From an optimization exercise on the open Yosys and OpenROAD flow, aimed at small area; shortcuts taken in it are not production practice. Only simulation tests tie the RTL to the original design; equivalence was not proved. Not every run is shown, and edits may drop behaviour that the tests do not exercise.

==> design/flow/config.mk <==
export PLATFORM = sky130hd
export DESIGN_NAME = Main
export DESIGN_NICKNAME = Main
export VERILOG_FILES = /design/flow/design.v
export SDC_FILE = /design/flow/constraint.sdc
export NUM_CORES = 4
export LEC_CHECK = 0
export CAP_MARGIN = 20
export CORE_MARGIN = 2
export CORE_UTILIZATION = 40
export SLEW_MARGIN = 20
==> design/flow/constraint.sdc <==
create_clock -name core_clock -period 20.0 [get_ports {CLOCK_50}]
set_input_delay 4.0000 -clock core_clock [delete_from_list [all_inputs] [get_ports {CLOCK_50}]]
set_output_delay 4.0000 -clock core_clock [all_outputs]
set_load 0.01 [all_outputs]
==> design/flow/design.v <==
module shift(
	input clk,
	input rst,
	input WireIn,
	output ANDShift
	);
	reg Out;
	reg [9:0] ShiftReg;
	always@ (posedge clk) begin
		if (rst) begin
			ShiftReg = 10'b0;
			Out <= 0;
		end
		else begin
			ShiftReg = ShiftReg << 1;  
			ShiftReg[0] = WireIn;  
			if(ShiftReg == 10'b11_1111_1111) Out <= 1;  
			else Out <= 0;
		end
	end
	assign ANDShift = Out;
endmodule
module move_forward(
	input clk,
	input rst,
	input go,
	input [11:0] steps,
	input [3:0] old_state,
	input boundary,
	output [3:0] state,
	output reg done
	);
	reg [3:0] mystate;
	assign state = mystate;
	reg [23:0] counter;
	reg [11:0] mysteps;
	always@(posedge clk) begin
		if (rst) begin
			done <= 0;
			counter <= 0;
			mysteps <= 0;
			mystate <= 4'b1100;
		end
		else if (go && boundary) done <= 1;
		else if (go && !done) begin
			if (mysteps	< steps) begin
				counter <= counter+1;
				if (counter == 24'b0000_0000_0000_0000_0111_1111) begin
					mysteps <= mysteps+1;
					case (mystate)
						4'b1100: mystate <= 4'b0110;
						4'b0110: mystate <= 4'b0011;
						4'b0011: mystate <= 4'b1001;
						4'b1001: mystate <= 4'b1100;
					endcase
					counter <= 0;
				end
			end
			else done <= 1;
		end
		else if (!go) begin
			done <= 0;
			mysteps <= 0;
			mystate <= old_state;
		end
	end
endmodule
module move_backward(
	input clk,
	input rst,
	input go,
	input [11:0] steps,
	input [3:0] old_state,
	input boundary,
	output [3:0] state,
	output reg done
	);
	reg [3:0] mystate;
	assign state = mystate;
	reg [23:0] counter;
	reg [11:0] mysteps;
	always@(posedge clk) begin
		if (rst) begin
			done <= 0;
			counter <= 0;
			mysteps <= 0;
			mystate <= 4'b1100;
		end
		else if (go && boundary) done <= 1;
		else if (go && !done) begin
			if (mysteps	< steps) begin
				counter <= counter+1;
				if (counter == 24'b0000_0000_0000_0000_0111_1111) begin
					mysteps <= mysteps+1;
					case (mystate)
						4'b1100: mystate <= 4'b1001;
						4'b1001: mystate <= 4'b0011;
						4'b0011: mystate <= 4'b0110;
						4'b0110: mystate <= 4'b1100;
					endcase
					counter <= 0;					
				end
			end
			else done <= 1;
		end
		else if (!go) begin
			done <= 0;
			mysteps <= 0;
			mystate <= old_state;
		end
	end
endmodule
module motor_control(
	input clk,
	input rst,
	input go,
	input direction,
	input [11:0] steps,
	input boundary1,
	input boundary2,
	output reg [3:0] state,
	output reg done
	);
	reg [3:0] mystate;
	wire [3:0] state_forward;
	wire [3:0] state_backward;
	reg go_forward;
	reg go_backward;
	wire done_forward;
	wire done_backward;	
	always@(posedge clk) begin
		if (rst) begin
			done <= 0;
			state <= 0;
			mystate <= 4'b1100;
			go_forward <= 0;
			go_backward <= 0;
		end
		else begin
		if (!direction) done <= done_forward;
		else if (direction) done <= done_backward;
		if (go) begin
			state <= mystate;
			if (!direction) begin
				go_forward <= 1;
				mystate <= state_forward;
			end
			else if (direction) begin
				go_backward <= 1;
				mystate <= state_backward;
			end
		end
		else begin
			go_forward <= 0;
			go_backward <= 0;
			state <= 0;
		end
		end
	end
	move_forward mf(
		.clk(clk),
		.rst(rst),
		.go(go_forward),
		.steps(steps),
		.old_state(mystate),
		.boundary(boundary1),
		.state(state_forward),
		.done(done_forward)
		);
	move_backward mb(
		.clk(clk),
		.rst(rst),
		.go(go_backward),
		.steps(steps),
		.old_state(mystate),
		.boundary(boundary2),
		.state(state_backward),
		.done(done_backward)
		);
endmodule
module motor_main(
	input clk,
	input rst,
	input [7:0] direction,
	input scan_offset_move,
	input scan_move,
	input horizontal_offset,
	input boundary_main_1,
	input boundary_main_2,
	input boundary_magnet_1,
	input boundary_magnet_2,
	input reset,
	output [3:0] motor_main_state,
	output [3:0] motor_magnet_state,
	output reg movement_done,
	output reg reset_done,
	output reg offset_done
	);	
	wire wire_N = direction[0];
	wire wire_NE = direction[1];
	wire wire_E = direction[2];
	wire wire_SE = direction[3];
	wire wire_S = direction[4];
	wire wire_SW = direction[5];
	wire wire_W = direction[6];
	wire wire_NW = direction[7];
	wire [3:0] state_main;
	wire [3:0] state_magnet;
	reg go_main;
	reg go_magnet;
	reg [11:0] steps_main;
	reg [11:0] steps_magnet;
	reg dir_main;
	reg dir_magnet;
	reg resetting;
	reg offsetting;
	wire done_main;
	wire done_magnet;
	assign motor_main_state = state_main;
	assign motor_magnet_state = state_magnet;
	always@(posedge clk) begin
		if (rst) begin
			movement_done <= 0;
			reset_done <= 0;
			offset_done <= 0;
			go_main <= 0;
			go_magnet <= 0;
			steps_main <= 0;
			steps_magnet <= 0;
			dir_main <= 0;
			dir_magnet <= 0;
			resetting <= 0;
			offsetting <= 0;
		end
		else begin
		if (resetting) reset_done <= (done_main && done_magnet);
		else if (offsetting) offset_done <= done_magnet;
		else if (go_main && go_magnet) movement_done <= (done_main && done_magnet);
		else if (go_main) movement_done <= done_main;
		else if (go_magnet) movement_done <= done_magnet;
		if (!go_main && !go_magnet) begin
			movement_done <= 0;
			reset_done <= 0;
			offset_done <= 0;
		end
		if (movement_done || reset_done || offset_done) begin
			go_main <= 0;
			go_magnet <= 0;
			resetting <= 0;
			offsetting <= 0;
		end
		else if (reset) begin
			go_main <= 1;
			go_magnet <= 1;
			dir_main <= 0;
			dir_magnet <= 0;
			steps_main <= 12'b1111_1111_1111;
			steps_magnet <= 12'b1111_1111_1111;
			resetting <= 1;
		end
		else if (scan_offset_move) begin
			go_main <= 1;
			dir_main <= 1;
			steps_main <= 12'd220;
		end
		else if (scan_move) begin
			go_main <= 1;
			dir_main <= 1;
			steps_main <= 12'd188;
		end
		else if (horizontal_offset) begin
			go_magnet <= 1;
			dir_magnet <= 1;
			steps_magnet <= 12'd83;
			offsetting <= 1;
		end
		else if (wire_N) begin
			go_main <= 1;
			dir_main <= 0;
			steps_main <= 12'd188;
		end
		else if (wire_S) begin
			go_main <= 1;
			dir_main <= 1;
			steps_main <= 12'd188;
		end
		else if (wire_W) begin
			go_magnet <= 1;
			dir_magnet <= 0;
			steps_magnet <= 12'd188;
		end
		else if (wire_E) begin
			go_magnet <= 1;
			dir_magnet <= 1;
			steps_magnet <= 12'd188;
		end
		else if (wire_NW) begin
			go_main <= 1;
			go_magnet <= 1;
			dir_main <= 0;
			dir_magnet <= 0;
			steps_main <= 12'd188;
			steps_magnet <= 12'd188;
		end
		else if (wire_SW) begin
			go_main <= 1;
			go_magnet <= 1;
			dir_main <= 1;
			dir_magnet <= 0;
			steps_main <= 12'd188;
			steps_magnet <= 12'd188;
		end
		else if (wire_SE) begin
			go_main <= 1;
			go_magnet <= 1;
			dir_main <= 1;
			dir_magnet <= 1;
			steps_main <= 12'd188;
			steps_magnet <= 12'd188;
		end
		else if (wire_NE) begin
			go_main <= 1;
			go_magnet <= 1;
			dir_main <= 0;
			dir_magnet <= 1;
			steps_main <= 12'd188;
			steps_magnet <= 12'd188;
		end
		end
	end
	motor_control mainMotor(
		.clk(clk),
		.rst(rst),
		.go(go_main),
		.direction(dir_main),
		.steps(steps_main),
		.boundary1(boundary_main_1),
		.boundary2(boundary_main_2),
		.state(state_main),
		.done(done_main)
	);
	motor_control magnetMotor(
		.clk(clk),
		.rst(rst),
		.go(go_magnet),
		.direction(dir_magnet),
		.steps(steps_magnet),
		.boundary1(boundary_magnet_1),
		.boundary2(boundary_magnet_2),
		.state(state_magnet),
		.done(done_magnet)
	);
endmodule
module sensor_scan(
	input clk,
	input rst,
	input start_scan,
	input [9:0] scan_data,
	input scan_move_done,
	input TxD_busy,
	output reg sending_scan_left,
	output reg sending_scan_right,
	output reg [4:0] pieces,
	output reg scan_offset_move,
	output reg scan_move
	);
	reg scanning;
	reg done;
	reg [4:0] position;
	reg begun_move;
	reg sending_move;
	reg sent_left;
	reg sent_right;
	reg sent_move;
	always@(posedge clk) begin
		if (rst) begin
			scanning <= 0;
			done <= 0;
			position <= 0;
			begun_move <= 0;
			sending_move <= 0;
			sent_left <= 0;
			sent_right <= 0;
			sent_move <= 0;
			sending_scan_left <= 0;
			sending_scan_right <= 0;
			pieces <= 0;
			scan_offset_move <= 0;
			scan_move <= 0;
		end
		else begin
		if (scan_move) scan_move <= 0;
		if (scan_offset_move) scan_offset_move <= 0;
		if (begun_move) begin
			if (scan_move_done) begin
				begun_move <= 0;
				sending_move <= 1;
			end
		end
		else if (TxD_busy) begin
			if (sending_move) begin
				sending_move <= 0;
				sent_move <= 1;
				position <= position+1;
			end
			else if (sending_scan_left) begin
				sending_scan_left <= 0;
				sent_left <= 1;
			end
			else if (sending_scan_right) begin
				sending_scan_right <= 0;
				sent_right <= 1;
			end
		end
		else if (start_scan) begin
			scanning <= 1;
			position <= 5'd0;
		end
		else if (scanning) begin
			if (position == 0) begin
				scan_offset_move <= 1;
				begun_move <= 1;
			end
			else if (sent_move) begin
				sent_move <= 0;
				sending_scan_left <= 1;
				pieces[0] <= scan_data[0];
				pieces[1] <= scan_data[1];
				pieces[2] <= scan_data[2];
				pieces[3] <= scan_data[3];
				pieces[4] <= scan_data[4];
			end
			else if (sent_left) begin
				sent_left <= 0;
				sending_scan_right <= 1;
				pieces[0] <= scan_data[5];
				pieces[1] <= scan_data[6];
				pieces[2] <= scan_data[7];
				pieces[3] <= scan_data[8];
				pieces[4] <= scan_data[9];
			end
			else if (sent_right) begin
				sent_right <= 0;
				if (position == 5'd10) scanning <= 0;
				else begin
					scan_move <= 1;
					begun_move <= 1;
				end
			end
		end
		end
	end
endmodule
module magnet_control(
	input clk,
	input rst,
	input magnet_on,
	input magnet_off,
	output magnet_state
	);
	reg magnet;
	assign magnet_state = magnet;
	always@(posedge clk) begin
		if (rst) magnet <= 1;
		else if (magnet_on) magnet <= 0;
		else if (magnet_off) magnet <= 1;
	end
endmodule
module display_interface(
	input clk,
	input rst,
	input black_to_play,
	input white_to_play,
	input draw_offer,
	input black_wins,
	input white_wins,
	input draw_game,
	input normal_wait,
	input player_must_jump,
	input more_jumps_available,
	input unrecoverable_error,
	input did_not_move,
	input new_game,
	input user_turn_done,
	output [10:0] display
	);
	reg black_play;
	reg white_play;
	reg draw_offered;
	reg black_win;
	reg white_win;
	reg draw;
	reg normal;
	reg must_jump;
	reg more_jumps;
	reg error;
	reg no_move;
	assign display[0] = black_play;
	assign display[1] = white_play;
	assign display[2] = black_win;
	assign display[3] = white_win;
	assign display[4] = draw;
	assign display[5] = normal;
	assign display[6] = must_jump;
	assign display[7] = more_jumps;
	assign display[8] = error;
	assign display[9] = draw_offered;
	assign display[10] = no_move;
	always@(posedge clk) begin
		if (rst) begin
			black_play <= 0;
			white_play <= 0;
			draw_offered <= 0;
			black_win <= 0;
			white_win <= 0;
			draw <= 0;
			normal <= 0;
			must_jump <= 0;
			more_jumps <= 0;
			error <= 0;
			no_move <= 0;
		end
		else begin
		if (black_to_play) begin
			black_play <= 1;
			white_play <= 0;
		end
		if (white_to_play) begin
			black_play <= 0;
			white_play <= 1;
		end
		if (draw_offer) draw_offered <= 1;
		if (new_game) begin
			black_win <= 0;
			white_win <= 0;
			draw <= 0;
			draw_offered <= 0;
		end
		else begin
			if (black_wins) black_win <= 1;
			else if (white_wins) white_win <= 1;
			else if (draw_game) draw <= 1;
		end
		if (user_turn_done) begin
			normal <= 0;
			must_jump <= 0;
			more_jumps <= 0;
			error <= 0;
			no_move <= 0;
			draw_offered <= 0;
		end
		else begin
			if (normal_wait) normal <= 1;
			if (player_must_jump) must_jump <= 1;
			if (more_jumps_available) more_jumps <= 1;
			if (unrecoverable_error) error <= 1;
			if (did_not_move) no_move <= 1;
		end
		end
	end
endmodule
module encoding(
	input clk,
	input rst,
	input user_turn_done,
	input movement_done,
	input reset_done,
	input offset_done,
	input [7:0] input_stream,
	input sending_scan_left,
	input sending_scan_right,
	input resign,
	input draw,
	input [4:0] pieces,
	input new_game,
	input [2:0] black_setting,
	input [2:0] white_setting,
	output reg [7:0] dataStream,
	output reg data_start
	);
	always@(posedge clk) begin
		if (rst) begin
			data_start <= 0;
			dataStream <= 0;
		end
		else begin
		if (user_turn_done) begin
			data_start <= 1;
			dataStream <= 8'b00000000;
		end
		else if (draw) begin
			data_start <= 1;
			dataStream <= 8'b00010000;
		end
		else if (resign) begin
			data_start <= 1;
			dataStream <= 8'b00100000;
		end
		else if (reset_done) begin
			data_start <= 1;
			dataStream <= 8'b01111111;
		end
		else if (offset_done) begin
			data_start <= 1;
			dataStream <= 8'b01111001;
		end
		else if (movement_done) begin
			data_start <= 1;
			dataStream[7:6] <= 2'b01;
			dataStream[5:3] <= input_stream[5:3];
			dataStream[2:0] <= 3'b000;
		end
		else if (sending_scan_left) begin
			data_start <= 1;
			dataStream[7:5] <= 3'b101;		 
			dataStream[4:0] <= pieces;
		end
		else if (sending_scan_right) begin
			data_start <= 1;
			dataStream[7:5] <= 3'b100;		 
			dataStream[4:0] <= pieces;
		end
		else if (new_game) begin
			data_start <= 1;
			dataStream[7:6] <= 2'b11;
			dataStream[5:3] <= black_setting;
			dataStream[2:0] <= white_setting;
		end
		else data_start <= 0;
		end
	end
endmodule
module decoding(
	input clk,
	input rst,
	input data_incoming,
	input [7:0] dataStream,
	input new_game,
	input user_turn_done,
	output reg [7:0] direction,
	output reg want_scan,
	output reg magnet_on,
	output reg magnet_off,
	output reg reset,
	output reg black_to_play,
	output reg white_to_play,
	output reg draw_offer,
	output reg black_wins,
	output reg white_wins,
	output reg draw,
	output reg normal_wait,
	output reg player_must_jump,
	output reg more_jumps_available,
	output reg unrecoverable_error,
	output reg did_not_move,
	output reg horizontal_offset
	);
	reg old_state;
	reg data_start;
	always@(posedge clk) begin
		if (rst) begin
			direction <= 0;
			want_scan <= 0;
			magnet_on <= 0;
			magnet_off <= 0;
			reset <= 0;
			black_to_play <= 0;
			white_to_play <= 0;
			draw_offer <= 0;
			black_wins <= 0;
			white_wins <= 0;
			draw <= 0;
			normal_wait <= 0;
			player_must_jump <= 0;
			more_jumps_available <= 0;
			unrecoverable_error <= 0;
			did_not_move <= 0;
			horizontal_offset <= 0;
			old_state <= 0;
			data_start <= 0;
		end
		else begin
		if ((data_incoming != old_state) && data_incoming) begin
			old_state <= 1;
			data_start <= 1;
		end
		else if ((data_incoming != old_state) && (!data_incoming)) old_state <= 0;
		else data_start <= 0;
		if (data_start) begin
			if (dataStream[7:6] == 2'b00) begin
				if (dataStream[2:0] == 3'b000) begin
					case (dataStream[5:3])
						3'd0: direction <= 8'b00000001;  
						3'd1: direction <= 8'b00000010;  
						3'd2: direction <= 8'b00000100;  
						3'd3: direction <= 8'b00001000;  
						3'd4: direction <= 8'b00010000;  
						3'd5: direction <= 8'b00100000;  
						3'd6: direction <= 8'b01000000;  
						3'd7: direction <= 8'b10000000;  
					endcase
				end
				else if (dataStream[5:0] == 6'b111111) reset <= 1;
				else if (dataStream[5:0] == 6'b111001) horizontal_offset <= 1;
			end
			else if (dataStream[7:6] == 2'b01) begin
				if (dataStream[5]) magnet_on <= 1;
				else if (!dataStream[5]) magnet_off <= 1;
			end
			else if (dataStream[7:6] == 2'b10) begin
				if (dataStream[5:0] == 6'b111111) want_scan <= 1;
				else if (dataStream[5:2] == 4'b1000) begin
					if (dataStream[1:0] == 2'b01) black_to_play <= 1;
					else if (dataStream[1:0] == 2'b10) white_to_play <= 1;
				end
				else if (dataStream[5:2] == 4'b1010) draw_offer <= 1;
				else if (dataStream[5:2] == 4'b0000) begin
					if (dataStream[1:0] == 2'b01) black_wins <= 1;
					else if (dataStream[1:0] == 2'b10) white_wins <= 1;
					else if (dataStream[1:0] == 2'b11) draw <= 1;
				end
			end
			else if (dataStream[7:6] == 2'b11) begin
				if (dataStream[5:0] == 6'b000000) normal_wait <= 1;
				else if (dataStream[5:0] == 6'b000001) player_must_jump <= 1;
				else if (dataStream[5:0] == 6'b000010) more_jumps_available <= 1;
				else if (dataStream[5:0] == 6'b111111) unrecoverable_error <= 1;
				else if (dataStream[5:0] == 6'b000011) did_not_move <= 1;
			end
		end
		else begin
			direction <= 0;
			want_scan <= 0;
			magnet_on <= 0;
			magnet_off <= 0;
			reset <= 0;
			horizontal_offset <= 0;
			black_wins <= 0;
			white_wins <= 0;
			draw <= 0;
			white_to_play <= 0;
			black_to_play <= 0;
			draw_offer <= 0;
			normal_wait <= 0;
			player_must_jump <= 0;
			more_jumps_available <= 0;
			unrecoverable_error <= 0;
			did_not_move <= 0;
		end
		end
	end
endmodule
module async_receiver(clk, rst, RxD, RxD_data_ready, RxD_data, RxD_endofpacket, RxD_idle);
input clk, rst, RxD;
output RxD_data_ready;   
output [7:0] RxD_data;
parameter ClkFrequency = 50000000;  
parameter Baud = 115200;
output RxD_endofpacket;   
output RxD_idle;   
parameter Baud8 = Baud*8;
parameter Baud8GeneratorAccWidth = 16;
wire [Baud8GeneratorAccWidth:0] Baud8GeneratorInc = ((Baud8<<(Baud8GeneratorAccWidth-7))+(ClkFrequency>>8))/(ClkFrequency>>7);
reg [Baud8GeneratorAccWidth:0] Baud8GeneratorAcc;
always @(posedge clk) if (rst) Baud8GeneratorAcc <= 0; else Baud8GeneratorAcc <= Baud8GeneratorAcc[Baud8GeneratorAccWidth-1:0] + Baud8GeneratorInc;
wire Baud8Tick = Baud8GeneratorAcc[Baud8GeneratorAccWidth];
reg [1:0] RxD_sync_inv;
always @(posedge clk) if (rst) RxD_sync_inv <= 2'b00; else if(Baud8Tick) RxD_sync_inv <= {RxD_sync_inv[0], ~RxD};
reg [1:0] RxD_cnt_inv;
reg RxD_bit_inv;
always @(posedge clk)
if (rst)
begin
	RxD_cnt_inv <= 2'b00;
	RxD_bit_inv <= 1'b0;
end
else
if(Baud8Tick)
begin
	if( RxD_sync_inv[1] && RxD_cnt_inv!=2'b11) RxD_cnt_inv <= RxD_cnt_inv + 2'h1;
	else 
	if(~RxD_sync_inv[1] && RxD_cnt_inv!=2'b00) RxD_cnt_inv <= RxD_cnt_inv - 2'h1;
	if(RxD_cnt_inv==2'b00) RxD_bit_inv <= 1'b0;
	else
	if(RxD_cnt_inv==2'b11) RxD_bit_inv <= 1'b1;
end
reg [3:0] state;
reg [3:0] bit_spacing;
wire next_bit = (bit_spacing==4'd10);
always @(posedge clk)
if(rst || state==0)
	bit_spacing <= 4'b0000;
else
if(Baud8Tick)
	bit_spacing <= {bit_spacing[2:0] + 4'b0001} | {bit_spacing[3], 3'b000};
always @(posedge clk)
if (rst) state <= 4'b0000;
else
if(Baud8Tick)
case(state)
	4'b0000: if(RxD_bit_inv) state <= 4'b1000;   
	4'b1000: if(next_bit) state <= 4'b1001;   
	4'b1001: if(next_bit) state <= 4'b1010;   
	4'b1010: if(next_bit) state <= 4'b1011;   
	4'b1011: if(next_bit) state <= 4'b1100;   
	4'b1100: if(next_bit) state <= 4'b1101;   
	4'b1101: if(next_bit) state <= 4'b1110;   
	4'b1110: if(next_bit) state <= 4'b1111;   
	4'b1111: if(next_bit) state <= 4'b0001;   
	4'b0001: if(next_bit) state <= 4'b0000;   
	default: state <= 4'b0000;
endcase
reg [7:0] RxD_data;
always @(posedge clk)
if (rst) RxD_data <= 8'h00;
else
if(Baud8Tick && next_bit && state[3]) RxD_data <= {~RxD_bit_inv, RxD_data[7:1]};
reg RxD_data_ready, RxD_data_error;
always @(posedge clk)
if (rst)
begin
	RxD_data_ready <= 1'b0;
	RxD_data_error <= 1'b0;
end
else
begin
	RxD_data_ready <= (Baud8Tick && next_bit && state==4'b0001 && ~RxD_bit_inv);   
	RxD_data_error <= (Baud8Tick && next_bit && state==4'b0001 &&  RxD_bit_inv);   
end
reg [4:0] gap_count;
always @(posedge clk) if (rst || state!=0) gap_count<=5'h00; else if(Baud8Tick & ~gap_count[4]) gap_count <= gap_count + 5'h01;
assign RxD_idle = gap_count[4];
reg RxD_endofpacket; always @(posedge clk) if (rst) RxD_endofpacket <= 1'b0; else RxD_endofpacket <= Baud8Tick & (gap_count==5'h0F);
endmodule
module async_transmitter(clk, rst, TxD_start, TxD_data, TxD, TxD_busy);
input clk, rst, TxD_start;
input [7:0] TxD_data;
output TxD, TxD_busy;
parameter ClkFrequency = 50000000;	 
parameter Baud = 115200;
parameter RegisterInputData = 1;	 
parameter BaudGeneratorAccWidth = 16;
reg [BaudGeneratorAccWidth:0] BaudGeneratorAcc;
wire [BaudGeneratorAccWidth:0] BaudGeneratorInc = ((Baud<<(BaudGeneratorAccWidth-4))+(ClkFrequency>>5))/(ClkFrequency>>4);
wire BaudTick = BaudGeneratorAcc[BaudGeneratorAccWidth];
wire TxD_busy;
always @(posedge clk) if (rst) BaudGeneratorAcc <= 0; else if(TxD_busy) BaudGeneratorAcc <= BaudGeneratorAcc[BaudGeneratorAccWidth-1:0] + BaudGeneratorInc;
reg [3:0] state;
wire TxD_ready = (state==0);
assign TxD_busy = ~TxD_ready;
reg [7:0] TxD_dataReg;
always @(posedge clk) if (rst) TxD_dataReg <= 8'h00; else if(TxD_ready & TxD_start) TxD_dataReg <= TxD_data;
wire [7:0] TxD_dataD = RegisterInputData ? TxD_dataReg : TxD_data;
always @(posedge clk)
if (rst) state <= 4'b0000;
else
case(state)
	4'b0000: if(TxD_start) state <= 4'b0001;
	4'b0001: if(BaudTick) state <= 4'b0100;
	4'b0100: if(BaudTick) state <= 4'b1000;   
	4'b1000: if(BaudTick) state <= 4'b1001;   
	4'b1001: if(BaudTick) state <= 4'b1010;   
	4'b1010: if(BaudTick) state <= 4'b1011;   
	4'b1011: if(BaudTick) state <= 4'b1100;   
	4'b1100: if(BaudTick) state <= 4'b1101;   
	4'b1101: if(BaudTick) state <= 4'b1110;   
	4'b1110: if(BaudTick) state <= 4'b1111;   
	4'b1111: if(BaudTick) state <= 4'b0010;   
	4'b0010: if(BaudTick) state <= 4'b0011;   
	4'b0011: if(BaudTick) state <= 4'b0000;   
	default: if(BaudTick) state <= 4'b0000;
endcase
reg muxbit;
always @( * )
case(state[2:0])
	3'd0: muxbit <= TxD_dataD[0];
	3'd1: muxbit <= TxD_dataD[1];
	3'd2: muxbit <= TxD_dataD[2];
	3'd3: muxbit <= TxD_dataD[3];
	3'd4: muxbit <= TxD_dataD[4];
	3'd5: muxbit <= TxD_dataD[5];
	3'd6: muxbit <= TxD_dataD[6];
	3'd7: muxbit <= TxD_dataD[7];
endcase
reg TxD;
always @(posedge clk) if (rst) TxD <= 1'b1; else TxD <= (state<4) | (state[3] & muxbit);   
endmodule
module Main(
	input CLOCK_50,
	input rst,
	input [3:0] KEY,
	input [5:0] SW,
	input [9:0] SENSOR_N,
	input [3:0] BOUNDARY_N,
	input UART_RXD,
	output UART_TXD,
	output [3:0] MOTOR_MAIN,
	output [3:0] MOTOR_MAGNET,
	output MAGNET_N,
	output [10:0] DISPLAY
	);
	wire [35:0] GPIO_0;
	assign GPIO_0[6'd26] = SENSOR_N[0];
	assign GPIO_0[6'd27] = SENSOR_N[1];
	assign GPIO_0[6'd29] = SENSOR_N[2];
	assign GPIO_0[6'd31] = SENSOR_N[3];
	assign GPIO_0[6'd33] = SENSOR_N[4];
	assign GPIO_0[6'd35] = SENSOR_N[5];
	assign GPIO_0[6'd34] = SENSOR_N[6];
	assign GPIO_0[6'd32] = SENSOR_N[7];
	assign GPIO_0[6'd30] = SENSOR_N[8];
	assign GPIO_0[6'd28] = SENSOR_N[9];
	assign GPIO_0[4'd2] = BOUNDARY_N[0];
	assign GPIO_0[4'd4] = BOUNDARY_N[1];
	assign GPIO_0[4'd6] = BOUNDARY_N[2];
	assign GPIO_0[4'd8] = BOUNDARY_N[3];
	wire scan_offset_move, scan_move, horizontal_offset, reset;
	wire movement_done, reset_done, offset_done;
	wire want_scan, TxD_busy, TxD_start, RxD_data_ready;
	wire sending_scan_left, sending_scan_right;
	wire magnet_on, magnet_off;
	wire black_to_play, white_to_play, draw_offer, black_wins, white_wins;
	wire draw_game, normal_wait, player_must_jump, more_jumps_available;
	wire unrecoverable_error, did_not_move;
	wire RxD_endofpacket, RxD_idle;
	reg [3:0] posKEY;
	reg [3:0] edgeKEY;
	wire [7:0] input_stream;
	wire [7:0] output_stream;
	wire [7:0] direction;
	wire [4:0] pieces;
	wire [9:0] sensorData;
		wire boundary_S;
	wire boundary_N;
	wire boundary_E;
	wire boundary_W;
always @ (posedge CLOCK_50) begin
	if (rst) begin
		posKEY <= 4'b0000;
		edgeKEY <= 4'b0000;
	end
	else begin
	if(!KEY[0] & !edgeKEY[0]) begin
		posKEY[0] <= 1;
		edgeKEY[0] <= 1;
	end
	else if (KEY[0]) edgeKEY[0] <= 0;
	else posKEY[0] <= 0;
	if(!KEY[1] & !edgeKEY[1]) begin
		posKEY[1] <= 1;
		edgeKEY[1] <= 1;
	end
	else if (KEY[1]) edgeKEY[1] <= 0;
	else posKEY[1] <= 0;
	if(!KEY[2] & !edgeKEY[2]) begin
		posKEY[2] <= 1;
		edgeKEY[2] <= 1;
	end
	else if (KEY[2]) edgeKEY[2] <= 0;
	else posKEY[2] <= 0;
	if(!KEY[3] & !edgeKEY[3]) begin
		posKEY[3] <= 1;
		edgeKEY[3] <= 1;
	end
	else if (KEY[3]) edgeKEY[3] <= 0;
	else posKEY[3] <= 0;
	end
end
shift Bound_N(
	.clk(CLOCK_50),
	.rst(rst),
	.WireIn(!GPIO_0[4'd2]),
	.ANDShift(boundary_N)
	);
shift Bound_S(
	.clk(CLOCK_50),
	.rst(rst),
	.WireIn(!GPIO_0[4'd4]),
	.ANDShift(boundary_S)
	);
shift Bound_W(
	.clk(CLOCK_50),
	.rst(rst),
	.WireIn(!GPIO_0[4'd6]),
	.ANDShift(boundary_W)
	);
shift Bound_E(
	.clk(CLOCK_50),
	.rst(rst),
	.WireIn(!GPIO_0[4'd8]),
	.ANDShift(boundary_E)
	);
shift Sensor1(
	.clk(CLOCK_50),
	.rst(rst),
	.WireIn(!GPIO_0[6'd26]),
	.ANDShift(sensorData[0])
	);
shift Sensor2(
	.clk(CLOCK_50),
	.rst(rst),
	.WireIn(!GPIO_0[6'd27]),
	.ANDShift(sensorData[1])
	);
shift Sensor3(
	.clk(CLOCK_50),
	.rst(rst),
	.WireIn(!GPIO_0[6'd29]),
	.ANDShift(sensorData[2])
	);
shift Sensor4(
	.clk(CLOCK_50),
	.rst(rst),
	.WireIn(!GPIO_0[6'd31]),
	.ANDShift(sensorData[3])
	);
shift Sensor5(
	.clk(CLOCK_50),
	.rst(rst),
	.WireIn(!GPIO_0[6'd33]),
	.ANDShift(sensorData[4])
	);
shift Sensor6(
	.clk(CLOCK_50),
	.rst(rst),
	.WireIn(!GPIO_0[6'd35]),
	.ANDShift(sensorData[5])
	);
shift Sensor7(
	.clk(CLOCK_50),
	.rst(rst),
	.WireIn(!GPIO_0[6'd34]),
	.ANDShift(sensorData[6])
	);
shift Sensor8(
	.clk(CLOCK_50),
	.rst(rst),
	.WireIn(!GPIO_0[6'd32]),
	.ANDShift(sensorData[7])
	);
shift Sensor9(
	.clk(CLOCK_50),
	.rst(rst),
	.WireIn(!GPIO_0[6'd30]),
	.ANDShift(sensorData[8])
	);
shift Sensor10(
	.clk(CLOCK_50),
	.rst(rst),
	.WireIn(!GPIO_0[6'd28]),
	.ANDShift(sensorData[9])
	);
motor_main m(
	.clk(CLOCK_50),
	.rst(rst),
	.direction(direction),
	.scan_offset_move(scan_offset_move),
	.scan_move(scan_move),
	.horizontal_offset(horizontal_offset),
	.boundary_main_1(boundary_S),
	.boundary_main_2(boundary_N),
	.boundary_magnet_1(boundary_E),
	.boundary_magnet_2(boundary_W),
	.reset(reset),
	.motor_main_state(MOTOR_MAIN),
	.motor_magnet_state(MOTOR_MAGNET),
	.movement_done(movement_done),
	.reset_done(reset_done),
	.offset_done(offset_done)
	);
sensor_scan s(
	.clk(CLOCK_50),
	.rst(rst),
	.start_scan(want_scan),
	.scan_data(sensorData),
	.scan_move_done(movement_done),
	.TxD_busy(TxD_busy),
	.sending_scan_left(sending_scan_left),
	.sending_scan_right(sending_scan_right),
	.pieces(pieces),
	.scan_offset_move(scan_offset_move),
	.scan_move(scan_move)
	);
magnet_control ma(
	.clk(CLOCK_50),
	.rst(rst),
	.magnet_on(magnet_on),
	.magnet_off(magnet_off),
	.magnet_state(MAGNET_N)
	);
display_interface di(
	.clk(CLOCK_50),
	.rst(rst),
	.black_to_play(black_to_play),
	.white_to_play(white_to_play),
	.draw_offer(draw_offer),
	.black_wins(black_wins),
	.white_wins(white_wins),
	.draw_game(draw_game),
	.normal_wait(normal_wait),
	.player_must_jump(player_must_jump),
	.more_jumps_available(more_jumps_available),
	.unrecoverable_error(unrecoverable_error),
	.did_not_move(did_not_move),
	.new_game(posKEY[1]),
	.user_turn_done(posKEY[0]),
	.display(DISPLAY)
	);
encoding e(
	.clk(CLOCK_50),
	.rst(rst),
	.user_turn_done(posKEY[0]),
	.movement_done(movement_done),
	.reset_done(reset_done),
	.offset_done(offset_done),
	.input_stream(input_stream),
	.sending_scan_left(sending_scan_left),
	.sending_scan_right(sending_scan_right),
	.resign(posKEY[2]),
	.draw(posKEY[3]),
	.pieces(pieces),
	.new_game(posKEY[1]),
	.black_setting(SW[5:3]),
	.white_setting(SW[2:0]),
	.dataStream(output_stream),
	.data_start(TxD_start)
	);
decoding d(
	.clk(CLOCK_50),
	.rst(rst),
	.data_incoming(RxD_data_ready),
	.dataStream(input_stream),
	.new_game(1'b0),
	.user_turn_done(1'b0),
	.direction(direction),
	.want_scan(want_scan),
	.magnet_on(magnet_on),
	.magnet_off(magnet_off),
	.reset(reset),
	.black_to_play(black_to_play),
	.white_to_play(white_to_play),
	.draw_offer(draw_offer),
	.black_wins(black_wins),
	.white_wins(white_wins),
	.draw(draw_game),
	.normal_wait(normal_wait),
	.player_must_jump(player_must_jump),
	.more_jumps_available(more_jumps_available),
	.unrecoverable_error(unrecoverable_error),
	.did_not_move(did_not_move),
	.horizontal_offset(horizontal_offset)
	);
async_receiver r(
	.clk(CLOCK_50),
	.rst(rst),
	.RxD(UART_RXD),
	.RxD_data_ready(RxD_data_ready),
	.RxD_data(input_stream),
	.RxD_endofpacket(RxD_endofpacket),
	.RxD_idle(RxD_idle)
	);
async_transmitter t(
	.clk(CLOCK_50),
	.rst(rst),
	.TxD_start(TxD_start),
	.TxD_data(output_stream),
	.TxD(UART_TXD),
	.TxD_busy(TxD_busy)
	);
endmodule
==> design/flow/run.sh <==
#!/bin/bash
# synth_recipe.tcl (not shown) runs the flow's synth.tcl, then flattens the netlist and writes it again
# the make line also repeats each setting of config.mk as NAME=value (left out here)
make -C /OpenROAD-flow-scripts/flow DESIGN_CONFIG=/design/flow/config.mk WORK_HOME=/design/flow/orfs CLKGATE_MAP_FILE= SYNTH_SCRIPT=/design/flow/synth_recipe.tcl finish
==> notes.md, run 1 <==
Result of the run: complete, no violations
Most frequent cell after synthesis: dfxtp_1
Final Hold Viols: 0
Most frequent cells in the layout: 484 x dfxtp_1, 252 x nor2_1, 178 x a21oi_1
Post-CTS setup buffers: 0
CP Data Arrival Time: 6.14 ns
Worst hold margin: 0.438 ns
Vert. Die Dim: 234 microns
Multi-input logic area: 0.0106 sq mm
Final instance area: 0.0238 sq mm
R2R cell count: 9
Post-DP Area: 0.0221 sq mm
EDFF count, synth: 0
Number of global-route vias before repair: 16000
Fin crit share: 28.4%
CTS max path bufs: 3
First-pass GRT wire length: 80300 microns
Sequential area share after synthesis: 45.8%
Router iterations before antenna repair: 6
Top cells by area, synth: dfxtp_1 46%, nor2_1 4.5%, a21oi_1 4.2%
DR WL/cell: 15.4 microns
# IOs: 48
GRT Total Usage: 17.4%
Area growth syn-to-layout: 12.6%
RSZ-0062 raised after global routing: false
Largest net degree at the start of global routing: 195
Final Setup Violations: 0
CP endpoint kind: flop
Peak Freq: 0.176 GHz
Initial DRC count: 1351
Leading area contributor after synthesis: dfxtp_1
Register area: 0.00969 sq mm
Unique masters post-synth: 79
Crit Path Class: input port to flop
Syn avg cell area: 8.79 sq um
Max_slew headroom: 36.9%
CP Data Required Time: 20.47 ns
Routed WL: 47900 microns
Worst slew pin tran: 0.942 ns
-- run 1: flip-flops by register name, indices dropped and copies added, names as in the netlist, 12 cells and up --
signal                    cells
r.Baud8GeneratorAcc          14
m.magnetMotor.mf.counter     24
m.mainMotor.mf.counter       24
t.BaudGeneratorAcc           17
m.mainMotor.mf.mysteps       12
m.magnetMotor.mb.counter     24
m.mainMotor.mb.counter       24
m.mainMotor.mb.mysteps       12
m.magnetMotor.mf.mysteps     12
m.magnetMotor.mb.mysteps     12
-- run 1: cell type report --
class | count | share of cell area (%)
well taps | 688 | 3.61
clock inverters | 16 | 0.651
clock buffers | 78 | 6.68
repair buffers | 61 | 2.49
multi-input cells | 1710 | 44.7
flip-flops and latches | 484 | 40.7
inverters | 75 | 1.18
-- run 1: logic make-up after synthesis --
| logic type | after synthesis | share of synthesized area, % |
|---|---|---|
| flip-flops | 484 | 45.8 |
| adder cells (fa/ha/maj) | 67 | 3.97 |
| AO/OA/AOI/OAI | 524 | 16.5 |
| buffers and inverters | 210 | 3.95 |
| AND/OR/NAND/NOR | 1009 | 24.8 |
| multiplexers | 45 | 2.26 |
| XOR/XNOR | 65 | 2.69 |
-- run 1: critical path, cell delays in order --
cell	delay, ns
buf_8	0.41
clkinv_1	0.40
buf_4	0.39
o21ai_1	0.49
buf_4	0.32
nor2_1	0.07
-- run 1: worst min path at each step --
stage	to	slack (ns)	depth (start not counted)
after floorplan	Bound_E.Out	0.42	2
after global placement	Bound_N.Out	0.44	2
final	Sensor10.Out	0.44	2
after CTS	Bound_N.Out	0.44	2
after global routing	Sensor10.Out	0.46	2
after detailed placement	Bound_N.Out	0.43	2
-- run 1: per-layer routing --
metal  vias up  GRT usage [%]  part of all wire [%]
met5         -              0                     0
met4         0           4.77                   1.7
met3        65           2.47                   3.7
met2       303           27.9                    45
met1      8145           24.5                    49
li1       8690              -                     -
-- run 1: metrics by stage --
| stage | utilization (%) | std cells |
|---|---|---|
| floorplan | - | 2404 |
| global placement | 42.1 | 3018 |
| detailed placement | 42.1 | 3018 |
| CTS | 45.4 | 3112 |
| global route | 45.4 | 3112 |
| finish | 45.4 | 3112 |
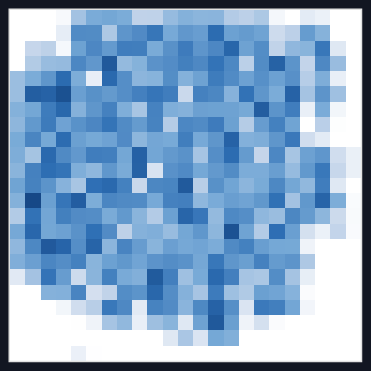
(run_1/density.png)
Scale: 1.5 px per micron. The die is cut into 23 by 23 equal tiles; white is low, dark blue is high, 0 to 100% covered.
- fullest tile: 90%
- nearly empty tiles: 18%
- tiles over 75% full: 6.6%
Core Box Area: 0.0524 sq mm
Initial Util: 40.3%
Finished Core Util: 45.4%

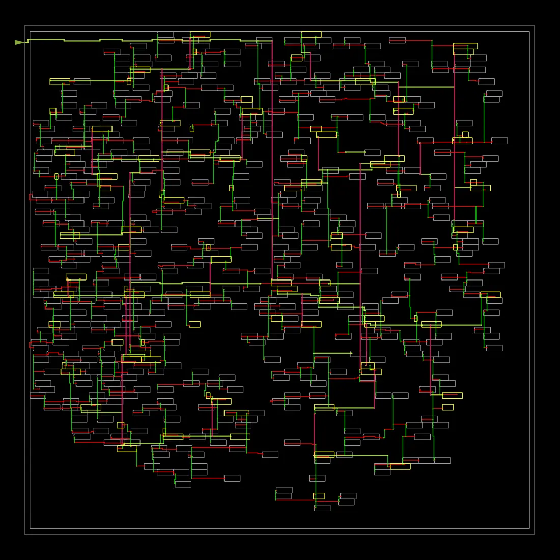
(run_1/final_clocks.png)
clock buffer count: 78
Worst-Skew Late Latency: 0.59 ns
Sink Count: 484
Num CTS Buffers: 53

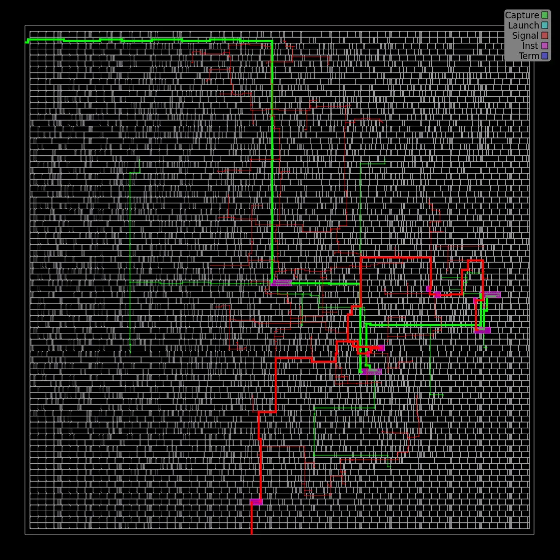
(run_1/final_worst_path.png)
post-layout min period: 5.68 ns
TNS Setup: 0 ns
post-route setup slack: 14.32 ns

## Run 2: files that changed since run 1, shown whole
==> design/flow/design.v <==
module filt(
	input clk,
	input rst,
	input in_n,
	output out
	);
	reg [3:0] c;
	assign out = c[3] & c[1];
	always @(posedge clk)
		if (rst | in_n) c <= 4'd0;
		else if (!out) c <= c + 4'd1;
endmodule
module mv #(parameter FWD = 1, parameter [11:0] OFF = 12'd220) (
	input clk,
	input rst,
	input go,
	input [1:0] sc,
	input [1:0] old_ph,
	input boundary,
	output reg [1:0] ph,
	output reg done
	);
	reg [6:0] counter;
	reg [11:0] mysteps;
	wire lt = (sc == 2'd3) ? (mysteps != 12'hfff) :
	          (sc == 2'd1) ? (mysteps < 12'd188) :
	          (sc == 2'd2) ? (mysteps < OFF) : 1'b0;
	always @(posedge clk) begin
		if (rst) begin
			done <= 0;
			counter <= 0;
			mysteps <= 0;
			ph <= 0;
		end
		else if (go && boundary) done <= 1;
		else if (go && !done) begin
			if (lt) begin
				counter <= counter + 7'd1;
				if (&counter) begin
					mysteps <= mysteps + 12'd1;
					ph <= FWD ? {ph[0], ~ph[1]} : {~ph[0], ph[1]};
				end
			end
			else done <= 1;
		end
		else if (!go) begin
			done <= 0;
			mysteps <= 0;
			ph <= old_ph;
		end
	end
endmodule
module mc #(parameter [11:0] OFF = 12'd220) (
	input clk,
	input rst,
	input go,
	input dir,
	input [1:0] sc,
	input b1,
	input b2,
	output [3:0] state,
	output reg done
	);
	reg [1:0] myph;
	reg [1:0] oph;
	reg en;
	reg gf, gb;
	wire [1:0] phf, phb;
	wire df, db;
	assign state = en ? {~oph[0], ~oph[1], oph[0], oph[1]} : 4'b0000;
	always @(posedge clk) begin
		if (rst) begin
			done <= 0;
			en <= 0;
			oph <= 0;
			myph <= 0;
			gf <= 0;
			gb <= 0;
		end
		else begin
			done <= dir ? db : df;
			if (go) begin
				en <= 1;
				oph <= myph;
				if (!dir) begin
					gf <= 1;
					myph <= phf;
				end
				else begin
					gb <= 1;
					myph <= phb;
				end
			end
			else begin
				gf <= 0;
				gb <= 0;
				en <= 0;
			end
		end
	end
	mv #(.FWD(1), .OFF(OFF)) f(.clk(clk), .rst(rst), .go(gf), .sc(sc), .old_ph(myph),
		.boundary(b1), .ph(phf), .done(df));
	mv #(.FWD(0), .OFF(OFF)) b(.clk(clk), .rst(rst), .go(gb), .sc(sc), .old_ph(myph),
		.boundary(b2), .ph(phb), .done(db));
endmodule
module Main(
	input CLOCK_50,
	input rst,
	input [3:0] KEY,
	input [5:0] SW,
	input [9:0] SENSOR_N,
	input [3:0] BOUNDARY_N,
	input UART_RXD,
	output UART_TXD,
	output [3:0] MOTOR_MAIN,
	output [3:0] MOTOR_MAGNET,
	output MAGNET_N,
	output [10:0] DISPLAY
	);
	wire clk = CLOCK_50;
	reg [3:0] posKEY;
	reg [3:0] edgeKEY;
	integer i;
	always @(posedge clk) begin
		if (rst) begin
			posKEY <= 4'b0000;
			edgeKEY <= 4'b0000;
		end
		else begin
			for (i = 0; i < 4; i = i + 1) begin
				if (!KEY[i] & !edgeKEY[i]) begin
					posKEY[i] <= 1;
					edgeKEY[i] <= 1;
				end
				else if (KEY[i]) edgeKEY[i] <= 0;
				else posKEY[i] <= 0;
			end
		end
	end
	wire [9:0] sensorData;
	wire [3:0] bnd;  
	genvar g;
	generate
		for (g = 0; g < 10; g = g + 1) begin : sf
			filt u(.clk(clk), .rst(rst), .in_n(SENSOR_N[g]), .out(sensorData[g]));
		end
		for (g = 0; g < 4; g = g + 1) begin : bf
			filt u(.clk(clk), .rst(rst), .in_n(BOUNDARY_N[g]), .out(bnd[g]));
		end
	endgenerate
	reg [12:0] racc;
	reg rtick;
	always @(posedge clk)
		if (rst) {rtick, racc} <= 14'd0;
		else {rtick, racc} <= {1'b0, racc} + 14'd151;
	reg [1:0] RxD_sync_inv;
	reg [1:0] RxD_cnt_inv;
	reg RxD_bit_inv;
	always @(posedge clk)
		if (rst) RxD_sync_inv <= 2'b00;
		else if (rtick) RxD_sync_inv <= {RxD_sync_inv[0], ~UART_RXD};
	always @(posedge clk)
		if (rst) begin
			RxD_cnt_inv <= 2'b00;
			RxD_bit_inv <= 1'b0;
		end
		else if (rtick) begin
			if (RxD_sync_inv[1] && RxD_cnt_inv != 2'b11) RxD_cnt_inv <= RxD_cnt_inv + 2'h1;
			else if (~RxD_sync_inv[1] && RxD_cnt_inv != 2'b00) RxD_cnt_inv <= RxD_cnt_inv - 2'h1;
			if (RxD_cnt_inv == 2'b00) RxD_bit_inv <= 1'b0;
			else if (RxD_cnt_inv == 2'b11) RxD_bit_inv <= 1'b1;
		end
	reg [3:0] rstate;
	reg [3:0] bit_spacing;
	wire next_bit = (bit_spacing == 4'd10);
	always @(posedge clk)
		if (rst || rstate == 0) bit_spacing <= 4'b0000;
		else if (rtick) bit_spacing <= {bit_spacing[2:0] + 4'b0001} | {bit_spacing[3], 3'b000};
	always @(posedge clk)
		if (rst) rstate <= 4'b0000;
		else if (rtick)
			case (rstate)
				4'b0000: if (RxD_bit_inv) rstate <= 4'b1000;
				4'b1000: if (next_bit) rstate <= 4'b1001;
				4'b1001: if (next_bit) rstate <= 4'b1010;
				4'b1010: if (next_bit) rstate <= 4'b1011;
				4'b1011: if (next_bit) rstate <= 4'b1100;
				4'b1100: if (next_bit) rstate <= 4'b1101;
				4'b1101: if (next_bit) rstate <= 4'b1110;
				4'b1110: if (next_bit) rstate <= 4'b1111;
				4'b1111: if (next_bit) rstate <= 4'b0001;
				4'b0001: if (next_bit) rstate <= 4'b0000;
				default: rstate <= 4'b0000;
			endcase
	reg [7:0] rdata;
	always @(posedge clk)
		if (rst) rdata <= 8'h00;
		else if (rtick && next_bit && rstate[3]) rdata <= {~RxD_bit_inv, rdata[7:1]};
	reg rrdy, rd1, rd2, rd3;
	always @(posedge clk)
		if (rst) {rrdy, rd1, rd2, rd3} <= 4'b0;
		else begin
			rrdy <= rtick && next_bit && rstate == 4'b0001 && ~RxD_bit_inv;
			rd1 <= rrdy;
			rd2 <= rd1;
			rd3 <= rd2;
		end
	wire cv = rd2 | rd3;
	wire [1:0] top = rdata[7:6];
	wire [5:0] lo = rdata[5:0];
	wire c00 = cv & (top == 2'b00);
	wire c10 = cv & (top == 2'b10);
	wire c11 = cv & (top == 2'b11);
	wire mv_cmd = c00 & (lo[2:0] == 3'b000);
	wire [7:0] direction = mv_cmd ? (8'd1 << lo[5:3]) : 8'd0;
	wire cmd_reset = c00 & (lo == 6'b111111);
	wire cmd_hoff = c00 & (lo == 6'b111001);
	wire magnet_on = cv & (top == 2'b01) & lo[5];
	wire magnet_off = cv & (top == 2'b01) & ~lo[5];
	wire want_scan = c10 & (lo == 6'b111111);
	wire black_to_play = c10 & (lo == 6'b100001);
	wire white_to_play = c10 & (lo == 6'b100010);
	wire draw_offer = c10 & (lo[5:2] == 4'b1010);
	wire black_wins = c10 & (lo == 6'b000001);
	wire white_wins = c10 & (lo == 6'b000010);
	wire draw_game = c10 & (lo == 6'b000011);
	wire normal_wait = c11 & (lo == 6'b000000);
	wire player_must_jump = c11 & (lo == 6'b000001);
	wire more_jumps_available = c11 & (lo == 6'b000010);
	wire unrecoverable_error = c11 & (lo == 6'b111111);
	wire did_not_move = c11 & (lo == 6'b000011);
	reg magnet;
	assign MAGNET_N = magnet;
	always @(posedge clk)
		if (rst) magnet <= 1;
		else if (magnet_on) magnet <= 0;
		else if (magnet_off) magnet <= 1;
	reg black_play, white_play, draw_offered, black_win, white_win, draw;
	reg normal, must_jump, more_jumps, error, no_move;
	assign DISPLAY = {no_move, draw_offered, error, more_jumps, must_jump, normal,
	                  draw, white_win, black_win, white_play, black_play};
	always @(posedge clk) begin
		if (rst) begin
			black_play <= 0;
			white_play <= 0;
			draw_offered <= 0;
			black_win <= 0;
			white_win <= 0;
			draw <= 0;
			normal <= 0;
			must_jump <= 0;
			more_jumps <= 0;
			error <= 0;
			no_move <= 0;
		end
		else begin
			if (black_to_play) begin
				black_play <= 1;
				white_play <= 0;
			end
			if (white_to_play) begin
				black_play <= 0;
				white_play <= 1;
			end
			if (draw_offer) draw_offered <= 1;
			if (posKEY[1]) begin
				black_win <= 0;
				white_win <= 0;
				draw <= 0;
				draw_offered <= 0;
			end
			else begin
				if (black_wins) black_win <= 1;
				else if (white_wins) white_win <= 1;
				else if (draw_game) draw <= 1;
			end
			if (posKEY[0]) begin
				normal <= 0;
				must_jump <= 0;
				more_jumps <= 0;
				error <= 0;
				no_move <= 0;
				draw_offered <= 0;
			end
			else begin
				if (normal_wait) normal <= 1;
				if (player_must_jump) must_jump <= 1;
				if (more_jumps_available) more_jumps <= 1;
				if (unrecoverable_error) error <= 1;
				if (did_not_move) no_move <= 1;
			end
		end
	end
	wire scan_offset_move, scan_move;
	reg movement_done, reset_done, offset_done;
	reg go_main, go_magnet;
	reg [1:0] steps_main, steps_magnet;  
	reg dir_main, dir_magnet;
	reg resetting, offsetting;
	wire done_main, done_magnet;
	always @(posedge clk) begin
		if (rst) begin
			movement_done <= 0;
			reset_done <= 0;
			offset_done <= 0;
			go_main <= 0;
			go_magnet <= 0;
			steps_main <= 0;
			steps_magnet <= 0;
			dir_main <= 0;
			dir_magnet <= 0;
			resetting <= 0;
			offsetting <= 0;
		end
		else begin
			if (resetting) reset_done <= (done_main && done_magnet);
			else if (offsetting) offset_done <= done_magnet;
			else if (go_main && go_magnet) movement_done <= (done_main && done_magnet);
			else if (go_main) movement_done <= done_main;
			else if (go_magnet) movement_done <= done_magnet;
			if (!go_main && !go_magnet) begin
				movement_done <= 0;
				reset_done <= 0;
				offset_done <= 0;
			end
			if (movement_done || reset_done || offset_done) begin
				go_main <= 0;
				go_magnet <= 0;
				resetting <= 0;
				offsetting <= 0;
			end
			else if (cmd_reset) begin
				go_main <= 1;
				go_magnet <= 1;
				dir_main <= 0;
				dir_magnet <= 0;
				steps_main <= 2'd3;
				steps_magnet <= 2'd3;
				resetting <= 1;
			end
			else if (scan_offset_move) begin
				go_main <= 1;
				dir_main <= 1;
				steps_main <= 2'd2;
			end
			else if (scan_move) begin
				go_main <= 1;
				dir_main <= 1;
				steps_main <= 2'd1;
			end
			else if (cmd_hoff) begin
				go_magnet <= 1;
				dir_magnet <= 1;
				steps_magnet <= 2'd2;
				offsetting <= 1;
			end
			else if (direction[0]) begin  
				go_main <= 1;
				dir_main <= 0;
				steps_main <= 2'd1;
			end
			else if (direction[4]) begin  
				go_main <= 1;
				dir_main <= 1;
				steps_main <= 2'd1;
			end
			else if (direction[6]) begin  
				go_magnet <= 1;
				dir_magnet <= 0;
				steps_magnet <= 2'd1;
			end
			else if (direction[2]) begin  
				go_magnet <= 1;
				dir_magnet <= 1;
				steps_magnet <= 2'd1;
			end
			else if (direction[7]) begin  
				go_main <= 1;
				go_magnet <= 1;
				dir_main <= 0;
				dir_magnet <= 0;
				steps_main <= 2'd1;
				steps_magnet <= 2'd1;
			end
			else if (direction[5]) begin  
				go_main <= 1;
				go_magnet <= 1;
				dir_main <= 1;
				dir_magnet <= 0;
				steps_main <= 2'd1;
				steps_magnet <= 2'd1;
			end
			else if (direction[3]) begin  
				go_main <= 1;
				go_magnet <= 1;
				dir_main <= 1;
				dir_magnet <= 1;
				steps_main <= 2'd1;
				steps_magnet <= 2'd1;
			end
			else if (direction[1]) begin  
				go_main <= 1;
				go_magnet <= 1;
				dir_main <= 0;
				dir_magnet <= 1;
				steps_main <= 2'd1;
				steps_magnet <= 2'd1;
			end
		end
	end
	mc #(.OFF(12'd220)) mainMotor(.clk(clk), .rst(rst), .go(go_main), .dir(dir_main),
		.sc(steps_main), .b1(bnd[1]), .b2(bnd[0]), .state(MOTOR_MAIN), .done(done_main));
	mc #(.OFF(12'd83)) magnetMotor(.clk(clk), .rst(rst), .go(go_magnet), .dir(dir_magnet),
		.sc(steps_magnet), .b1(bnd[3]), .b2(bnd[2]), .state(MOTOR_MAGNET), .done(done_magnet));
	reg scanning;
	reg [4:0] position;
	reg begun_move, sending_move;
	reg sent_left, sent_right, sent_move;
	reg sending_scan_left, sending_scan_right;
	reg [4:0] pieces;
	reg scan_offset_move_r, scan_move_r;
	assign scan_offset_move = scan_offset_move_r;
	assign scan_move = scan_move_r;
	wire TxD_busy;
	always @(posedge clk) begin
		if (rst) begin
			scanning <= 0;
			position <= 0;
			begun_move <= 0;
			sending_move <= 0;
			sent_left <= 0;
			sent_right <= 0;
			sent_move <= 0;
			sending_scan_left <= 0;
			sending_scan_right <= 0;
			pieces <= 0;
			scan_offset_move_r <= 0;
			scan_move_r <= 0;
		end
		else begin
			if (scan_move_r) scan_move_r <= 0;
			if (scan_offset_move_r) scan_offset_move_r <= 0;
			if (begun_move) begin
				if (movement_done) begin
					begun_move <= 0;
					sending_move <= 1;
				end
			end
			else if (TxD_busy) begin
				if (sending_move) begin
					sending_move <= 0;
					sent_move <= 1;
					position <= position + 5'd1;
				end
				else if (sending_scan_left) begin
					sending_scan_left <= 0;
					sent_left <= 1;
				end
				else if (sending_scan_right) begin
					sending_scan_right <= 0;
					sent_right <= 1;
				end
			end
			else if (want_scan) begin
				scanning <= 1;
				position <= 5'd0;
			end
			else if (scanning) begin
				if (position == 0) begin
					scan_offset_move_r <= 1;
					begun_move <= 1;
				end
				else if (sent_move) begin
					sent_move <= 0;
					sending_scan_left <= 1;
					pieces <= sensorData[4:0];
				end
				else if (sent_left) begin
					sent_left <= 0;
					sending_scan_right <= 1;
					pieces <= sensorData[9:5];
				end
				else if (sent_right) begin
					sent_right <= 0;
					if (position == 5'd10) scanning <= 0;
					else begin
						scan_move_r <= 1;
						begun_move <= 1;
					end
				end
			end
		end
	end
	reg [7:0] dataStream;
	reg data_start;
	always @(posedge clk) begin
		if (rst) begin
			data_start <= 0;
			dataStream <= 0;
		end
		else begin
			if (posKEY[0]) begin
				data_start <= 1;
				dataStream <= 8'b00000000;
			end
			else if (posKEY[3]) begin
				data_start <= 1;
				dataStream <= 8'b00010000;
			end
			else if (posKEY[2]) begin
				data_start <= 1;
				dataStream <= 8'b00100000;
			end
			else if (reset_done) begin
				data_start <= 1;
				dataStream <= 8'b01111111;
			end
			else if (offset_done) begin
				data_start <= 1;
				dataStream <= 8'b01111001;
			end
			else if (movement_done) begin
				data_start <= 1;
				dataStream <= {2'b01, rdata[5:3], 3'b000};
			end
			else if (sending_scan_left) begin
				data_start <= 1;
				dataStream <= {3'b101, pieces};
			end
			else if (sending_scan_right) begin
				data_start <= 1;
				dataStream <= {3'b100, pieces};
			end
			else if (posKEY[1]) begin
				data_start <= 1;
				dataStream <= {2'b11, SW[5:3], SW[2:0]};
			end
			else data_start <= 0;
		end
	end
	reg [15:0] tacc;
	reg ttick;
	reg [3:0] tstate;
	wire TxD_ready = (tstate == 0);
	assign TxD_busy = ~TxD_ready;
	always @(posedge clk)
		if (rst) {ttick, tacc} <= 17'd0;
		else if (TxD_busy) {ttick, tacc} <= {1'b0, tacc} + 17'd151;
	reg [7:0] TxD_dataReg;
	always @(posedge clk)
		if (rst) TxD_dataReg <= 8'h00;
		else if (TxD_ready & data_start) TxD_dataReg <= dataStream;
	always @(posedge clk)
		if (rst) tstate <= 4'b0000;
		else
			case (tstate)
				4'b0000: if (data_start) tstate <= 4'b0001;
				4'b0001: if (ttick) tstate <= 4'b0100;
				4'b0100: if (ttick) tstate <= 4'b1000;
				4'b1000: if (ttick) tstate <= 4'b1001;
				4'b1001: if (ttick) tstate <= 4'b1010;
				4'b1010: if (ttick) tstate <= 4'b1011;
				4'b1011: if (ttick) tstate <= 4'b1100;
				4'b1100: if (ttick) tstate <= 4'b1101;
				4'b1101: if (ttick) tstate <= 4'b1110;
				4'b1110: if (ttick) tstate <= 4'b1111;
				4'b1111: if (ttick) tstate <= 4'b0010;
				4'b0010: if (ttick) tstate <= 4'b0011;
				4'b0011: if (ttick) tstate <= 4'b0000;
				default: if (ttick) tstate <= 4'b0000;
			endcase
	wire muxbit = TxD_dataReg[tstate[2:0]];
	reg TxD;
	assign UART_TXD = TxD;
	always @(posedge clk)
		if (rst) TxD <= 1'b1;
		else TxD <= (tstate < 4) | (tstate[3] & muxbit);
endmodule
==> design/flow/config.mk <==
export PLATFORM = sky130hd
export DESIGN_NAME = Main
export DESIGN_NICKNAME = Main
export VERILOG_FILES = /design/flow/design.v
export SDC_FILE = /design/flow/constraint.sdc
export NUM_CORES = 4
export LEC_CHECK = 0
export CAP_MARGIN = 20
export CORE_MARGIN = 2
export CORE_UTILIZATION = 40
export CTS_BUF_LIST = sky130_fd_sc_hd__clkbuf_4
export SLEW_MARGIN = 20
==> run 2 against run 1 <==
  * Clock skew is 0.029 ns higher
  * Utilization grew 0.99 points
  * Flip-flop and latch count fell by 193
  * Critical path type is now flop to primary output
  * Via count fell by 38%
  * Synthesized cell count fell by 37%
  * Critical path depth is 4 lower
  * Largest cell class unchanged
  * Register-to-register slack gained 0.68 ns
  * Final area fell by 38%
  * Clock-buffer cell count up 43
==> notes.md, run 2 <==
Result of the run: complete, no violations (unchanged)
Router iterations before antenna repair: 5 (was 6)
Max FFs per register: 40
Worst slew pin tran: 1.10 ns (was 0.942 ns)
Most frequent cell after synthesis: dfxtp_1 (unchanged)
Crit Path Class: flop to primary output (was input port to flop)
# IOs: 48 (unchanged)
Core Box Area: 0.0317 sq mm (was 0.0524 sq mm)
Number of global-route vias before repair: 10000 (was 16000)
CP max stage delay: 0.53 ns (was 0.49 ns)
Syn avg cell area: 8.57 sq um (was 8.79 sq um)
Final Hold Viols: 0 (unchanged)
Most frequent cells in the layout: 291 x dfxtp_1, 197 x nor2_1, 121 x nand2_1, 121 x clkbuf_4, 117 x a21oi_1 (was 484 x dfxtp_1, 252 x nor2_1, 178 x a21oi_1)
TNS Setup: 0 ns (unchanged)
EDFF count, synth: 0 (unchanged)
CP Data Arrival Time: 1.73 ns (was 6.14 ns)
Vert. Die Dim: 184 microns (was 234 microns)
Fin crit share: 28.6% (was 28.4%)
Initial Util: 40.8% (was 40.3%)
Sequential area share after synthesis: 45.0% (was 45.8%)
Peak Freq: 0.175 GHz (was 0.176 GHz)
Max_slew headroom: 26.5% (was 36.9%)
Largest net degree at the start of global routing: 135 (was 195)
Worst path slowest cell: clkdlybuf4s50_1 (was o21ai_1)
CP endpoint kind: primary output (was flop)
Top cells by area, synth: dfxtp_1 45%, nor2_1 5.7%, a21oi_1 4.5% (was dfxtp_1 46%, nor2_1 4.5%, a21oi_1 4.2%)
Area growth syn-to-layout: 13.6% (was 12.6%)
Final Setup Violations: 0 (unchanged)
First-pass GRT wire length: 46600 microns (was 80300 microns)
==> run 2: final timing paths <==
check / startpoint / endpoint / cells past startpoint
min: dataStream[1] / TxD_dataReg[1] / 2
max: mainMotor.oph[1] / MOTOR_MAIN[0] / 2
min reg2reg: dataStream[1] / TxD_dataReg[1] / 2
max reg2reg: mainMotor.b.mysteps[8] / mainMotor.b.mysteps[10] / 6
==> run 2: worst min-delay path: stages (launching register included) <==
cell and delay, ns:
dfxtp_1 0.31, nand3_1 0.06, a21oi_1 0.05
==> run 2: metrics by stage <==
step	instance area, sq um	utilization, %
detailed placement	13600	42.9
finish	14700	46.4
floorplan	13000	-
global route	14700	46.4
global placement	13600	42.9
CTS	14700	46.4
==> run 2: kinds of logic (layout without fill, tap and decap cells) <==
logic type / Yosys count / in the layout / share of synthesized area (%)
multiplexers: 49 / 49 / 4.05
buffers and inverters: 124 / 240 / 4.05
XOR/XNOR: 81 / 81 / 5.48
other: 0 / 1 / 0
flip-flops: 291 / 291 / 45.0
AND/OR/NAND/NOR: 645 / 645 / 24.7
adder cells (fa/ha/maj): 31 / 31 / 2.99
AO/OA/AOI/OAI: 290 / 290 / 13.7
==> run 2: metal layers <==
layer / routed length (microns) / GRT usage, %
met1: 13300 / 21.6
met2: 12300 / 25.7
met3: 1120 / 3.63
met4: 674 / 6.53
met5: 0 / 0
==> run 2: area by class of cell <==
type / count / area [sq um]
Antenna cell: 1 / 2.50
Clock buffer: 121 / 908
Tap cell: 402 / 503
Clock inverter: 27 / 210
Fill cell: 3125 / 17000
Sequential cell: 291 / 5830
Multi-Input combinational cell: 1096 / 6620
Timing Repair Buffer: 50 / 494
Inverter: 42 / 158
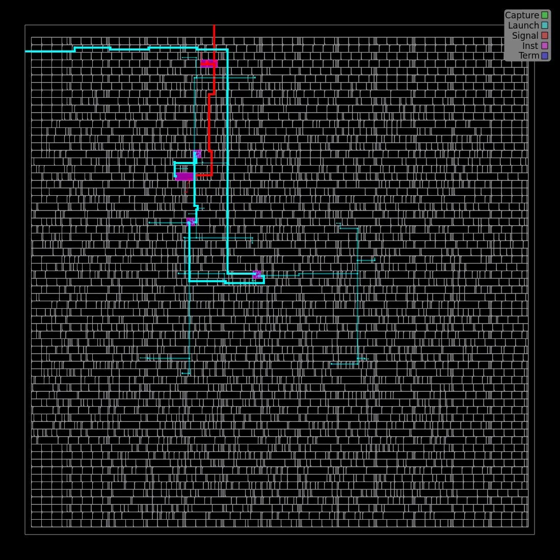
(run_2/final_worst_path.png)
Finished Core Util: 46.4%
post-layout min period: 5.73 ns
post-route setup slack: 14.27 ns
fin cells: 2030

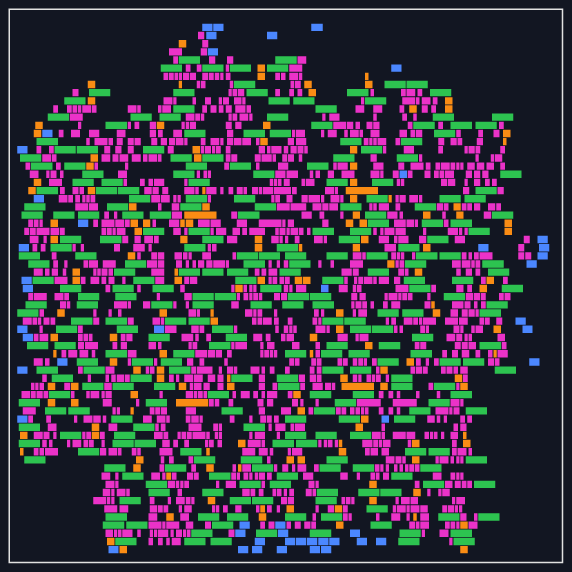
(run_2/cell_classes.png)
Scale: 3 px per micron.
- green: flip-flops (cells 291)
- orange: clock drivers and dummy loads (cells 148)
- magenta: all other logic (cells 1138)
- blue: other buffers and delay cells (cells 50)

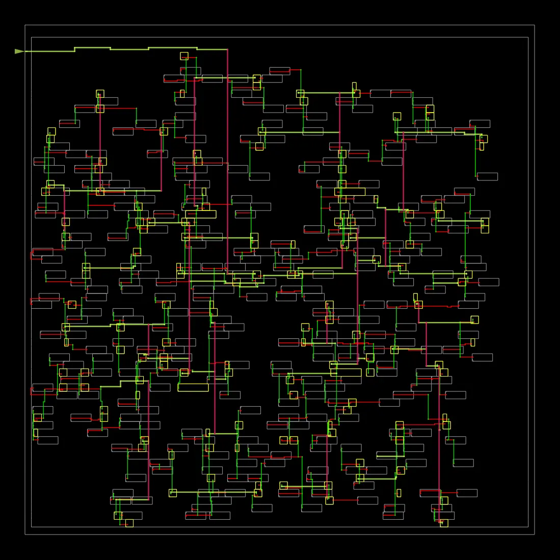
(run_2/final_clocks.png)
Worst-Skew Late Latency: 0.68 ns
Sink Count: 291

==> run 2 -> run 3 <==
--- a/design/flow/config.mk
+++ b/design/flow/config.mk
@@ -9,4 +9,3 @@
 export CORE_MARGIN = 2
 export CORE_UTILIZATION = 40
-export CTS_BUF_LIST = sky130_fd_sc_hd__clkbuf_4
 export SLEW_MARGIN = 20
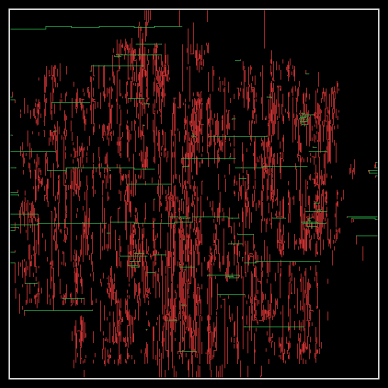
(run_3/metal_stack.png)
Scale: 2 px per micron. Two of the layers only.
- red: met2 (wire length 12200 microns)
- green: met3 (wire length 939 microns)

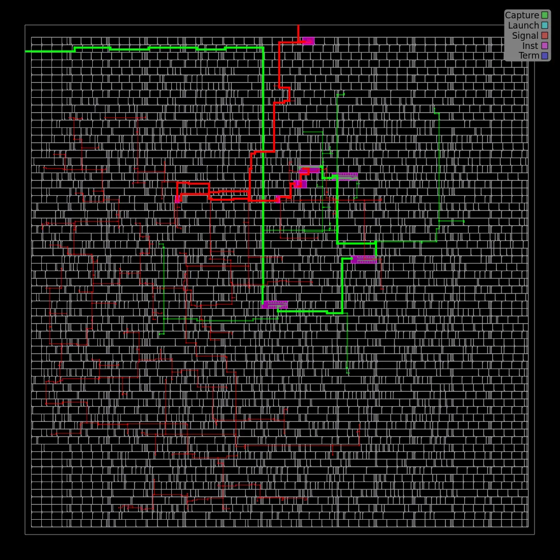
(run_3/final_worst_path.png)
fin cells: 1938
Finished Core Util: 46.3%
post-layout min period: 5.86 ns
post-route setup slack: 14.14 ns

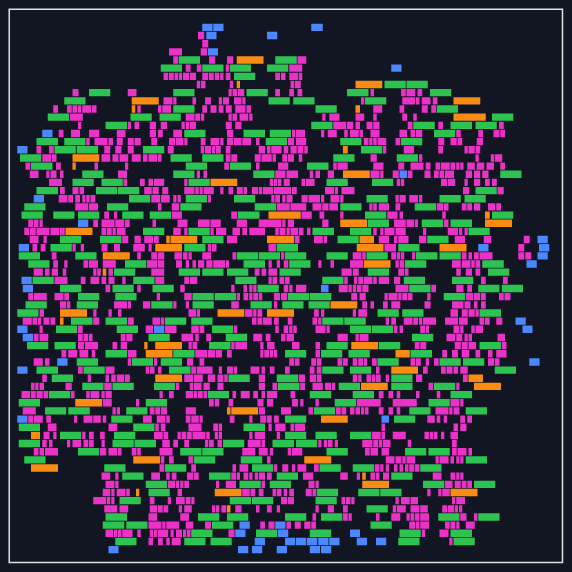
(run_3/cell_classes.png)
Scale: 3 px per micron.
- orange: clock drivers and dummy loads (cells 57)
- green: flip-flops (cells 291)
- magenta: all other logic (cells 1138)
- blue: other buffers and delay cells (cells 50)

==> run 3 against run 2 <==
  * First-iteration DRC count is 12% lower
  * Global-route usage is 0.28 points lower
  * Critical endpoint is now mainMotor.f.mysteps[6]
  * Worst hold slack better by 0.0055 ns
==> notes.md, run 3 <==
Worst r2r src: mainMotor.b.mysteps[8] (unchanged)
Most frequent cells in the layout: 291 x dfxtp_1, 197 x nor2_1, 121 x nand2_1 (was 291 x dfxtp_1, 197 x nor2_1, 121 x nand2_1, 121 x clkbuf_4, 117 x a21oi_1)
R2R cell count: 6 (unchanged)
Max FFs per register: 40 (unchanged)
First-pass GRT wire length: 46000 microns (was 46600 microns)
CP top delay family: buffers and inverters (unchanged)
Top cells by area, synth: dfxtp_1 45%, nor2_1 5.7%, a21oi_1 4.5% (unchanged)
Register area: 0.00583 sq mm (unchanged)
# IOs: 48 (unchanged)
Worst slew pin tran: 1.05 ns (was 1.10 ns)
Final Hold Viols: 0 (unchanged)
Sequential area share after synthesis: 45.0% (unchanged)
Unique masters post-synth: 80 (unchanged)
Result of the run: complete, no violations (unchanged)
Crit. Startpoint: rst (was mainMotor.oph[1])
Core Box Area: 0.0317 sq mm (unchanged)
Routed WL: 26900 microns (was 27300 microns)
EDFF count, synth: 0 (unchanged)
Worst Hold Path Cells: 1 (was 2)
Area growth syn-to-layout: 13.4% (was 13.6%)
Peak Freq: 0.171 GHz (was 0.175 GHz)
Vert. Die Dim: 184 microns (unchanged)
CP max stage delay: 0.71 ns (was 0.53 ns)
Sink Count: 291 (unchanged)
RSZ-0062 raised after global routing: false (unchanged)
Num CTS Buffers: 34 (was 81)
Gr ovfl total: 0 (unchanged)
Worst Hold End: rd2 (was TxD_dataReg[1])
GRT Total Usage: 16.0% (was 16.3%)
Final Setup Violations: 0 (unchanged)
Number of diodes: 0 (was 1)
HP Start: rd1 (was dataStream[1])
Crit Path Class: input port to flop (was flop to primary output)
Initial DRC count: 562 (was 641)
Multi-input logic area: 0.00662 sq mm (unchanged)
Initial Util: 40.8% (unchanged)
CP cell instances: buf_6 > inv_1 > nand2_1 > nor2_1 > a31o_2 (was and2_1 > clkdlybuf4s50_1)
CTS max path bufs: 3 (unchanged)
# port buffers: 47 (unchanged)
Syn avg cell area: 8.57 sq um (unchanged)
Max_slew headroom: 29.9% (was 26.5%)
Router iterations before antenna repair: 5 (unchanged)
CP Data Required Time: 20.39 ns (was 16.00 ns)
Worst path slowest cell: inv_1 (was clkdlybuf4s50_1)
Post-CTS setup buffers: 0 (unchanged)
RR Endpoint: mainMotor.b.mysteps[10] (unchanged)
Worst-Skew Late Latency: 0.50 ns (was 0.68 ns)
Fillers: 3057 (was 3125)
Most frequent cell after synthesis: dfxtp_1 (unchanged)
Largest net degree at the start of global routing: 135 (unchanged)
TNS Setup: 0 ns (unchanged)
CP endpoint kind: flop (was primary output)
Max Transition Viols Final: 0 (unchanged)
Biggest register: sf.u.c (unchanged)
CP Data Arrival Time: 6.25 ns (was 1.73 ns)
DR WL/cell: 13.9 microns (was 13.5 microns)
-- run 3: cell families (layout without fill, tap and decap cells) --
kind of cell             after synthesis  count (layout)  synth area share (%)
multiplexers                          49              49                  4.05
AND/OR/NAND/NOR                      645             645                  24.7
AO/OA/AOI/OAI                        290             290                  13.7
adder cells (fa/ha/maj)               31              31                  2.99
flip-flops                           291             291                  45.0
buffers and inverters                124             149                  4.05
XOR/XNOR                              81              81                  5.48
-- run 3: layer usage --
metal  global-route usage, %  vias to the layer above  share of wire, %
met5                       0                        -                 0
met4                    4.99                        0               2.0
met3                    2.63                       44               3.5
met2                    25.7                      159                45
met1                    21.9                     4817                49
li1                        -                     5374                 -
-- run 3: through the flow --
stage | hold slack [ns] | instance area, sq um | instances | utilization, %
finish | 0.444 | 14700 | 1938 | 46.3
global route | 0.463 | 14700 | 1938 | 46.3
CTS | 0.444 | 14700 | 1938 | 46.3
detailed placement | 0.432 | 13600 | 1881 | 42.9
global placement | 0.423 | 13600 | 1881 | 42.9
floorplan | 0.414 | 13000 | 1511 | -
-- run 3: final cells by class --
class	count	share of cell area, %
Tap cell	402	3.42
Timing Repair Buffer	50	3.36
Inverter	42	1.07
Sequential cell	291	39.7
Multi-Input combinational cell	1096	45.0
Clock buffer	51	6.87
Clock inverter	6	0.571
-- run 3: worst reg2reg max path, cell delays in order, from the launching register on --
cell and delay, ns:
dfxtp_1 0.38, nor4_1 0.31, o211ai_1 0.13, o22ai_1 0.65, nand3_1 0.68, or4b_1 0.65
a21oi_1 0.15
-- run 3: worst max-delay path by stage --
stage	to	slack (ns)	cells after the start
floorplan	dataStream[7]	14.99	4
global placement	magnetMotor.f.mysteps[9]	13.57	4
detailed placement	mainMotor.f.mysteps[11]	13.54	5
CTS	magnetMotor.f.mysteps[9]	14.06	4
global route	magnetMotor.f.mysteps[9]	13.91	4
finish	mainMotor.f.mysteps[6]	14.14	5
==> run 3 -> run 4 <==
--- a/design/flow/config.mk
+++ b/design/flow/config.mk
@@ -9,3 +9,5 @@
 export CORE_MARGIN = 2
 export CORE_UTILIZATION = 40
+export CTS_BUF_LIST = sky130_fd_sc_hd__clkbuf_2
+export CTS_CLUSTER_SIZE = 30
 export SLEW_MARGIN = 20
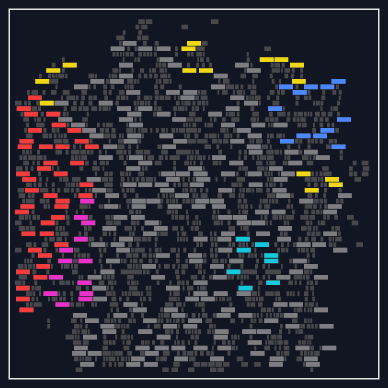
(run_4/registers.png)
Scale: 2 px per micron. Other sequential cells in the stronger gray, the rest of the logic in the fainter gray.
- red: sf.u.c (placed flops 40; where left middle)
- magenta: racc (placed flops 13)
- blue: magnetMotor.b.mysteps (placed flops 12; where top right)
- cyan: TxD_dataReg (placed flops 8)
- yellow: bf.u.c (placed flops 16)

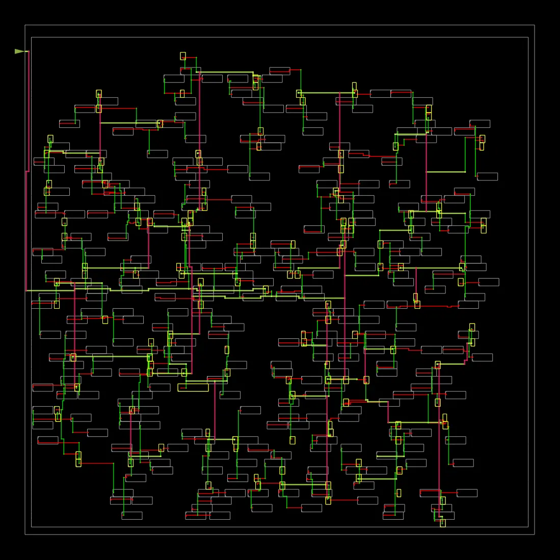
(run_4/final_clocks.png)
Seq cells: 291
Worst-Skew Late Latency: 0.84 ns
clock buffer count: 115
Num CTS Buffers: 79

==> run 4 against run 3 <==
  * Still clean
  * Final area shrank 2.7%
  * Global-route usage increased by 0.35 points
  * Final cell count up 4.2%
  * Setup slack worse by 0.032 ns
  * Fmax is 0.55% lower
  * Synthesized area unchanged
==> notes.md, run 4 <==
Result of the run: complete, no violations (unchanged)
CP top delay family: buffers and inverters (unchanged)
GRT Total Usage: 16.3% (was 16.0%)
CTS max path bufs: 3 (unchanged)
Net Count, Synth: 1569 (unchanged)
Crit Path Class: flop to primary output (was input port to flop)
Initial DRC count: 571 (was 562)
EDFF count, synth: 0 (unchanged)
HP Class: flop to flop (unchanged)
CP cell instances: and2_1 > clkdlybuf4s50_1 (was buf_6 > inv_1 > nand2_1 > nor2_1 > a31o_2)
CP Data Arrival Time: 1.90 ns (was 6.25 ns)
Final Setup Violations: 0 (unchanged)
Max FFs per register: 40 (unchanged)
Fin crit share: 29.5% (was 29.3%)
Initial antenna violation count: 1 (was 0)
Crit path buffers/inverters: 1 (was 2)
Top cells by area, synth: dfxtp_1 45%, nor2_1 5.7%, a21oi_1 4.5% (unchanged)
CP Data Required Time: 16.00 ns (was 20.39 ns)
Syn avg cell area: 8.57 sq um (unchanged)
CP endpoint kind: primary output (was flop)
RSZ-0062 raised after global routing: false (unchanged)
Vert. Die Dim: 184 microns (unchanged)
# port buffers: 47 (unchanged)
Number of global-route vias before repair: 10100 (was 9661)
Max Transition Viols Final: 0 (unchanged)
Peak Freq: 0.170 GHz (was 0.171 GHz)
Most instantiated cells after synthesis: 291 x dfxtp_1, 197 x nor2_1, 121 x nand2_1, 117 x a21oi_1, 84 x nor3_1 (unchanged)
CP max stage delay: 0.53 ns (was 0.71 ns)
Post-layout min period: 5.90 ns (was 5.86 ns)
Unique masters post-synth: 80 (unchanged)
Initial Util: 40.8% (unchanged)
Biggest register: sf.u.c (unchanged)
Post-CTS setup buffers: 0 (unchanged)
First-pass GRT wire length: 46700 microns (was 46000 microns)
Post-DP Area: 0.0136 sq mm (unchanged)
Core Box Area: 0.0317 sq mm (unchanged)
Sink Count: 291 (unchanged)
Sequential area share after synthesis: 45.0% (unchanged)
Most frequent cells in the layout: 291 x dfxtp_1, 197 x nor2_1, 121 x nand2_1 (unchanged)
Worst path slowest cell: clkdlybuf4s50_1 (was inv_1)
Largest net degree at the start of global routing: 135 (unchanged)
# IOs: 48 (unchanged)
Gr ovfl total: 0 (unchanged)
Final Hold Viols: 0 (unchanged)
TNS Setup: 0 ns (unchanged)
Leading area contributor after synthesis: dfxtp_1 (unchanged)
Area growth syn-to-layout: 10.3% (was 13.4%)
Router iterations before antenna repair: 5 (unchanged)
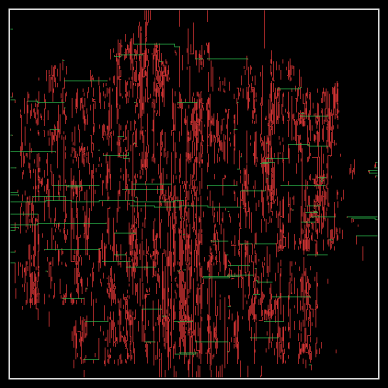
(run_4/metal_stack.png)
Scale: 2 px per micron. Two of the layers only.
- green: met3 (wire length 1010 microns)
- red: met2 (wire length 12500 microns)
DR WL/cell: 13.6 microns
Routed WL: 27400 microns
via count: 10700

-- run 4: cell counts after synthesis --
Identical to the previous run, type by type.
-- run 4: through the flow --
step / instances / worst slack (ns) / utilization (%) / hold slack (ns)
after detailed placement: 1881 / 13.54 / 42.9 / 0.432
after floorplan: 1511 / 14.99 / - / 0.414
after CTS: 2019 / 13.98 / 45.0 / 0.399
after global placement: 1881 / 13.57 / 42.9 / 0.423
after global routing: 2020 / 13.95 / 45.1 / 0.453
final: 2020 / 14.10 / 45.1 / 0.414
-- run 4: cell type report --
| type | count | area (sq um) |
|---|---|---|
| fill | 3153 | 17400 |
| multi-input combinational | 1096 | 6620 |
| sequential | 291 | 5830 |
| clock buffer | 115 | 576 |
| tap | 402 | 503 |
| timing repair buffer | 50 | 494 |
| inverter | 42 | 158 |
| clock inverter | 23 | 115 |
| antenna | 1 | 2.50 |
-- run 4: logic make-up after synthesis --
logic type                 after synthesis  synth area share [%]
buffers and inverters                  124                  4.05
xor gates and xnor gates                81                  5.48
muxes                                   49                  4.05
adders and majority gates               31                  2.99
DFF                                    291                  45.0
and+or+nand+nor                        645                  24.7
AOI/OAI and AO/OA                      290                  13.7
-- run 4: path summary, 6_finish.rpt --
| kind | from | endpoint | slack, ns | cells after the start |
|---|---|---|---|---|
| worst max-delay path | mainMotor.oph[1] | MOTOR_MAIN[0] | 14.10 | 2 |
| worst min-delay path | dataStream[1] | TxD_dataReg[1] | 0.41 | 2 |
| worst max register to register | mainMotor.b.mysteps[8] | mainMotor.b.mysteps[10] | 16.98 | 6 |
| worst min register to register | dataStream[1] | TxD_dataReg[1] | 0.41 | 2 |
-- run 4: worst register-to-register path: stages, from the launching register on --
cell and delay (ns):
dfxtp_1 0.39, nor4_1 0.31, o211ai_1 0.13, o22ai_1 0.64, nand3_1 0.68, or4b_1 0.65, a21oi_1 0.15
-- run 4: routing by layer --
metal	global-route usage, %	part of all wire [%]	vias to the layer above
met5	0	0	-
met4	6.94	2.4	0
met3	3.31	3.7	59
met2	25.9	45	173
met1	21.6	49	4921
li1	-	-	5517
--- run 5 (changed files replaced; the others as in run 4) ---
removed: design/flow/run.sh
==> design/flow/design.v <==
module filt(
	input clk,
	input rst,
	input in_n,
	output out
	);
	reg [3:0] q;
	wire [3:0] c = q ^ 4'b0011;
	wire x = c[3] | c[2] | ~(c[1] | c[0]);
	assign out = c[3] & c[2] & c[1];
	always @(posedge clk)
		if (rst | in_n) q <= 4'b0011;
		else q <= {c[2:0], x} ^ 4'b0011;
endmodule
module mv #(parameter FWD = 1, parameter [11:0] OFF = 12'd220) (
	input clk,
	input rst,
	input go,
	input [1:0] sc,
	input [1:0] old_ph,
	input boundary,
	output reg [1:0] ph,
	output reg done
	);
	reg [6:0] counter;
	reg [11:0] mysteps;
	wire lt = (sc == 2'd3) ? (mysteps != 12'hfff) :
	          (sc == 2'd1) ? (mysteps < 12'd188) :
	          (sc == 2'd2) ? (mysteps < OFF) : 1'b0;
	wire step = go && !boundary && !done && lt;
	always @(posedge clk) begin
		if (rst) begin
			done <= 0;
			counter <= 0;
		end
		else begin
			done <= go && (boundary || done || !lt);
			if (step) counter <= counter + 7'd1;
		end
	end
	always @(posedge clk) begin
		if (!go) begin
			mysteps <= 0;
			ph <= old_ph;
		end
		else if (step && &counter) begin
			mysteps <= mysteps + 12'd1;
			ph <= FWD ? {ph[0], ~ph[1]} : {~ph[0], ph[1]};
		end
	end
endmodule
module mc #(parameter [11:0] OFF = 12'd220) (
	input clk,
	input rst,
	input go,
	input dir,
	input [1:0] sc,
	input b1,
	input b2,
	output [3:0] state,
	output reg done
	);
	reg [1:0] myph;
	reg [1:0] oph;
	reg gf, gb;
	wire en = gf | gb;  
	wire [1:0] phf, phb;
	wire df, db;
	assign state = en ? {~oph[0], ~oph[1], oph[0], oph[1]} : 4'b0000;
	always @(posedge clk) begin
		if (rst) begin
			done <= 0;
			myph <= 0;
			gf <= 0;
			gb <= 0;
		end
		else begin
			done <= dir ? db : df;
			if (go) begin
				if (!dir) begin
					gf <= 1;
					myph <= phf;
				end
				else begin
					gb <= 1;
					myph <= phb;
				end
			end
			else begin
				gf <= 0;
				gb <= 0;
			end
		end
	end
	always @(posedge clk) if (go) oph <= myph;
	mv #(.FWD(1), .OFF(OFF)) f(.clk(clk), .rst(rst), .go(gf), .sc(sc), .old_ph(myph),
		.boundary(b1), .ph(phf), .done(df));
	mv #(.FWD(0), .OFF(OFF)) b(.clk(clk), .rst(rst), .go(gb), .sc(sc), .old_ph(myph),
		.boundary(b2), .ph(phb), .done(db));
endmodule
module Main(
	input CLOCK_50,
	input rst,
	input [3:0] KEY,
	input [5:0] SW,
	input [9:0] SENSOR_N,
	input [3:0] BOUNDARY_N,
	input UART_RXD,
	output UART_TXD,
	output [3:0] MOTOR_MAIN,
	output [3:0] MOTOR_MAGNET,
	output MAGNET_N,
	output [10:0] DISPLAY
	);
	wire clk = CLOCK_50;
	reg [3:0] posKEY;
	reg [3:0] edgeKEY;
	integer i;
	always @(posedge clk) begin
		if (rst) begin
			posKEY <= 4'b0000;
			edgeKEY <= 4'b0000;
		end
		else begin
			for (i = 0; i < 4; i = i + 1) begin
				if (!KEY[i] & !edgeKEY[i]) begin
					posKEY[i] <= 1;
					edgeKEY[i] <= 1;
				end
				else if (KEY[i]) edgeKEY[i] <= 0;
				else posKEY[i] <= 0;
			end
		end
	end
	wire [9:0] sensorData;
	wire [3:0] bnd;  
	genvar g;
	generate
		for (g = 0; g < 10; g = g + 1) begin : sf
			filt u(.clk(clk), .rst(rst), .in_n(SENSOR_N[g]), .out(sensorData[g]));
		end
		for (g = 0; g < 4; g = g + 1) begin : bf
			filt u(.clk(clk), .rst(rst), .in_n(BOUNDARY_N[g]), .out(bnd[g]));
		end
	endgenerate
	reg [12:0] racc;
	reg rtick;
	always @(posedge clk)
		if (rst) {rtick, racc} <= 14'd0;
		else {rtick, racc} <= {1'b0, racc} + 14'd151;
	reg [1:0] RxD_sync_inv;
	reg [1:0] RxD_cnt_inv;
	reg RxD_bit_inv;
	always @(posedge clk)
		if (rst) RxD_sync_inv <= 2'b00;
		else if (rtick) RxD_sync_inv <= {RxD_sync_inv[0], ~UART_RXD};
	always @(posedge clk)
		if (rst) begin
			RxD_cnt_inv <= 2'b00;
			RxD_bit_inv <= 1'b0;
		end
		else if (rtick) begin
			if (RxD_sync_inv[1] && RxD_cnt_inv != 2'b11) RxD_cnt_inv <= RxD_cnt_inv + 2'h1;
			else if (~RxD_sync_inv[1] && RxD_cnt_inv != 2'b00) RxD_cnt_inv <= RxD_cnt_inv - 2'h1;
			if (RxD_cnt_inv == 2'b00) RxD_bit_inv <= 1'b0;
			else if (RxD_cnt_inv == 2'b11) RxD_bit_inv <= 1'b1;
		end
	reg [3:0] rstate;
	reg [3:0] bit_spacing;
	wire next_bit = (bit_spacing == 4'd10);
	wire frame_end = rtick && next_bit && rstate == 4'b0001;
	always @(posedge clk)
		if (rst) bit_spacing <= 4'b0000;
		else if (rstate == 0) bit_spacing <= (bit_spacing[3] && bit_spacing[2:0] != 3'd6 && bit_spacing[2:0] != 3'd7) ? bit_spacing + 4'd1 : 4'd0;
		else if (frame_end) bit_spacing <= RxD_bit_inv ? 4'd0 : 4'd11;
		else if (rtick) bit_spacing <= {bit_spacing[2:0] + 4'b0001} | {bit_spacing[3], 3'b000};
	always @(posedge clk)
		if (rst) rstate <= 4'b0000;
		else if (rtick)
			case (rstate)
				4'b0000: if (RxD_bit_inv) rstate <= 4'b1000;
				4'b1000: if (next_bit) rstate <= 4'b1001;
				4'b1001: if (next_bit) rstate <= 4'b1010;
				4'b1010: if (next_bit) rstate <= 4'b1011;
				4'b1011: if (next_bit) rstate <= 4'b1100;
				4'b1100: if (next_bit) rstate <= 4'b1101;
				4'b1101: if (next_bit) rstate <= 4'b1110;
				4'b1110: if (next_bit) rstate <= 4'b1111;
				4'b1111: if (next_bit) rstate <= 4'b0001;
				4'b0001: if (next_bit) rstate <= 4'b0000;
				default: rstate <= 4'b0000;
			endcase
	reg [7:0] rdata;
	always @(posedge clk)
		if (rtick && next_bit && rstate[3]) rdata <= {~RxD_bit_inv, rdata[7:1]};
	wire cv = (rstate == 0) && (bit_spacing == 4'd13 || bit_spacing == 4'd14);
	wire [1:0] top = rdata[7:6];
	wire [5:0] lo = rdata[5:0];
	wire c00 = cv & (top == 2'b00);
	wire c10 = cv & (top == 2'b10);
	wire c11 = cv & (top == 2'b11);
	wire mv_cmd = c00 & (lo[2:0] == 3'b000);
	wire [7:0] direction = mv_cmd ? (8'd1 << lo[5:3]) : 8'd0;
	wire cmd_reset = c00 & (lo == 6'b111111);
	wire cmd_hoff = c00 & (lo == 6'b111001);
	wire magnet_on = cv & (top == 2'b01) & lo[5];
	wire magnet_off = cv & (top == 2'b01) & ~lo[5];
	wire want_scan = c10 & (lo == 6'b111111);
	wire black_to_play = c10 & (lo == 6'b100001);
	wire white_to_play = c10 & (lo == 6'b100010);
	wire draw_offer = c10 & (lo[5:2] == 4'b1010);
	wire black_wins = c10 & (lo == 6'b000001);
	wire white_wins = c10 & (lo == 6'b000010);
	wire draw_game = c10 & (lo == 6'b000011);
	wire normal_wait = c11 & (lo == 6'b000000);
	wire player_must_jump = c11 & (lo == 6'b000001);
	wire more_jumps_available = c11 & (lo == 6'b000010);
	wire unrecoverable_error = c11 & (lo == 6'b111111);
	wire did_not_move = c11 & (lo == 6'b000011);
	reg magnet;
	assign MAGNET_N = magnet;
	always @(posedge clk)
		if (rst) magnet <= 1;
		else if (magnet_on) magnet <= 0;
		else if (magnet_off) magnet <= 1;
	reg black_play, white_play, draw_offered, black_win, white_win, draw;
	reg normal, must_jump, more_jumps, error, no_move;
	assign DISPLAY = {no_move, draw_offered, error, more_jumps, must_jump, normal,
	                  draw, white_win, black_win, white_play, black_play};
	always @(posedge clk) begin
		if (rst) begin
			black_play <= 0;
			white_play <= 0;
			draw_offered <= 0;
			black_win <= 0;
			white_win <= 0;
			draw <= 0;
			normal <= 0;
			must_jump <= 0;
			more_jumps <= 0;
			error <= 0;
			no_move <= 0;
		end
		else begin
			if (black_to_play) begin
				black_play <= 1;
				white_play <= 0;
			end
			if (white_to_play) begin
				black_play <= 0;
				white_play <= 1;
			end
			if (draw_offer) draw_offered <= 1;
			if (posKEY[1]) begin
				black_win <= 0;
				white_win <= 0;
				draw <= 0;
				draw_offered <= 0;
			end
			else begin
				if (black_wins) black_win <= 1;
				else if (white_wins) white_win <= 1;
				else if (draw_game) draw <= 1;
			end
			if (posKEY[0]) begin
				normal <= 0;
				must_jump <= 0;
				more_jumps <= 0;
				error <= 0;
				no_move <= 0;
				draw_offered <= 0;
			end
			else begin
				if (normal_wait) normal <= 1;
				if (player_must_jump) must_jump <= 1;
				if (more_jumps_available) more_jumps <= 1;
				if (unrecoverable_error) error <= 1;
				if (did_not_move) no_move <= 1;
			end
		end
	end
	wire scan_offset_move, scan_move;
	reg movement_done, reset_done, offset_done;
	reg go_main, go_magnet;
	reg [1:0] steps_main, steps_magnet;  
	reg dir_main, dir_magnet;
	reg resetting, offsetting;
	wire done_main, done_magnet;
	always @(posedge clk) begin
		if (rst) begin
			movement_done <= 0;
			reset_done <= 0;
			offset_done <= 0;
			go_main <= 0;
			go_magnet <= 0;
			dir_main <= 0;
			dir_magnet <= 0;
			resetting <= 0;
			offsetting <= 0;
		end
		else begin
			if (resetting) reset_done <= (done_main && done_magnet);
			else if (offsetting) offset_done <= done_magnet;
			else if (go_main && go_magnet) movement_done <= (done_main && done_magnet);
			else if (go_main) movement_done <= done_main;
			else if (go_magnet) movement_done <= done_magnet;
			if (!go_main && !go_magnet) begin
				movement_done <= 0;
				reset_done <= 0;
				offset_done <= 0;
			end
			if (movement_done || reset_done || offset_done) begin
				go_main <= 0;
				go_magnet <= 0;
				resetting <= 0;
				offsetting <= 0;
			end
			else if (cmd_reset) begin
				go_main <= 1;
				go_magnet <= 1;
				dir_main <= 0;
				dir_magnet <= 0;
				resetting <= 1;
			end
			else if (scan_offset_move) begin
				go_main <= 1;
				dir_main <= 1;
			end
			else if (scan_move) begin
				go_main <= 1;
				dir_main <= 1;
			end
			else if (cmd_hoff) begin
				go_magnet <= 1;
				dir_magnet <= 1;
				offsetting <= 1;
			end
			else if (direction[0]) begin  
				go_main <= 1;
				dir_main <= 0;
			end
			else if (direction[4]) begin  
				go_main <= 1;
				dir_main <= 1;
			end
			else if (direction[6]) begin  
				go_magnet <= 1;
				dir_magnet <= 0;
			end
			else if (direction[2]) begin  
				go_magnet <= 1;
				dir_magnet <= 1;
			end
			else if (direction[7]) begin  
				go_main <= 1;
				go_magnet <= 1;
				dir_main <= 0;
				dir_magnet <= 0;
			end
			else if (direction[5]) begin  
				go_main <= 1;
				go_magnet <= 1;
				dir_main <= 1;
				dir_magnet <= 0;
			end
			else if (direction[3]) begin  
				go_main <= 1;
				go_magnet <= 1;
				dir_main <= 1;
				dir_magnet <= 1;
			end
			else if (direction[1]) begin  
				go_main <= 1;
				go_magnet <= 1;
				dir_main <= 0;
				dir_magnet <= 1;
			end
		end
	end
	always @(posedge clk) begin
		if (!(movement_done || reset_done || offset_done)) begin
			if (cmd_reset) begin
				steps_main <= 2'd3;
				steps_magnet <= 2'd3;
			end
			else if (scan_offset_move) steps_main <= 2'd2;
			else if (scan_move) steps_main <= 2'd1;
			else if (cmd_hoff) steps_magnet <= 2'd2;
			else if (direction[0] | direction[4]) steps_main <= 2'd1;
			else if (direction[6] | direction[2]) steps_magnet <= 2'd1;
			else if (direction[7] | direction[5] | direction[3] | direction[1]) begin
				steps_main <= 2'd1;
				steps_magnet <= 2'd1;
			end
		end
	end
	mc #(.OFF(12'd220)) mainMotor(.clk(clk), .rst(rst), .go(go_main), .dir(dir_main),
		.sc(steps_main), .b1(bnd[1]), .b2(bnd[0]), .state(MOTOR_MAIN), .done(done_main));
	mc #(.OFF(12'd83)) magnetMotor(.clk(clk), .rst(rst), .go(go_magnet), .dir(dir_magnet),
		.sc(steps_magnet), .b1(bnd[3]), .b2(bnd[2]), .state(MOTOR_MAGNET), .done(done_magnet));
	reg scanning;
	reg [4:0] position;
	reg begun_move, sending_move;
	reg sent_left, sent_right, sent_move;
	reg sending_scan_left, sending_scan_right;
	reg [4:0] pieces;
	reg scan_offset_move_r, scan_move_r;
	assign scan_offset_move = scan_offset_move_r;
	assign scan_move = scan_move_r;
	wire TxD_busy;
	always @(posedge clk) begin
		if (rst) begin
			scanning <= 0;
			begun_move <= 0;
			sending_move <= 0;
			sent_left <= 0;
			sent_right <= 0;
			sent_move <= 0;
			sending_scan_left <= 0;
			sending_scan_right <= 0;
			scan_offset_move_r <= 0;
			scan_move_r <= 0;
		end
		else begin
			if (scan_move_r) scan_move_r <= 0;
			if (scan_offset_move_r) scan_offset_move_r <= 0;
			if (begun_move) begin
				if (movement_done) begin
					begun_move <= 0;
					sending_move <= 1;
				end
			end
			else if (TxD_busy) begin
				if (sending_move) begin
					sending_move <= 0;
					sent_move <= 1;
				end
				else if (sending_scan_left) begin
					sending_scan_left <= 0;
					sent_left <= 1;
				end
				else if (sending_scan_right) begin
					sending_scan_right <= 0;
					sent_right <= 1;
				end
			end
			else if (want_scan) begin
				scanning <= 1;
			end
			else if (scanning) begin
				if (position == 0) begin
					scan_offset_move_r <= 1;
					begun_move <= 1;
				end
				else if (sent_move) begin
					sent_move <= 0;
					sending_scan_left <= 1;
				end
				else if (sent_left) begin
					sent_left <= 0;
					sending_scan_right <= 1;
				end
				else if (sent_right) begin
					sent_right <= 0;
					if (position == 5'd10) scanning <= 0;
					else begin
						scan_move_r <= 1;
						begun_move <= 1;
					end
				end
			end
		end
	end
	always @(posedge clk) begin
		if (begun_move) ;
		else if (TxD_busy) begin
			if (sending_move) position <= position + 5'd1;
		end
		else if (want_scan) position <= 5'd0;
		else if (scanning && position != 0) begin
			if (sent_move) pieces <= sensorData[4:0];
			else if (sent_left) pieces <= sensorData[9:5];
		end
	end
	reg [7:0] dataStream;
	reg data_start;
	wire ev = posKEY[0] | posKEY[3] | posKEY[2] | reset_done | offset_done |
	          movement_done | sending_scan_left | sending_scan_right | posKEY[1];
	always @(posedge clk)
		if (rst) data_start <= 0;
		else data_start <= ev;
	always @(posedge clk)
		if (posKEY[0]) dataStream <= 8'b00000000;
		else if (posKEY[3]) dataStream <= 8'b00010000;
		else if (posKEY[2]) dataStream <= 8'b00100000;
		else if (reset_done) dataStream <= 8'b01111111;
		else if (offset_done) dataStream <= 8'b01111001;
		else if (movement_done) dataStream <= {2'b01, rdata[5:3], 3'b000};
		else if (sending_scan_left) dataStream <= {3'b101, pieces};
		else if (sending_scan_right) dataStream <= {3'b100, pieces};
		else dataStream <= {2'b11, SW[5:3], SW[2:0]};
	reg [15:0] tacc;
	reg ttick;
	reg [3:0] tstate;
	wire TxD_ready = (tstate == 0);
	assign TxD_busy = ~TxD_ready;
	always @(posedge clk)
		if (rst) {ttick, tacc} <= 17'd0;
		else if (TxD_busy) {ttick, tacc} <= {1'b0, tacc} + 17'd151;
	reg [7:0] TxD_dataReg;
	always @(posedge clk)
		if (TxD_ready & data_start) TxD_dataReg <= dataStream;
	always @(posedge clk)
		if (rst) tstate <= 4'b0000;
		else
			case (tstate)
				4'b0000: if (data_start) tstate <= 4'b0001;
				4'b0001: if (ttick) tstate <= 4'b0100;
				4'b0100: if (ttick) tstate <= 4'b1000;
				4'b1000: if (ttick) tstate <= 4'b1001;
				4'b1001: if (ttick) tstate <= 4'b1010;
				4'b1010: if (ttick) tstate <= 4'b1011;
				4'b1011: if (ttick) tstate <= 4'b1100;
				4'b1100: if (ttick) tstate <= 4'b1101;
				4'b1101: if (ttick) tstate <= 4'b1110;
				4'b1110: if (ttick) tstate <= 4'b1111;
				4'b1111: if (ttick) tstate <= 4'b0010;
				4'b0010: if (ttick) tstate <= 4'b0011;
				4'b0011: if (ttick) tstate <= 4'b0000;
				default: if (ttick) tstate <= 4'b0000;
			endcase
	wire muxbit = TxD_dataReg[tstate[2:0]];
	reg TxD;
	assign UART_TXD = TxD;
	always @(posedge clk)
		if (rst) TxD <= 1'b1;
		else TxD <= (tstate < 4) | (tstate[3] & muxbit);
endmodule
==> design/flow/flow/run.sh <==
#!/bin/bash
# Own layout flow: the standard synthesis, then the combinational logic is
# re-mapped by ABC with an area-oriented script (flip-flops are kept as they are,
# same cells and names), then the standard layout from floorplan on, with
# port buffers of the smallest buffer and a clock tree of small buffers without
# dummy loads.
set -euo pipefail
HERE=$(pwd)
R=$HERE/orfs/results/${FLOW_PLATFORM}/Main/base
LIB=$FLOW_HOME/platforms/${FLOW_PLATFORM}/lib/sky130_fd_sc_hd__tt_025C_1v80.lib
YOSYS=$FLOW_HOME/../tools/install/yosys/bin/yosys
export BUFFER_PORTS_ARGS="-buffer_cell sky130_fd_sc_hd__buf_1"
export CTS_ARGS="$(cat $HERE/flow/cts_args.txt)"

bash standard.sh synth > standard_synth.log 2>&1
cp $R/1_2_yosys.v $HERE/std_1_2_yosys.v

cat > $HERE/remap.ys <<EOY
read_liberty -ignore_miss_func $LIB
read_verilog $HERE/std_1_2_yosys.v
hierarchy -top ${FLOW_TOP}
setattr -mod -set keep_hierarchy 1 sky130_fd_sc_hd__*df* sky130_fd_sc_hd__*dl* sky130_fd_sc_hd__conb_1
flatten
rename -hide w:_*_.*
select ${FLOW_TOP}
opt_clean
abc -liberty $LIB -dont_use sky130_fd_sc_hd__probe_p_8 -dont_use sky130_fd_sc_hd__probec_p_8 -dont_use sky130_fd_sc_hd__lpflow_bleeder_1 -dont_use sky130_fd_sc_hd__lpflow_clkbufkapwr_1 -dont_use sky130_fd_sc_hd__lpflow_clkbufkapwr_16 -dont_use sky130_fd_sc_hd__lpflow_clkbufkapwr_2 -dont_use sky130_fd_sc_hd__lpflow_clkbufkapwr_4 -dont_use sky130_fd_sc_hd__lpflow_clkbufkapwr_8 -dont_use sky130_fd_sc_hd__lpflow_clkinvkapwr_1 -dont_use sky130_fd_sc_hd__lpflow_clkinvkapwr_16 -dont_use sky130_fd_sc_hd__lpflow_clkinvkapwr_2 -dont_use sky130_fd_sc_hd__lpflow_clkinvkapwr_4 -dont_use sky130_fd_sc_hd__lpflow_clkinvkapwr_8 -dont_use sky130_fd_sc_hd__lpflow_decapkapwr_12 -dont_use sky130_fd_sc_hd__lpflow_decapkapwr_3 -dont_use sky130_fd_sc_hd__lpflow_decapkapwr_4 -dont_use sky130_fd_sc_hd__lpflow_decapkapwr_6 -dont_use sky130_fd_sc_hd__lpflow_decapkapwr_8 -dont_use sky130_fd_sc_hd__lpflow_inputiso0n_1 -dont_use sky130_fd_sc_hd__lpflow_inputiso0p_1 -dont_use sky130_fd_sc_hd__lpflow_inputiso1n_1 -dont_use sky130_fd_sc_hd__lpflow_inputiso1p_1 -dont_use sky130_fd_sc_hd__lpflow_inputisolatch_1 -dont_use sky130_fd_sc_hd__lpflow_isobufsrc_1 -dont_use sky130_fd_sc_hd__lpflow_isobufsrc_16 -dont_use sky130_fd_sc_hd__lpflow_isobufsrc_2 -dont_use sky130_fd_sc_hd__lpflow_isobufsrc_4 -dont_use sky130_fd_sc_hd__lpflow_isobufsrc_8 -dont_use sky130_fd_sc_hd__lpflow_isobufsrckapwr_16 -dont_use sky130_fd_sc_hd__lpflow_lsbuf_lh_hl_isowell_tap_1 -dont_use sky130_fd_sc_hd__lpflow_lsbuf_lh_hl_isowell_tap_2 -dont_use sky130_fd_sc_hd__lpflow_lsbuf_lh_hl_isowell_tap_4 -dont_use sky130_fd_sc_hd__lpflow_lsbuf_lh_isowell_4 -dont_use sky130_fd_sc_hd__lpflow_lsbuf_lh_isowell_tap_1 -dont_use sky130_fd_sc_hd__lpflow_lsbuf_lh_isowell_tap_2 -dont_use sky130_fd_sc_hd__lpflow_lsbuf_lh_isowell_tap_4  -script +$(cat $HERE/flow/abc_script.txt)
opt_clean
hilomap -singleton -hicell sky130_fd_sc_hd__conb_1 HI -locell sky130_fd_sc_hd__conb_1 LO
insbuf -buf sky130_fd_sc_hd__buf_4 A X
opt_clean -purge
rename -enumerate -pattern rm_%_
stat -liberty $LIB
write_verilog -noattr -nohex -nodec -selected $HERE/remap_1_2_yosys.v
EOY
$YOSYS -s $HERE/remap.ys > remap.log 2>&1
cp $HERE/remap_1_2_yosys.v $R/1_2_yosys.v
rm -f $R/1_synth.odb $R/1_synth.sdc
bash standard.sh > standard.log 2>&1
==> design/flow/flow/abc_script.txt <==
strash;&get,-n;&fraig,-x;&put;scorr;dc2;strash;&get,-n;&dch,-f;&nf,-R,1000;&put
==> design/flow/flow/cts_args.txt <==
-sink_clustering_enable -repair_clock_nets -dont_use_dummy_load -buf_list sky130_fd_sc_hd__clkbuf_4 -sink_clustering_size 8 -sink_clustering_max_diameter 40
==> design/flow/standard.sh <==
#!/bin/bash
# synth_recipe.tcl (not shown) runs the flow's synth.tcl, then flattens the netlist and writes it again
# the make line also repeats each setting of config.mk as NAME=value (left out here)
make -C /OpenROAD-flow-scripts/flow DESIGN_CONFIG=/design/flow/config.mk WORK_HOME=/design/flow/orfs CLKGATE_MAP_FILE= SYNTH_SCRIPT=/design/flow/synth_recipe.tcl "${@:-finish}"
==> design/flow/config.mk <==
export PLATFORM = sky130hd
export DESIGN_NAME = Main
export DESIGN_NICKNAME = Main
export VERILOG_FILES = /design/flow/design.v
export SDC_FILE = /design/flow/constraint.sdc
export NUM_CORES = 4
export LEC_CHECK = 0
export CAP_MARGIN = 20
export CORE_MARGIN = 2
export CORE_UTILIZATION = 65
export SLEW_MARGIN = 20
==> run 5 against run 4 <==
  * Wire length fell by 27%
  * Flip-flop and latch count down 6
  * Via count fell by 22%
  * Critical path depth rose by 1
  * Fmax grew 0.15%
  * Utilization grew 27 points
  * First-iteration DRC count is 3.7% lower
  * Final cell count down 29%
  * Largest cell class is now registers
==> notes.md, run 5 <==
Result of the run: complete, no violations (unchanged)
Worst path slowest cell: dfxtp_1 (was clkdlybuf4s50_1)
Max_slew headroom: 40.6% (was 29.6%)
Router iterations before antenna repair: 6 (was 5)
Sink Count: 285 (was 291)
Worst hold margin: 0.418 ns (was 0.414 ns)
CTS max path bufs: 3 (unchanged)
Fin crit share: 29.4% (was 29.5%)
Worst slew pin tran: 0.883 ns (was 1.06 ns)
CP endpoint kind: primary output (unchanged)
Peak Freq: 0.170 GHz (about the same)
R2R cell count: 15 (was 6)
Worst Hold Path Cells: 0 (was 2)
Cell depth of the worst setup path: 3 (was 2)
Crit Path Class: flop to primary output (unchanged)
Biggest register: sf.u.q (was sf.u.c)
Fillers: 1298 (was 3153)
Number of global-route vias before repair: 7729 (was 10100)
HP Class: flop to flop (unchanged)
Final Hold Viols: 0 (unchanged)
Initial DRC count: 550 (was 571)
Syn avg cell area: 9.51 sq um (was 8.57 sq um)
Gr ovfl total: 0 (unchanged)
Initial Util: 67.0% (was 40.8%)
Max FFs per register: 40 (unchanged)
Vert. Die Dim: 132 microns (was 184 microns)
Max Transition Viols Final: 0 (unchanged)
# port buffers: 47 (unchanged)
Via count: 8283 (was 10700)
Final Setup Violations: 0 (unchanged)
Initial antenna violation count: 1 (unchanged)
Area growth syn-to-layout: 6.88% (was 10.3%)
Num CTS Buffers: 43 (was 79)
Largest net degree at the start of global routing: 85 (was 135)
DR WL/cell: 14.1 microns (was 13.6 microns)
CP max stage delay: 0.77 ns (was 0.53 ns)
GRT Total Usage: 23.2% (was 16.3%)
Routed WL: 20100 microns (was 27400 microns)
CP Data Required Time: 16.00 ns (about the same)
# IOs: 48 (unchanged)
CP Data Arrival Time: 1.89 ns (was 1.90 ns)
[run 5: through the flow]
stage | cells | instance area [sq um] | setup WS, ns | utilization, %
after floorplan | 1127 | 10700 | 15.04 | -
after global placement | 1384 | 11100 | 13.88 | 69.6
after detailed placement | 1384 | 11100 | 13.82 | 69.6
after CTS | 1427 | 11500 | 14.05 | 71.6
after global routing | 1428 | 11500 | 13.90 | 71.6
final | 1428 | 11500 | 14.11 | 71.6
[run 5: worst paths after layout]
check                                         startpoint                         to  slack (ns)
worst max-delay path                      magnetMotor.gb            MOTOR_MAGNET[0]       14.11
worst min-delay path                       dataStream[6]             TxD_dataReg[6]        0.42
worst max register to register  magnetMotor.f.mysteps[0]  magnetMotor.f.mysteps[10]       16.09
worst min register to register             dataStream[6]             TxD_dataReg[6]        0.42
[run 5: metal layers]
layer  track usage [%]  share of wire [%]  up-vias
li1                  -                  -     4309
met1              30.4                 49     3789
met2              38.7                 45      147
met3              4.25                3.4       38
met4              8.24                2.3        0
met5                 0                  0        -
[run 5: layout make-up]
cell class                 count  area (sq um)  area share, %
antenna                        1          2.50         0.0218
multi-input combinational    811          4440           38.8
sequential                   285          6130           53.5
timing repair buffer          52           218           1.90
clock buffer                  43           323           2.82
tap                          216           270           2.36
inverter                      20          75.1          0.655
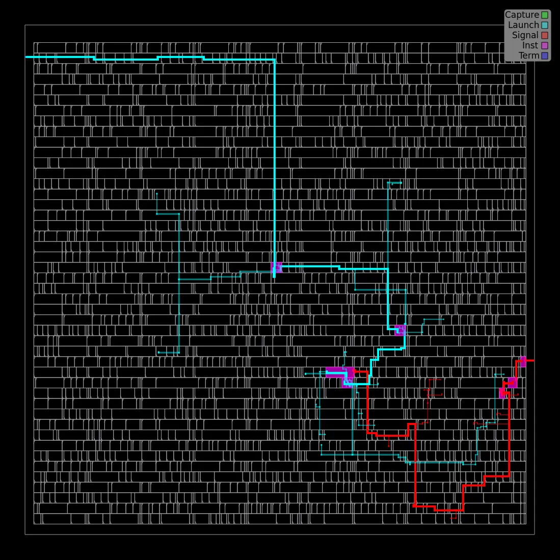
(run_5/final_worst_path.png)
fin cells: 1428
post-route setup slack: 14.11 ns
post-layout min period: 5.89 ns
Finished Core Util: 71.6%

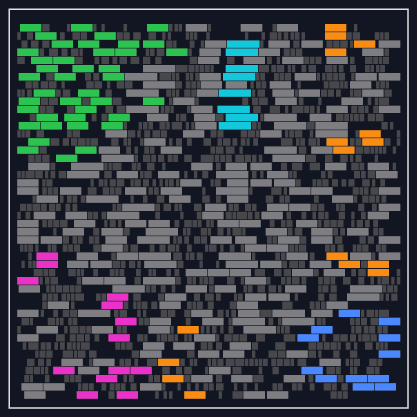
(run_5/registers.png)
Scale: 3 px per micron. Other sequential cells in the stronger gray, the rest of the logic in the fainter gray.
register area: 0.00613 sq mm
fraction of area in registers: 53.5%

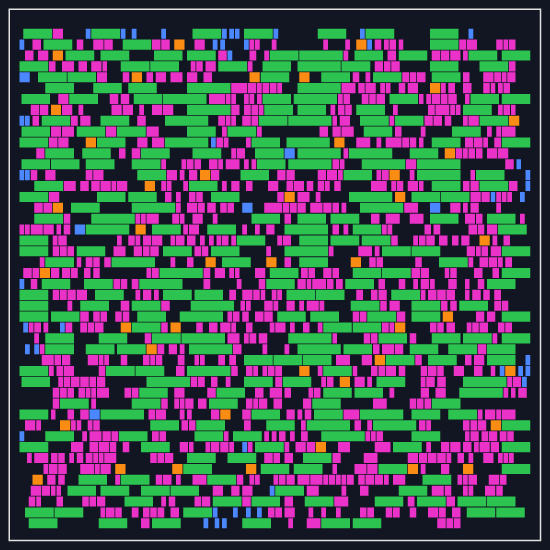
(run_5/cell_classes.png)
Scale: 4 px per micron.
final instance area: 0.0115 sq mm
Core Box Area: 0.0160 sq mm
row count: 46

==> run 5 -> run 6 <==
==> design/flow/flow/cts_args.txt (replaced) <==
-sink_clustering_enable -repair_clock_nets -dont_use_dummy_load -buf_list sky130_fd_sc_hd__clkbuf_4 -sink_clustering_size 10 -sink_clustering_max_diameter 50
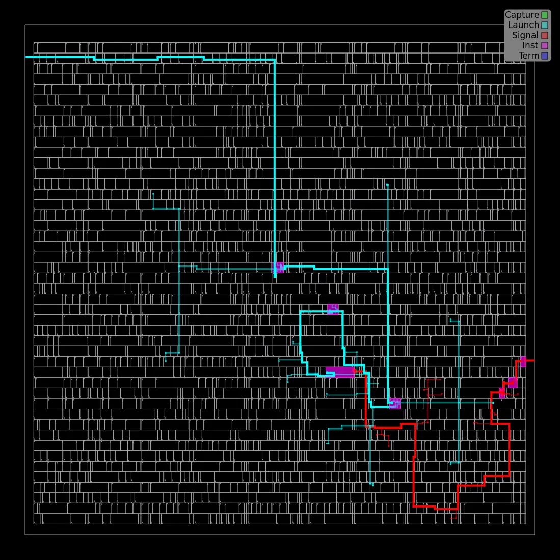
(run_6/final_worst_path.png)
Finished Core Util: 71.2%
post-route setup slack: 14.12 ns
post-layout min period: 5.88 ns

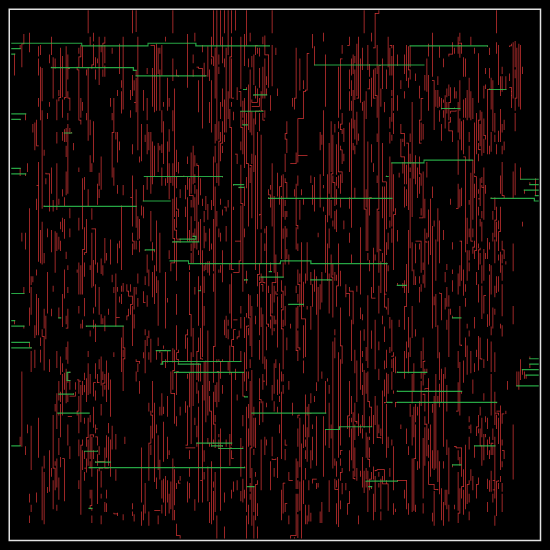
(run_6/metal_stack.png)
Scale: 4 px per micron. Two of the layers only.
- green: met3 (wire length 672 microns)
- red: met2 (wire length 9020 microns)

==> run 6 against run 5 <==
  * Flip-flop and latch count is the same
  * Non-clock buffer count stayed put
  * First-iteration DRC count is 20% lower
  * Sequential share of layout area increased by 0.28 points
  * Largest cell class unchanged
==> notes.md, run 6 <==
Register area: 0.00613 sq mm (unchanged)
Fin crit share: 29.4% (about the same)
Final Hold Viols: 0 (unchanged)
TNS Setup: 0 ns (unchanged)
Result of the run: complete, no violations (unchanged)
Gr ovfl total: 0 (unchanged)
Initial Util: 67.0% (unchanged)
HP Class: flop to flop (unchanged)
Initial antenna violation count: 1 (unchanged)
Final Setup Violations: 0 (unchanged)
Initial DRC count: 438 (was 550)
Worst slew pin tran: 0.887 ns (was 0.883 ns)
First-pass GRT wire length: 34500 microns (about the same)
Num CTS Buffers: 35 (was 43)
Max FFs per register: 40 (unchanged)
Crit Path Class: flop to primary output (unchanged)
CP max stage delay: 0.77 ns (about the same)
Worst path slowest cell: dfxtp_1 (unchanged)
RSZ-0062 raised after global routing: false (unchanged)
Flop2flop setup slack: 16.05 ns (was 16.09 ns)
Net Count, Synth: 1154 (unchanged)
Row count: 46 (unchanged)
Post-CTS setup buffers: 0 (unchanged)
Max Transition Viols Final: 0 (unchanged)
Biggest register: sf.u.q (unchanged)
Worst-Skew Late Latency: 0.62 ns (about the same)
# IOs: 48 (unchanged)
Largest net degree at the start of global routing: 85 (unchanged)
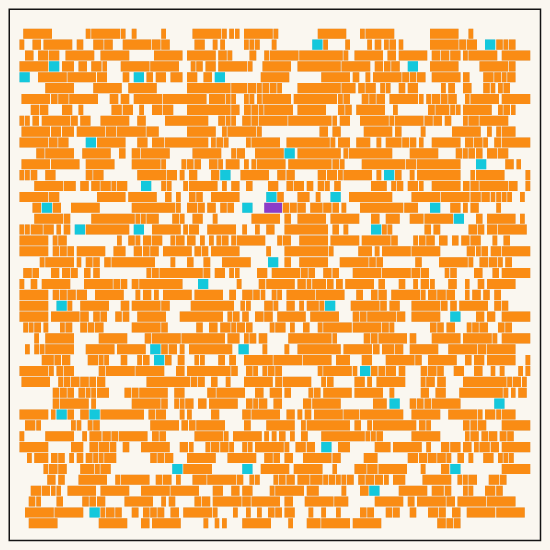
(run_6/drive_strength.png)
Scale: 4 px per micron.
- cyan: drive 3 to 4 (cells 41; share 3.4%)
- orange: drive 1 or less (cells 1161; share 97%)
- purple: drive 2 (cells 1; share 0.083%)
final instance area: 0.0114 sq mm
Area growth syn-to-layout: 6.32%
Non-clk bufs: 52

run 6: changes by cell type in the layout (fill, tap and decap cells not counted):
cell      previous run  this run
clkbuf_4            44        36
run 6: worst paths after layout:
kind / start / end / depth (start not counted)
worst min register to register: dataStream[4] / TxD_dataReg[4] / 0
worst min-delay path: dataStream[4] / TxD_dataReg[4] / 0
worst max-delay path: magnetMotor.gb / MOTOR_MAGNET[0] / 3
worst max register to register: magnetMotor.f.mysteps[0] / magnetMotor.f.mysteps[10] / 15
run 6: final cells by class:
cell class | count | share of cell area, %
repair buffers | 52 | 1.91
clock buffers | 35 | 2.31
well taps | 216 | 2.37
diodes | 1 | 0.0220
multi-input cells | 811 | 39.0
flip-flops and latches | 285 | 53.8
inverters | 20 | 0.659
run 6: metal layers:
| layer | part of all wire [%] | global-route usage, % | vias to the layer above | routed length (microns) |
|---|---|---|---|---|
| li1 | - | - | 4291 | - |
| met1 | 49 | 30.9 | 3823 | 9950 |
| met2 | 45 | 38.5 | 127 | 9020 |
| met3 | 3.3 | 3.87 | 34 | 672 |
| met4 | 2.4 | 8.36 | 0 | 473 |
| met5 | 0 | 0 | - | 0 |
run 6: through the flow:
step           util (%)  setup WS (ns)  area, sq um  instances
2_1_floorplan         -          15.04        10700       1127
3_3_place_gp       69.6          13.88        11100       1384
3_5_place_dp       69.6          13.82        11100       1384
4_1_cts            71.2          14.06        11400       1419
5_1_grt            71.2          13.92        11400       1420
6_report           71.2          14.12        11400       1420
==> run_6/final_clocks.png <==
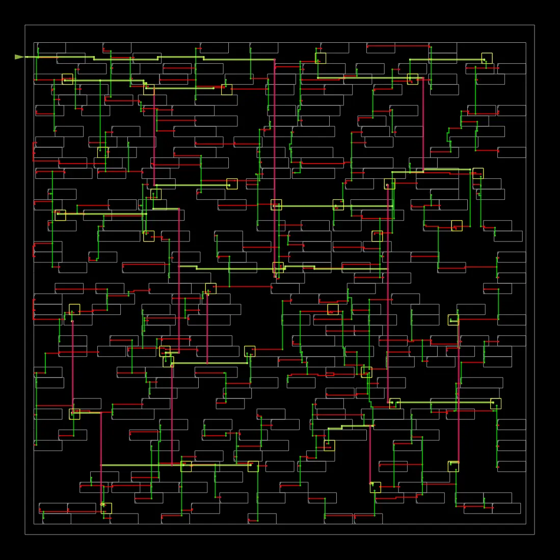

==> run 6 -> run 7 <==
--- a/design/flow/design.v
+++ b/design/flow/design.v
@@ -30,13 +30,8 @@
 	wire step = go && !boundary && !done && lt;
 	always @(posedge clk) begin
-		if (rst) begin
-			done <= 0;
-			counter <= 0;
-		end
-		else begin
-			done <= go && (boundary || done || !lt);
-			if (step) counter <= counter + 7'd1;
-		end
+		if (rst) counter <= 0;
+		else if (step) counter <= counter + 7'd1;
 	end
+	always @(posedge clk) done <= go && (boundary || done || !lt);
 	always @(posedge clk) begin
 		if (!go) begin
@@ -70,5 +65,4 @@
 	always @(posedge clk) begin
 		if (rst) begin
-			done <= 0;
 			myph <= 0;
 			gf <= 0;
@@ -76,5 +70,4 @@
 		end
 		else begin
-			done <= dir ? db : df;
 			if (go) begin
 				if (!dir) begin
@@ -93,4 +86,5 @@
 		end
 	end
+	always @(posedge clk) done <= dir ? db : df;
 	always @(posedge clk) if (go) oph <= myph;
 	mv #(.FWD(1), .OFF(OFF)) f(.clk(clk), .rst(rst), .go(gf), .sc(sc), .old_ph(myph),
@@ -400,5 +394,5 @@
 		.sc(steps_magnet), .b1(bnd[3]), .b2(bnd[2]), .state(MOTOR_MAGNET), .done(done_magnet));
 	reg scanning;
-	reg [4:0] position;
+	reg [3:0] position;  
 	reg begun_move, sending_move;
 	reg sent_left, sent_right, sent_move;
@@ -463,5 +457,5 @@
 				else if (sent_right) begin
 					sent_right <= 0;
-					if (position == 5'd10) scanning <= 0;
+					if (position == 4'd10) scanning <= 0;
 					else begin
 						scan_move_r <= 1;
@@ -475,7 +469,7 @@
 		if (begun_move) ;
 		else if (TxD_busy) begin
-			if (sending_move) position <= position + 5'd1;
+			if (sending_move) position <= position + 4'd1;
 		end
-		else if (want_scan) position <= 5'd0;
+		else if (want_scan) position <= 4'd0;
 		else if (scanning && position != 0) begin
 			if (sent_move) pieces <= sensorData[4:0];
@@ -483,5 +477,4 @@
 		end
 	end
-	reg [7:0] dataStream;
 	reg data_start;
 	wire ev = posKEY[0] | posKEY[3] | posKEY[2] | reset_done | offset_done |
@@ -490,14 +483,15 @@
 		if (rst) data_start <= 0;
 		else data_start <= ev;
-	always @(posedge clk)
-		if (posKEY[0]) dataStream <= 8'b00000000;
-		else if (posKEY[3]) dataStream <= 8'b00010000;
-		else if (posKEY[2]) dataStream <= 8'b00100000;
-		else if (reset_done) dataStream <= 8'b01111111;
-		else if (offset_done) dataStream <= 8'b01111001;
-		else if (movement_done) dataStream <= {2'b01, rdata[5:3], 3'b000};
-		else if (sending_scan_left) dataStream <= {3'b101, pieces};
-		else if (sending_scan_right) dataStream <= {3'b100, pieces};
-		else dataStream <= {2'b11, SW[5:3], SW[2:0]};
+	reg [7:0] dataStream;
+	always @*
+		if (posKEY[0]) dataStream = 8'b00000000;
+		else if (posKEY[3]) dataStream = 8'b00010000;
+		else if (posKEY[2]) dataStream = 8'b00100000;
+		else if (reset_done) dataStream = 8'b01111111;
+		else if (offset_done) dataStream = 8'b01111001;
+		else if (movement_done) dataStream = {2'b01, rdata[5:3], 3'b000};
+		else if (sending_scan_left) dataStream = {3'b101, pieces};
+		else if (sending_scan_right) dataStream = {3'b100, pieces};
+		else dataStream = {2'b11, SW[5:3], SW[2:0]};
 	reg [15:0] tacc;
 	reg ttick;
@@ -508,7 +502,9 @@
 		if (rst) {ttick, tacc} <= 17'd0;
 		else if (TxD_busy) {ttick, tacc} <= {1'b0, tacc} + 17'd151;
+	wire tnext0 = (TxD_ready & ~data_start) |
+	              (ttick & (tstate == 4'b0011 | (tstate[3:2] == 2'b01 & tstate[1:0] != 2'b00)));
 	reg [7:0] TxD_dataReg;
 	always @(posedge clk)
-		if (TxD_ready & data_start) TxD_dataReg <= dataStream;
+		if (tnext0 & ev) TxD_dataReg <= dataStream;
 	always @(posedge clk)
 		if (rst) tstate <= 4'b0000;
==> design/flow/flow/abc_script.txt (replaced) <==
strash;&get,-n;&fraig,-x;&put;dc2;dc2;dc2;strash;&get,-n;&dch,-f;&nf,-R,1000;&put
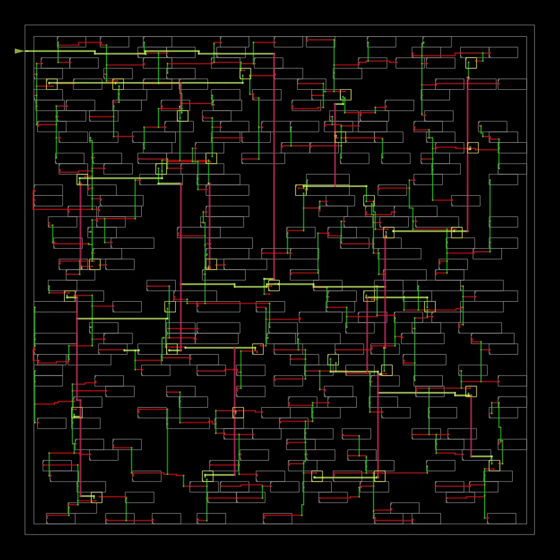
(run_7/final_clocks.png)
post-route clock skew: 0.0528 ns
Worst-Skew Late Latency: 0.60 ns
Seq cells: 276
Sink Count: 276

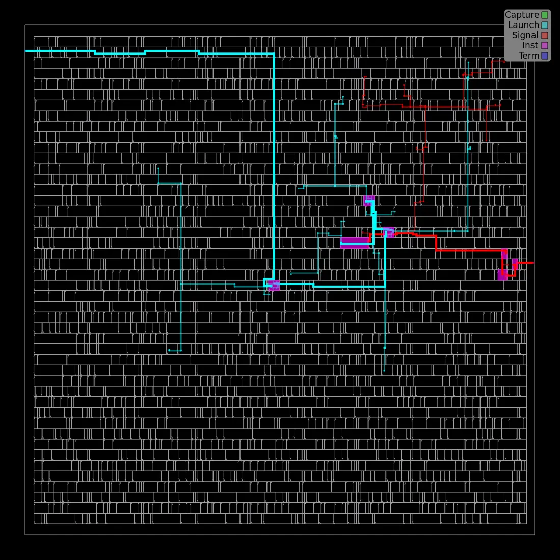
(run_7/final_worst_path.png)
Finished Core Util: 70.2%
post-route setup slack: 14.13 ns
fin cells: 1392
post-layout min period: 5.87 ns

==> run 7 against run 6 <==
  * Utilization decreased by 1.0 points
  * Clock-buffer cell count decreased by 1
  * Synthesized cell count decreased by 2.2%
  * Synthesized area decreased by 2.5%
  * Register-to-register slack improved by 0.07 ns
==> notes.md, run 7 <==
Result of the run: complete, no violations (unchanged)
GR Util met1: 32.0% (was 30.9%)
Uppermost routed layer: met4 (unchanged)
Row count: 46 (unchanged)
CTS max path bufs: 3 (unchanged)
Gr ovfl total: 0 (unchanged)
Worst hold margin: 0.447 ns (was 0.398 ns)
Final instance area: 0.0111 sq mm (was 0.0114 sq mm)
Routed length on met1: 9560 microns (was 9950 microns)
Max FFs per register: 40 (unchanged)
Worst path slowest cell: dfxtp_1 (unchanged)
Crit Path Class: flop to primary output (unchanged)
DR WL/cell: 14.1 microns (was 14.2 microns)
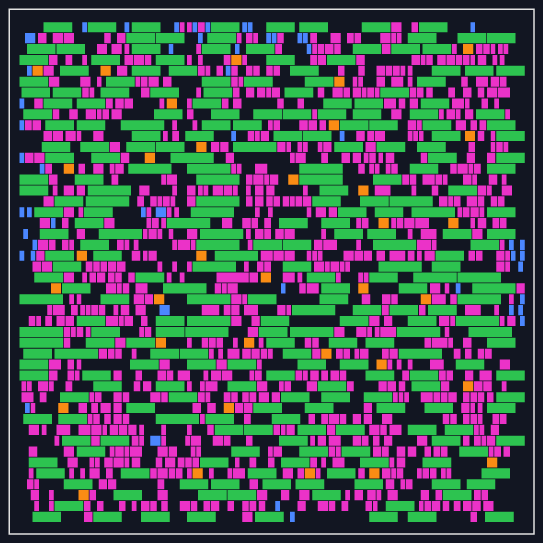
(run_7/cell_classes.png)
Scale: 4 px per micron.
- blue: other buffers and delay cells (cells 50)
- green: flip-flops (cells 276)
- orange: cells driving clock nets (cells 34)
- magenta: all other logic (cells 815)

run 7: cell count changes in the layout (fill, tap and decap cells not counted), moves of 7 or more:
cell,before,now
o21ai_0,61,34
and3_1,41,31
nor4_1,8,15
mux2i_1,14,6
nor3_1,75,82
dfxtp_1,243,235
o21bai_1,1,13
o21a_1,3,10
nand2_1,82,72
run 7: layout make-up:
cell class	instances	area (sq um)	area share (%)
sequential	276	5940	53.4
multi-input combinational	796	4370	39.3
tap	216	270	2.43
clock buffer	34	255	2.30
timing repair buffer	50	203	1.83
inverter	19	71.3	0.642
antenna	1	2.50	0.0225
run 7: worst paths after layout:
kind / endpoint / slack [ns] / cells past startpoint / startpoint
setup / recovery: MOTOR_MAGNET[1] / 14.13 / 3 / magnetMotor.gb
hold / removal: sf[9].u.q[1] / 0.45 / 1 / sf[9].u.q[0]
setup reg to reg: magnetMotor.f.mysteps[10] / 16.12 / 18 / steps_magnet[1]
hold reg to reg: sf[9].u.q[1] / 0.45 / 1 / sf[9].u.q[0]

==> gallery <==
Drive-strength map.
Plate I
Scale: 4 px per micron.
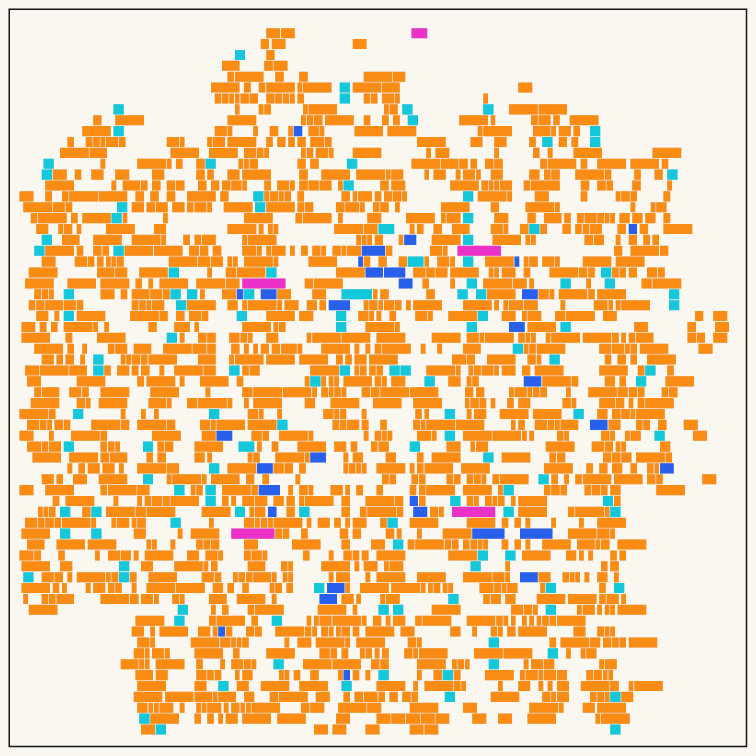
Plate II
Scale: 3 px per micron.
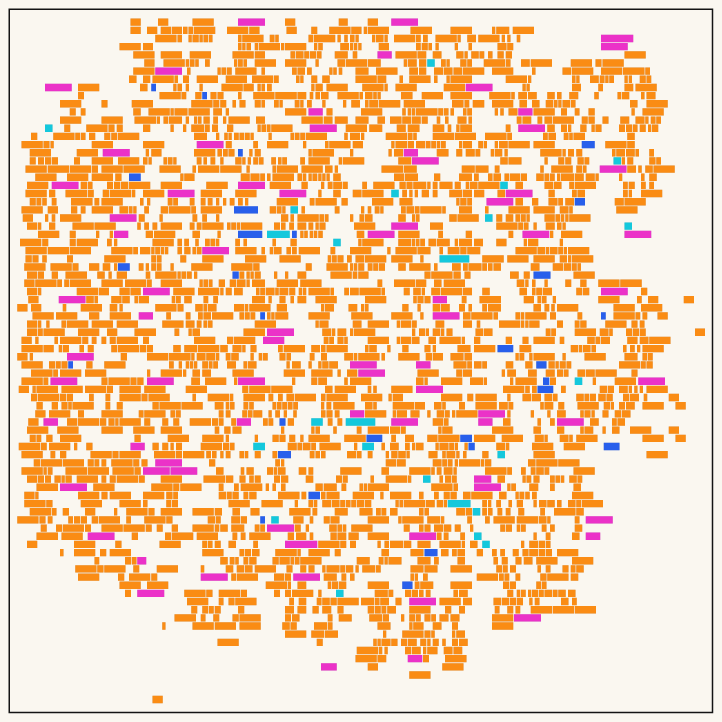
Plate III
Scale: 4 px per micron.
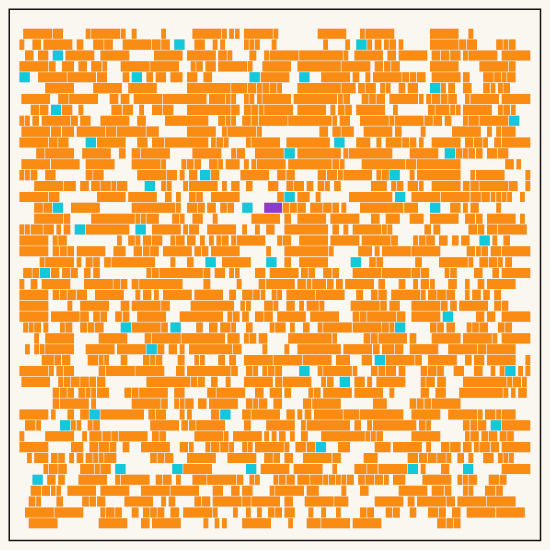
Plate IV
Scale: 4 px per micron.
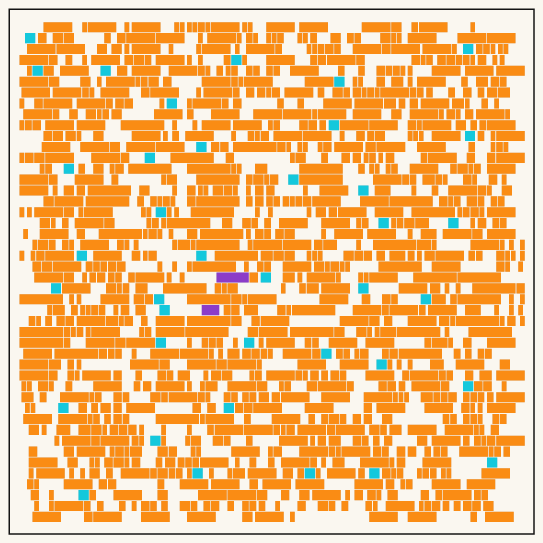
Plate I comes from run 2.
Plate II comes from run 1.
Plate IV comes from run 7.
Plate III comes from run 5.
The one with the most cells is Plate II.
The one with the largest die is Plate II.

Key to Plate III:
- cyan: drive 3 to 4 (cells 49; share 4.0%)
- purple: drive 2 (cells 1; share 0.083%)
- orange: drive 1 or less (cells 1161; share 96%)


==> layout pictures side by side <==
Where the registers sit.
(a)
Scale: 3 px per micron. Other sequential cells in the stronger gray, the rest of the logic in the fainter gray.
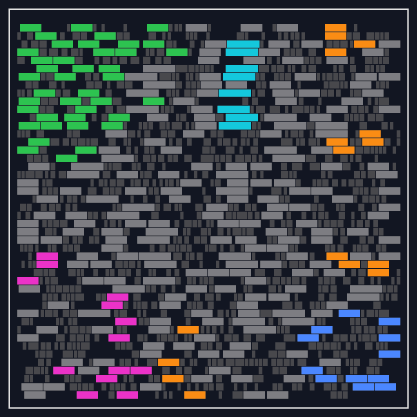
(b)
Scale: 2 px per micron. Other sequential cells in the stronger gray, the rest of the logic in the fainter gray.
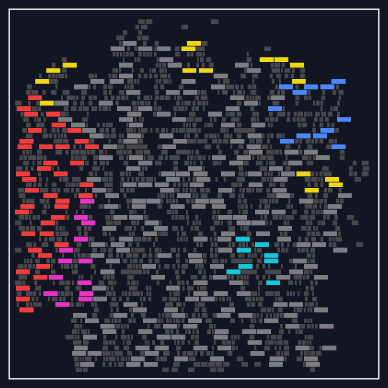
(c)
Scale: 3 px per micron. Other sequential cells in the stronger gray, the rest of the logic in the fainter gray.
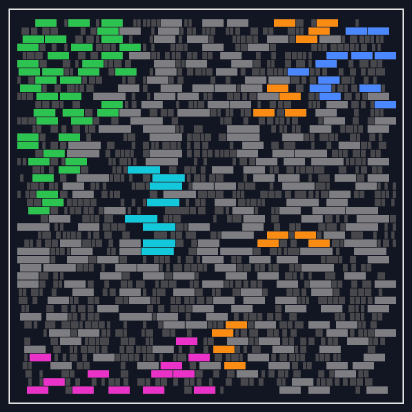
(b) -> run 2
(c) -> run 7
(a) -> run 6
- largest die: (b)

Key to (a):
- magenta: racc (placed flops 13; where bottom left)
- green: sf.u.q (placed flops 40; where top left)
- cyan: TxD_dataReg (placed flops 8; where top middle)
- orange: bf.u.q (placed flops 16)
- blue: magnetMotor.b.mysteps (placed flops 12; where bottom right)

## separate check: timing with driven ports
The flow's constraints put no driver on any port. The routed layouts listed below were extracted and timed again, unchanged, in two steps.
Step 1 assumes that a clkbuf_16 drives the clock port and a buf_2 every other input.
Step 2, shift: input delay + t, output delay - t, t = (earliest + latest rising clock arrival at the registers) / 2. This alone moves slack from input paths to output paths.
a / b / c = ideal ports / drivers / drivers and shift; a / b = the first two.
run	shift t [ns]	setup slack, ns	worst setup path after step 2
run 1	0.643	14.323 / 14.332 / 13.688	input to register
run 2	0.698	14.270 / 14.225 / 13.588	input to register
run 3	0.548	14.135 / 14.144 / 13.597	input to register
run 4	0.833	14.103 / 14.063 / 13.592	input to register
run 5	0.639	14.112 / 14.074 / 13.845	input to register
run 6	0.640	14.118 / 14.080 / 13.856	input to register
run 7	0.619	14.126 / 14.085 / 14.063	input to register
After both steps every run listed still meets setup and hold. The setup slack of run 2, which loses most, moves by -0.045 ns with the drivers and by -0.682 ns with both steps.
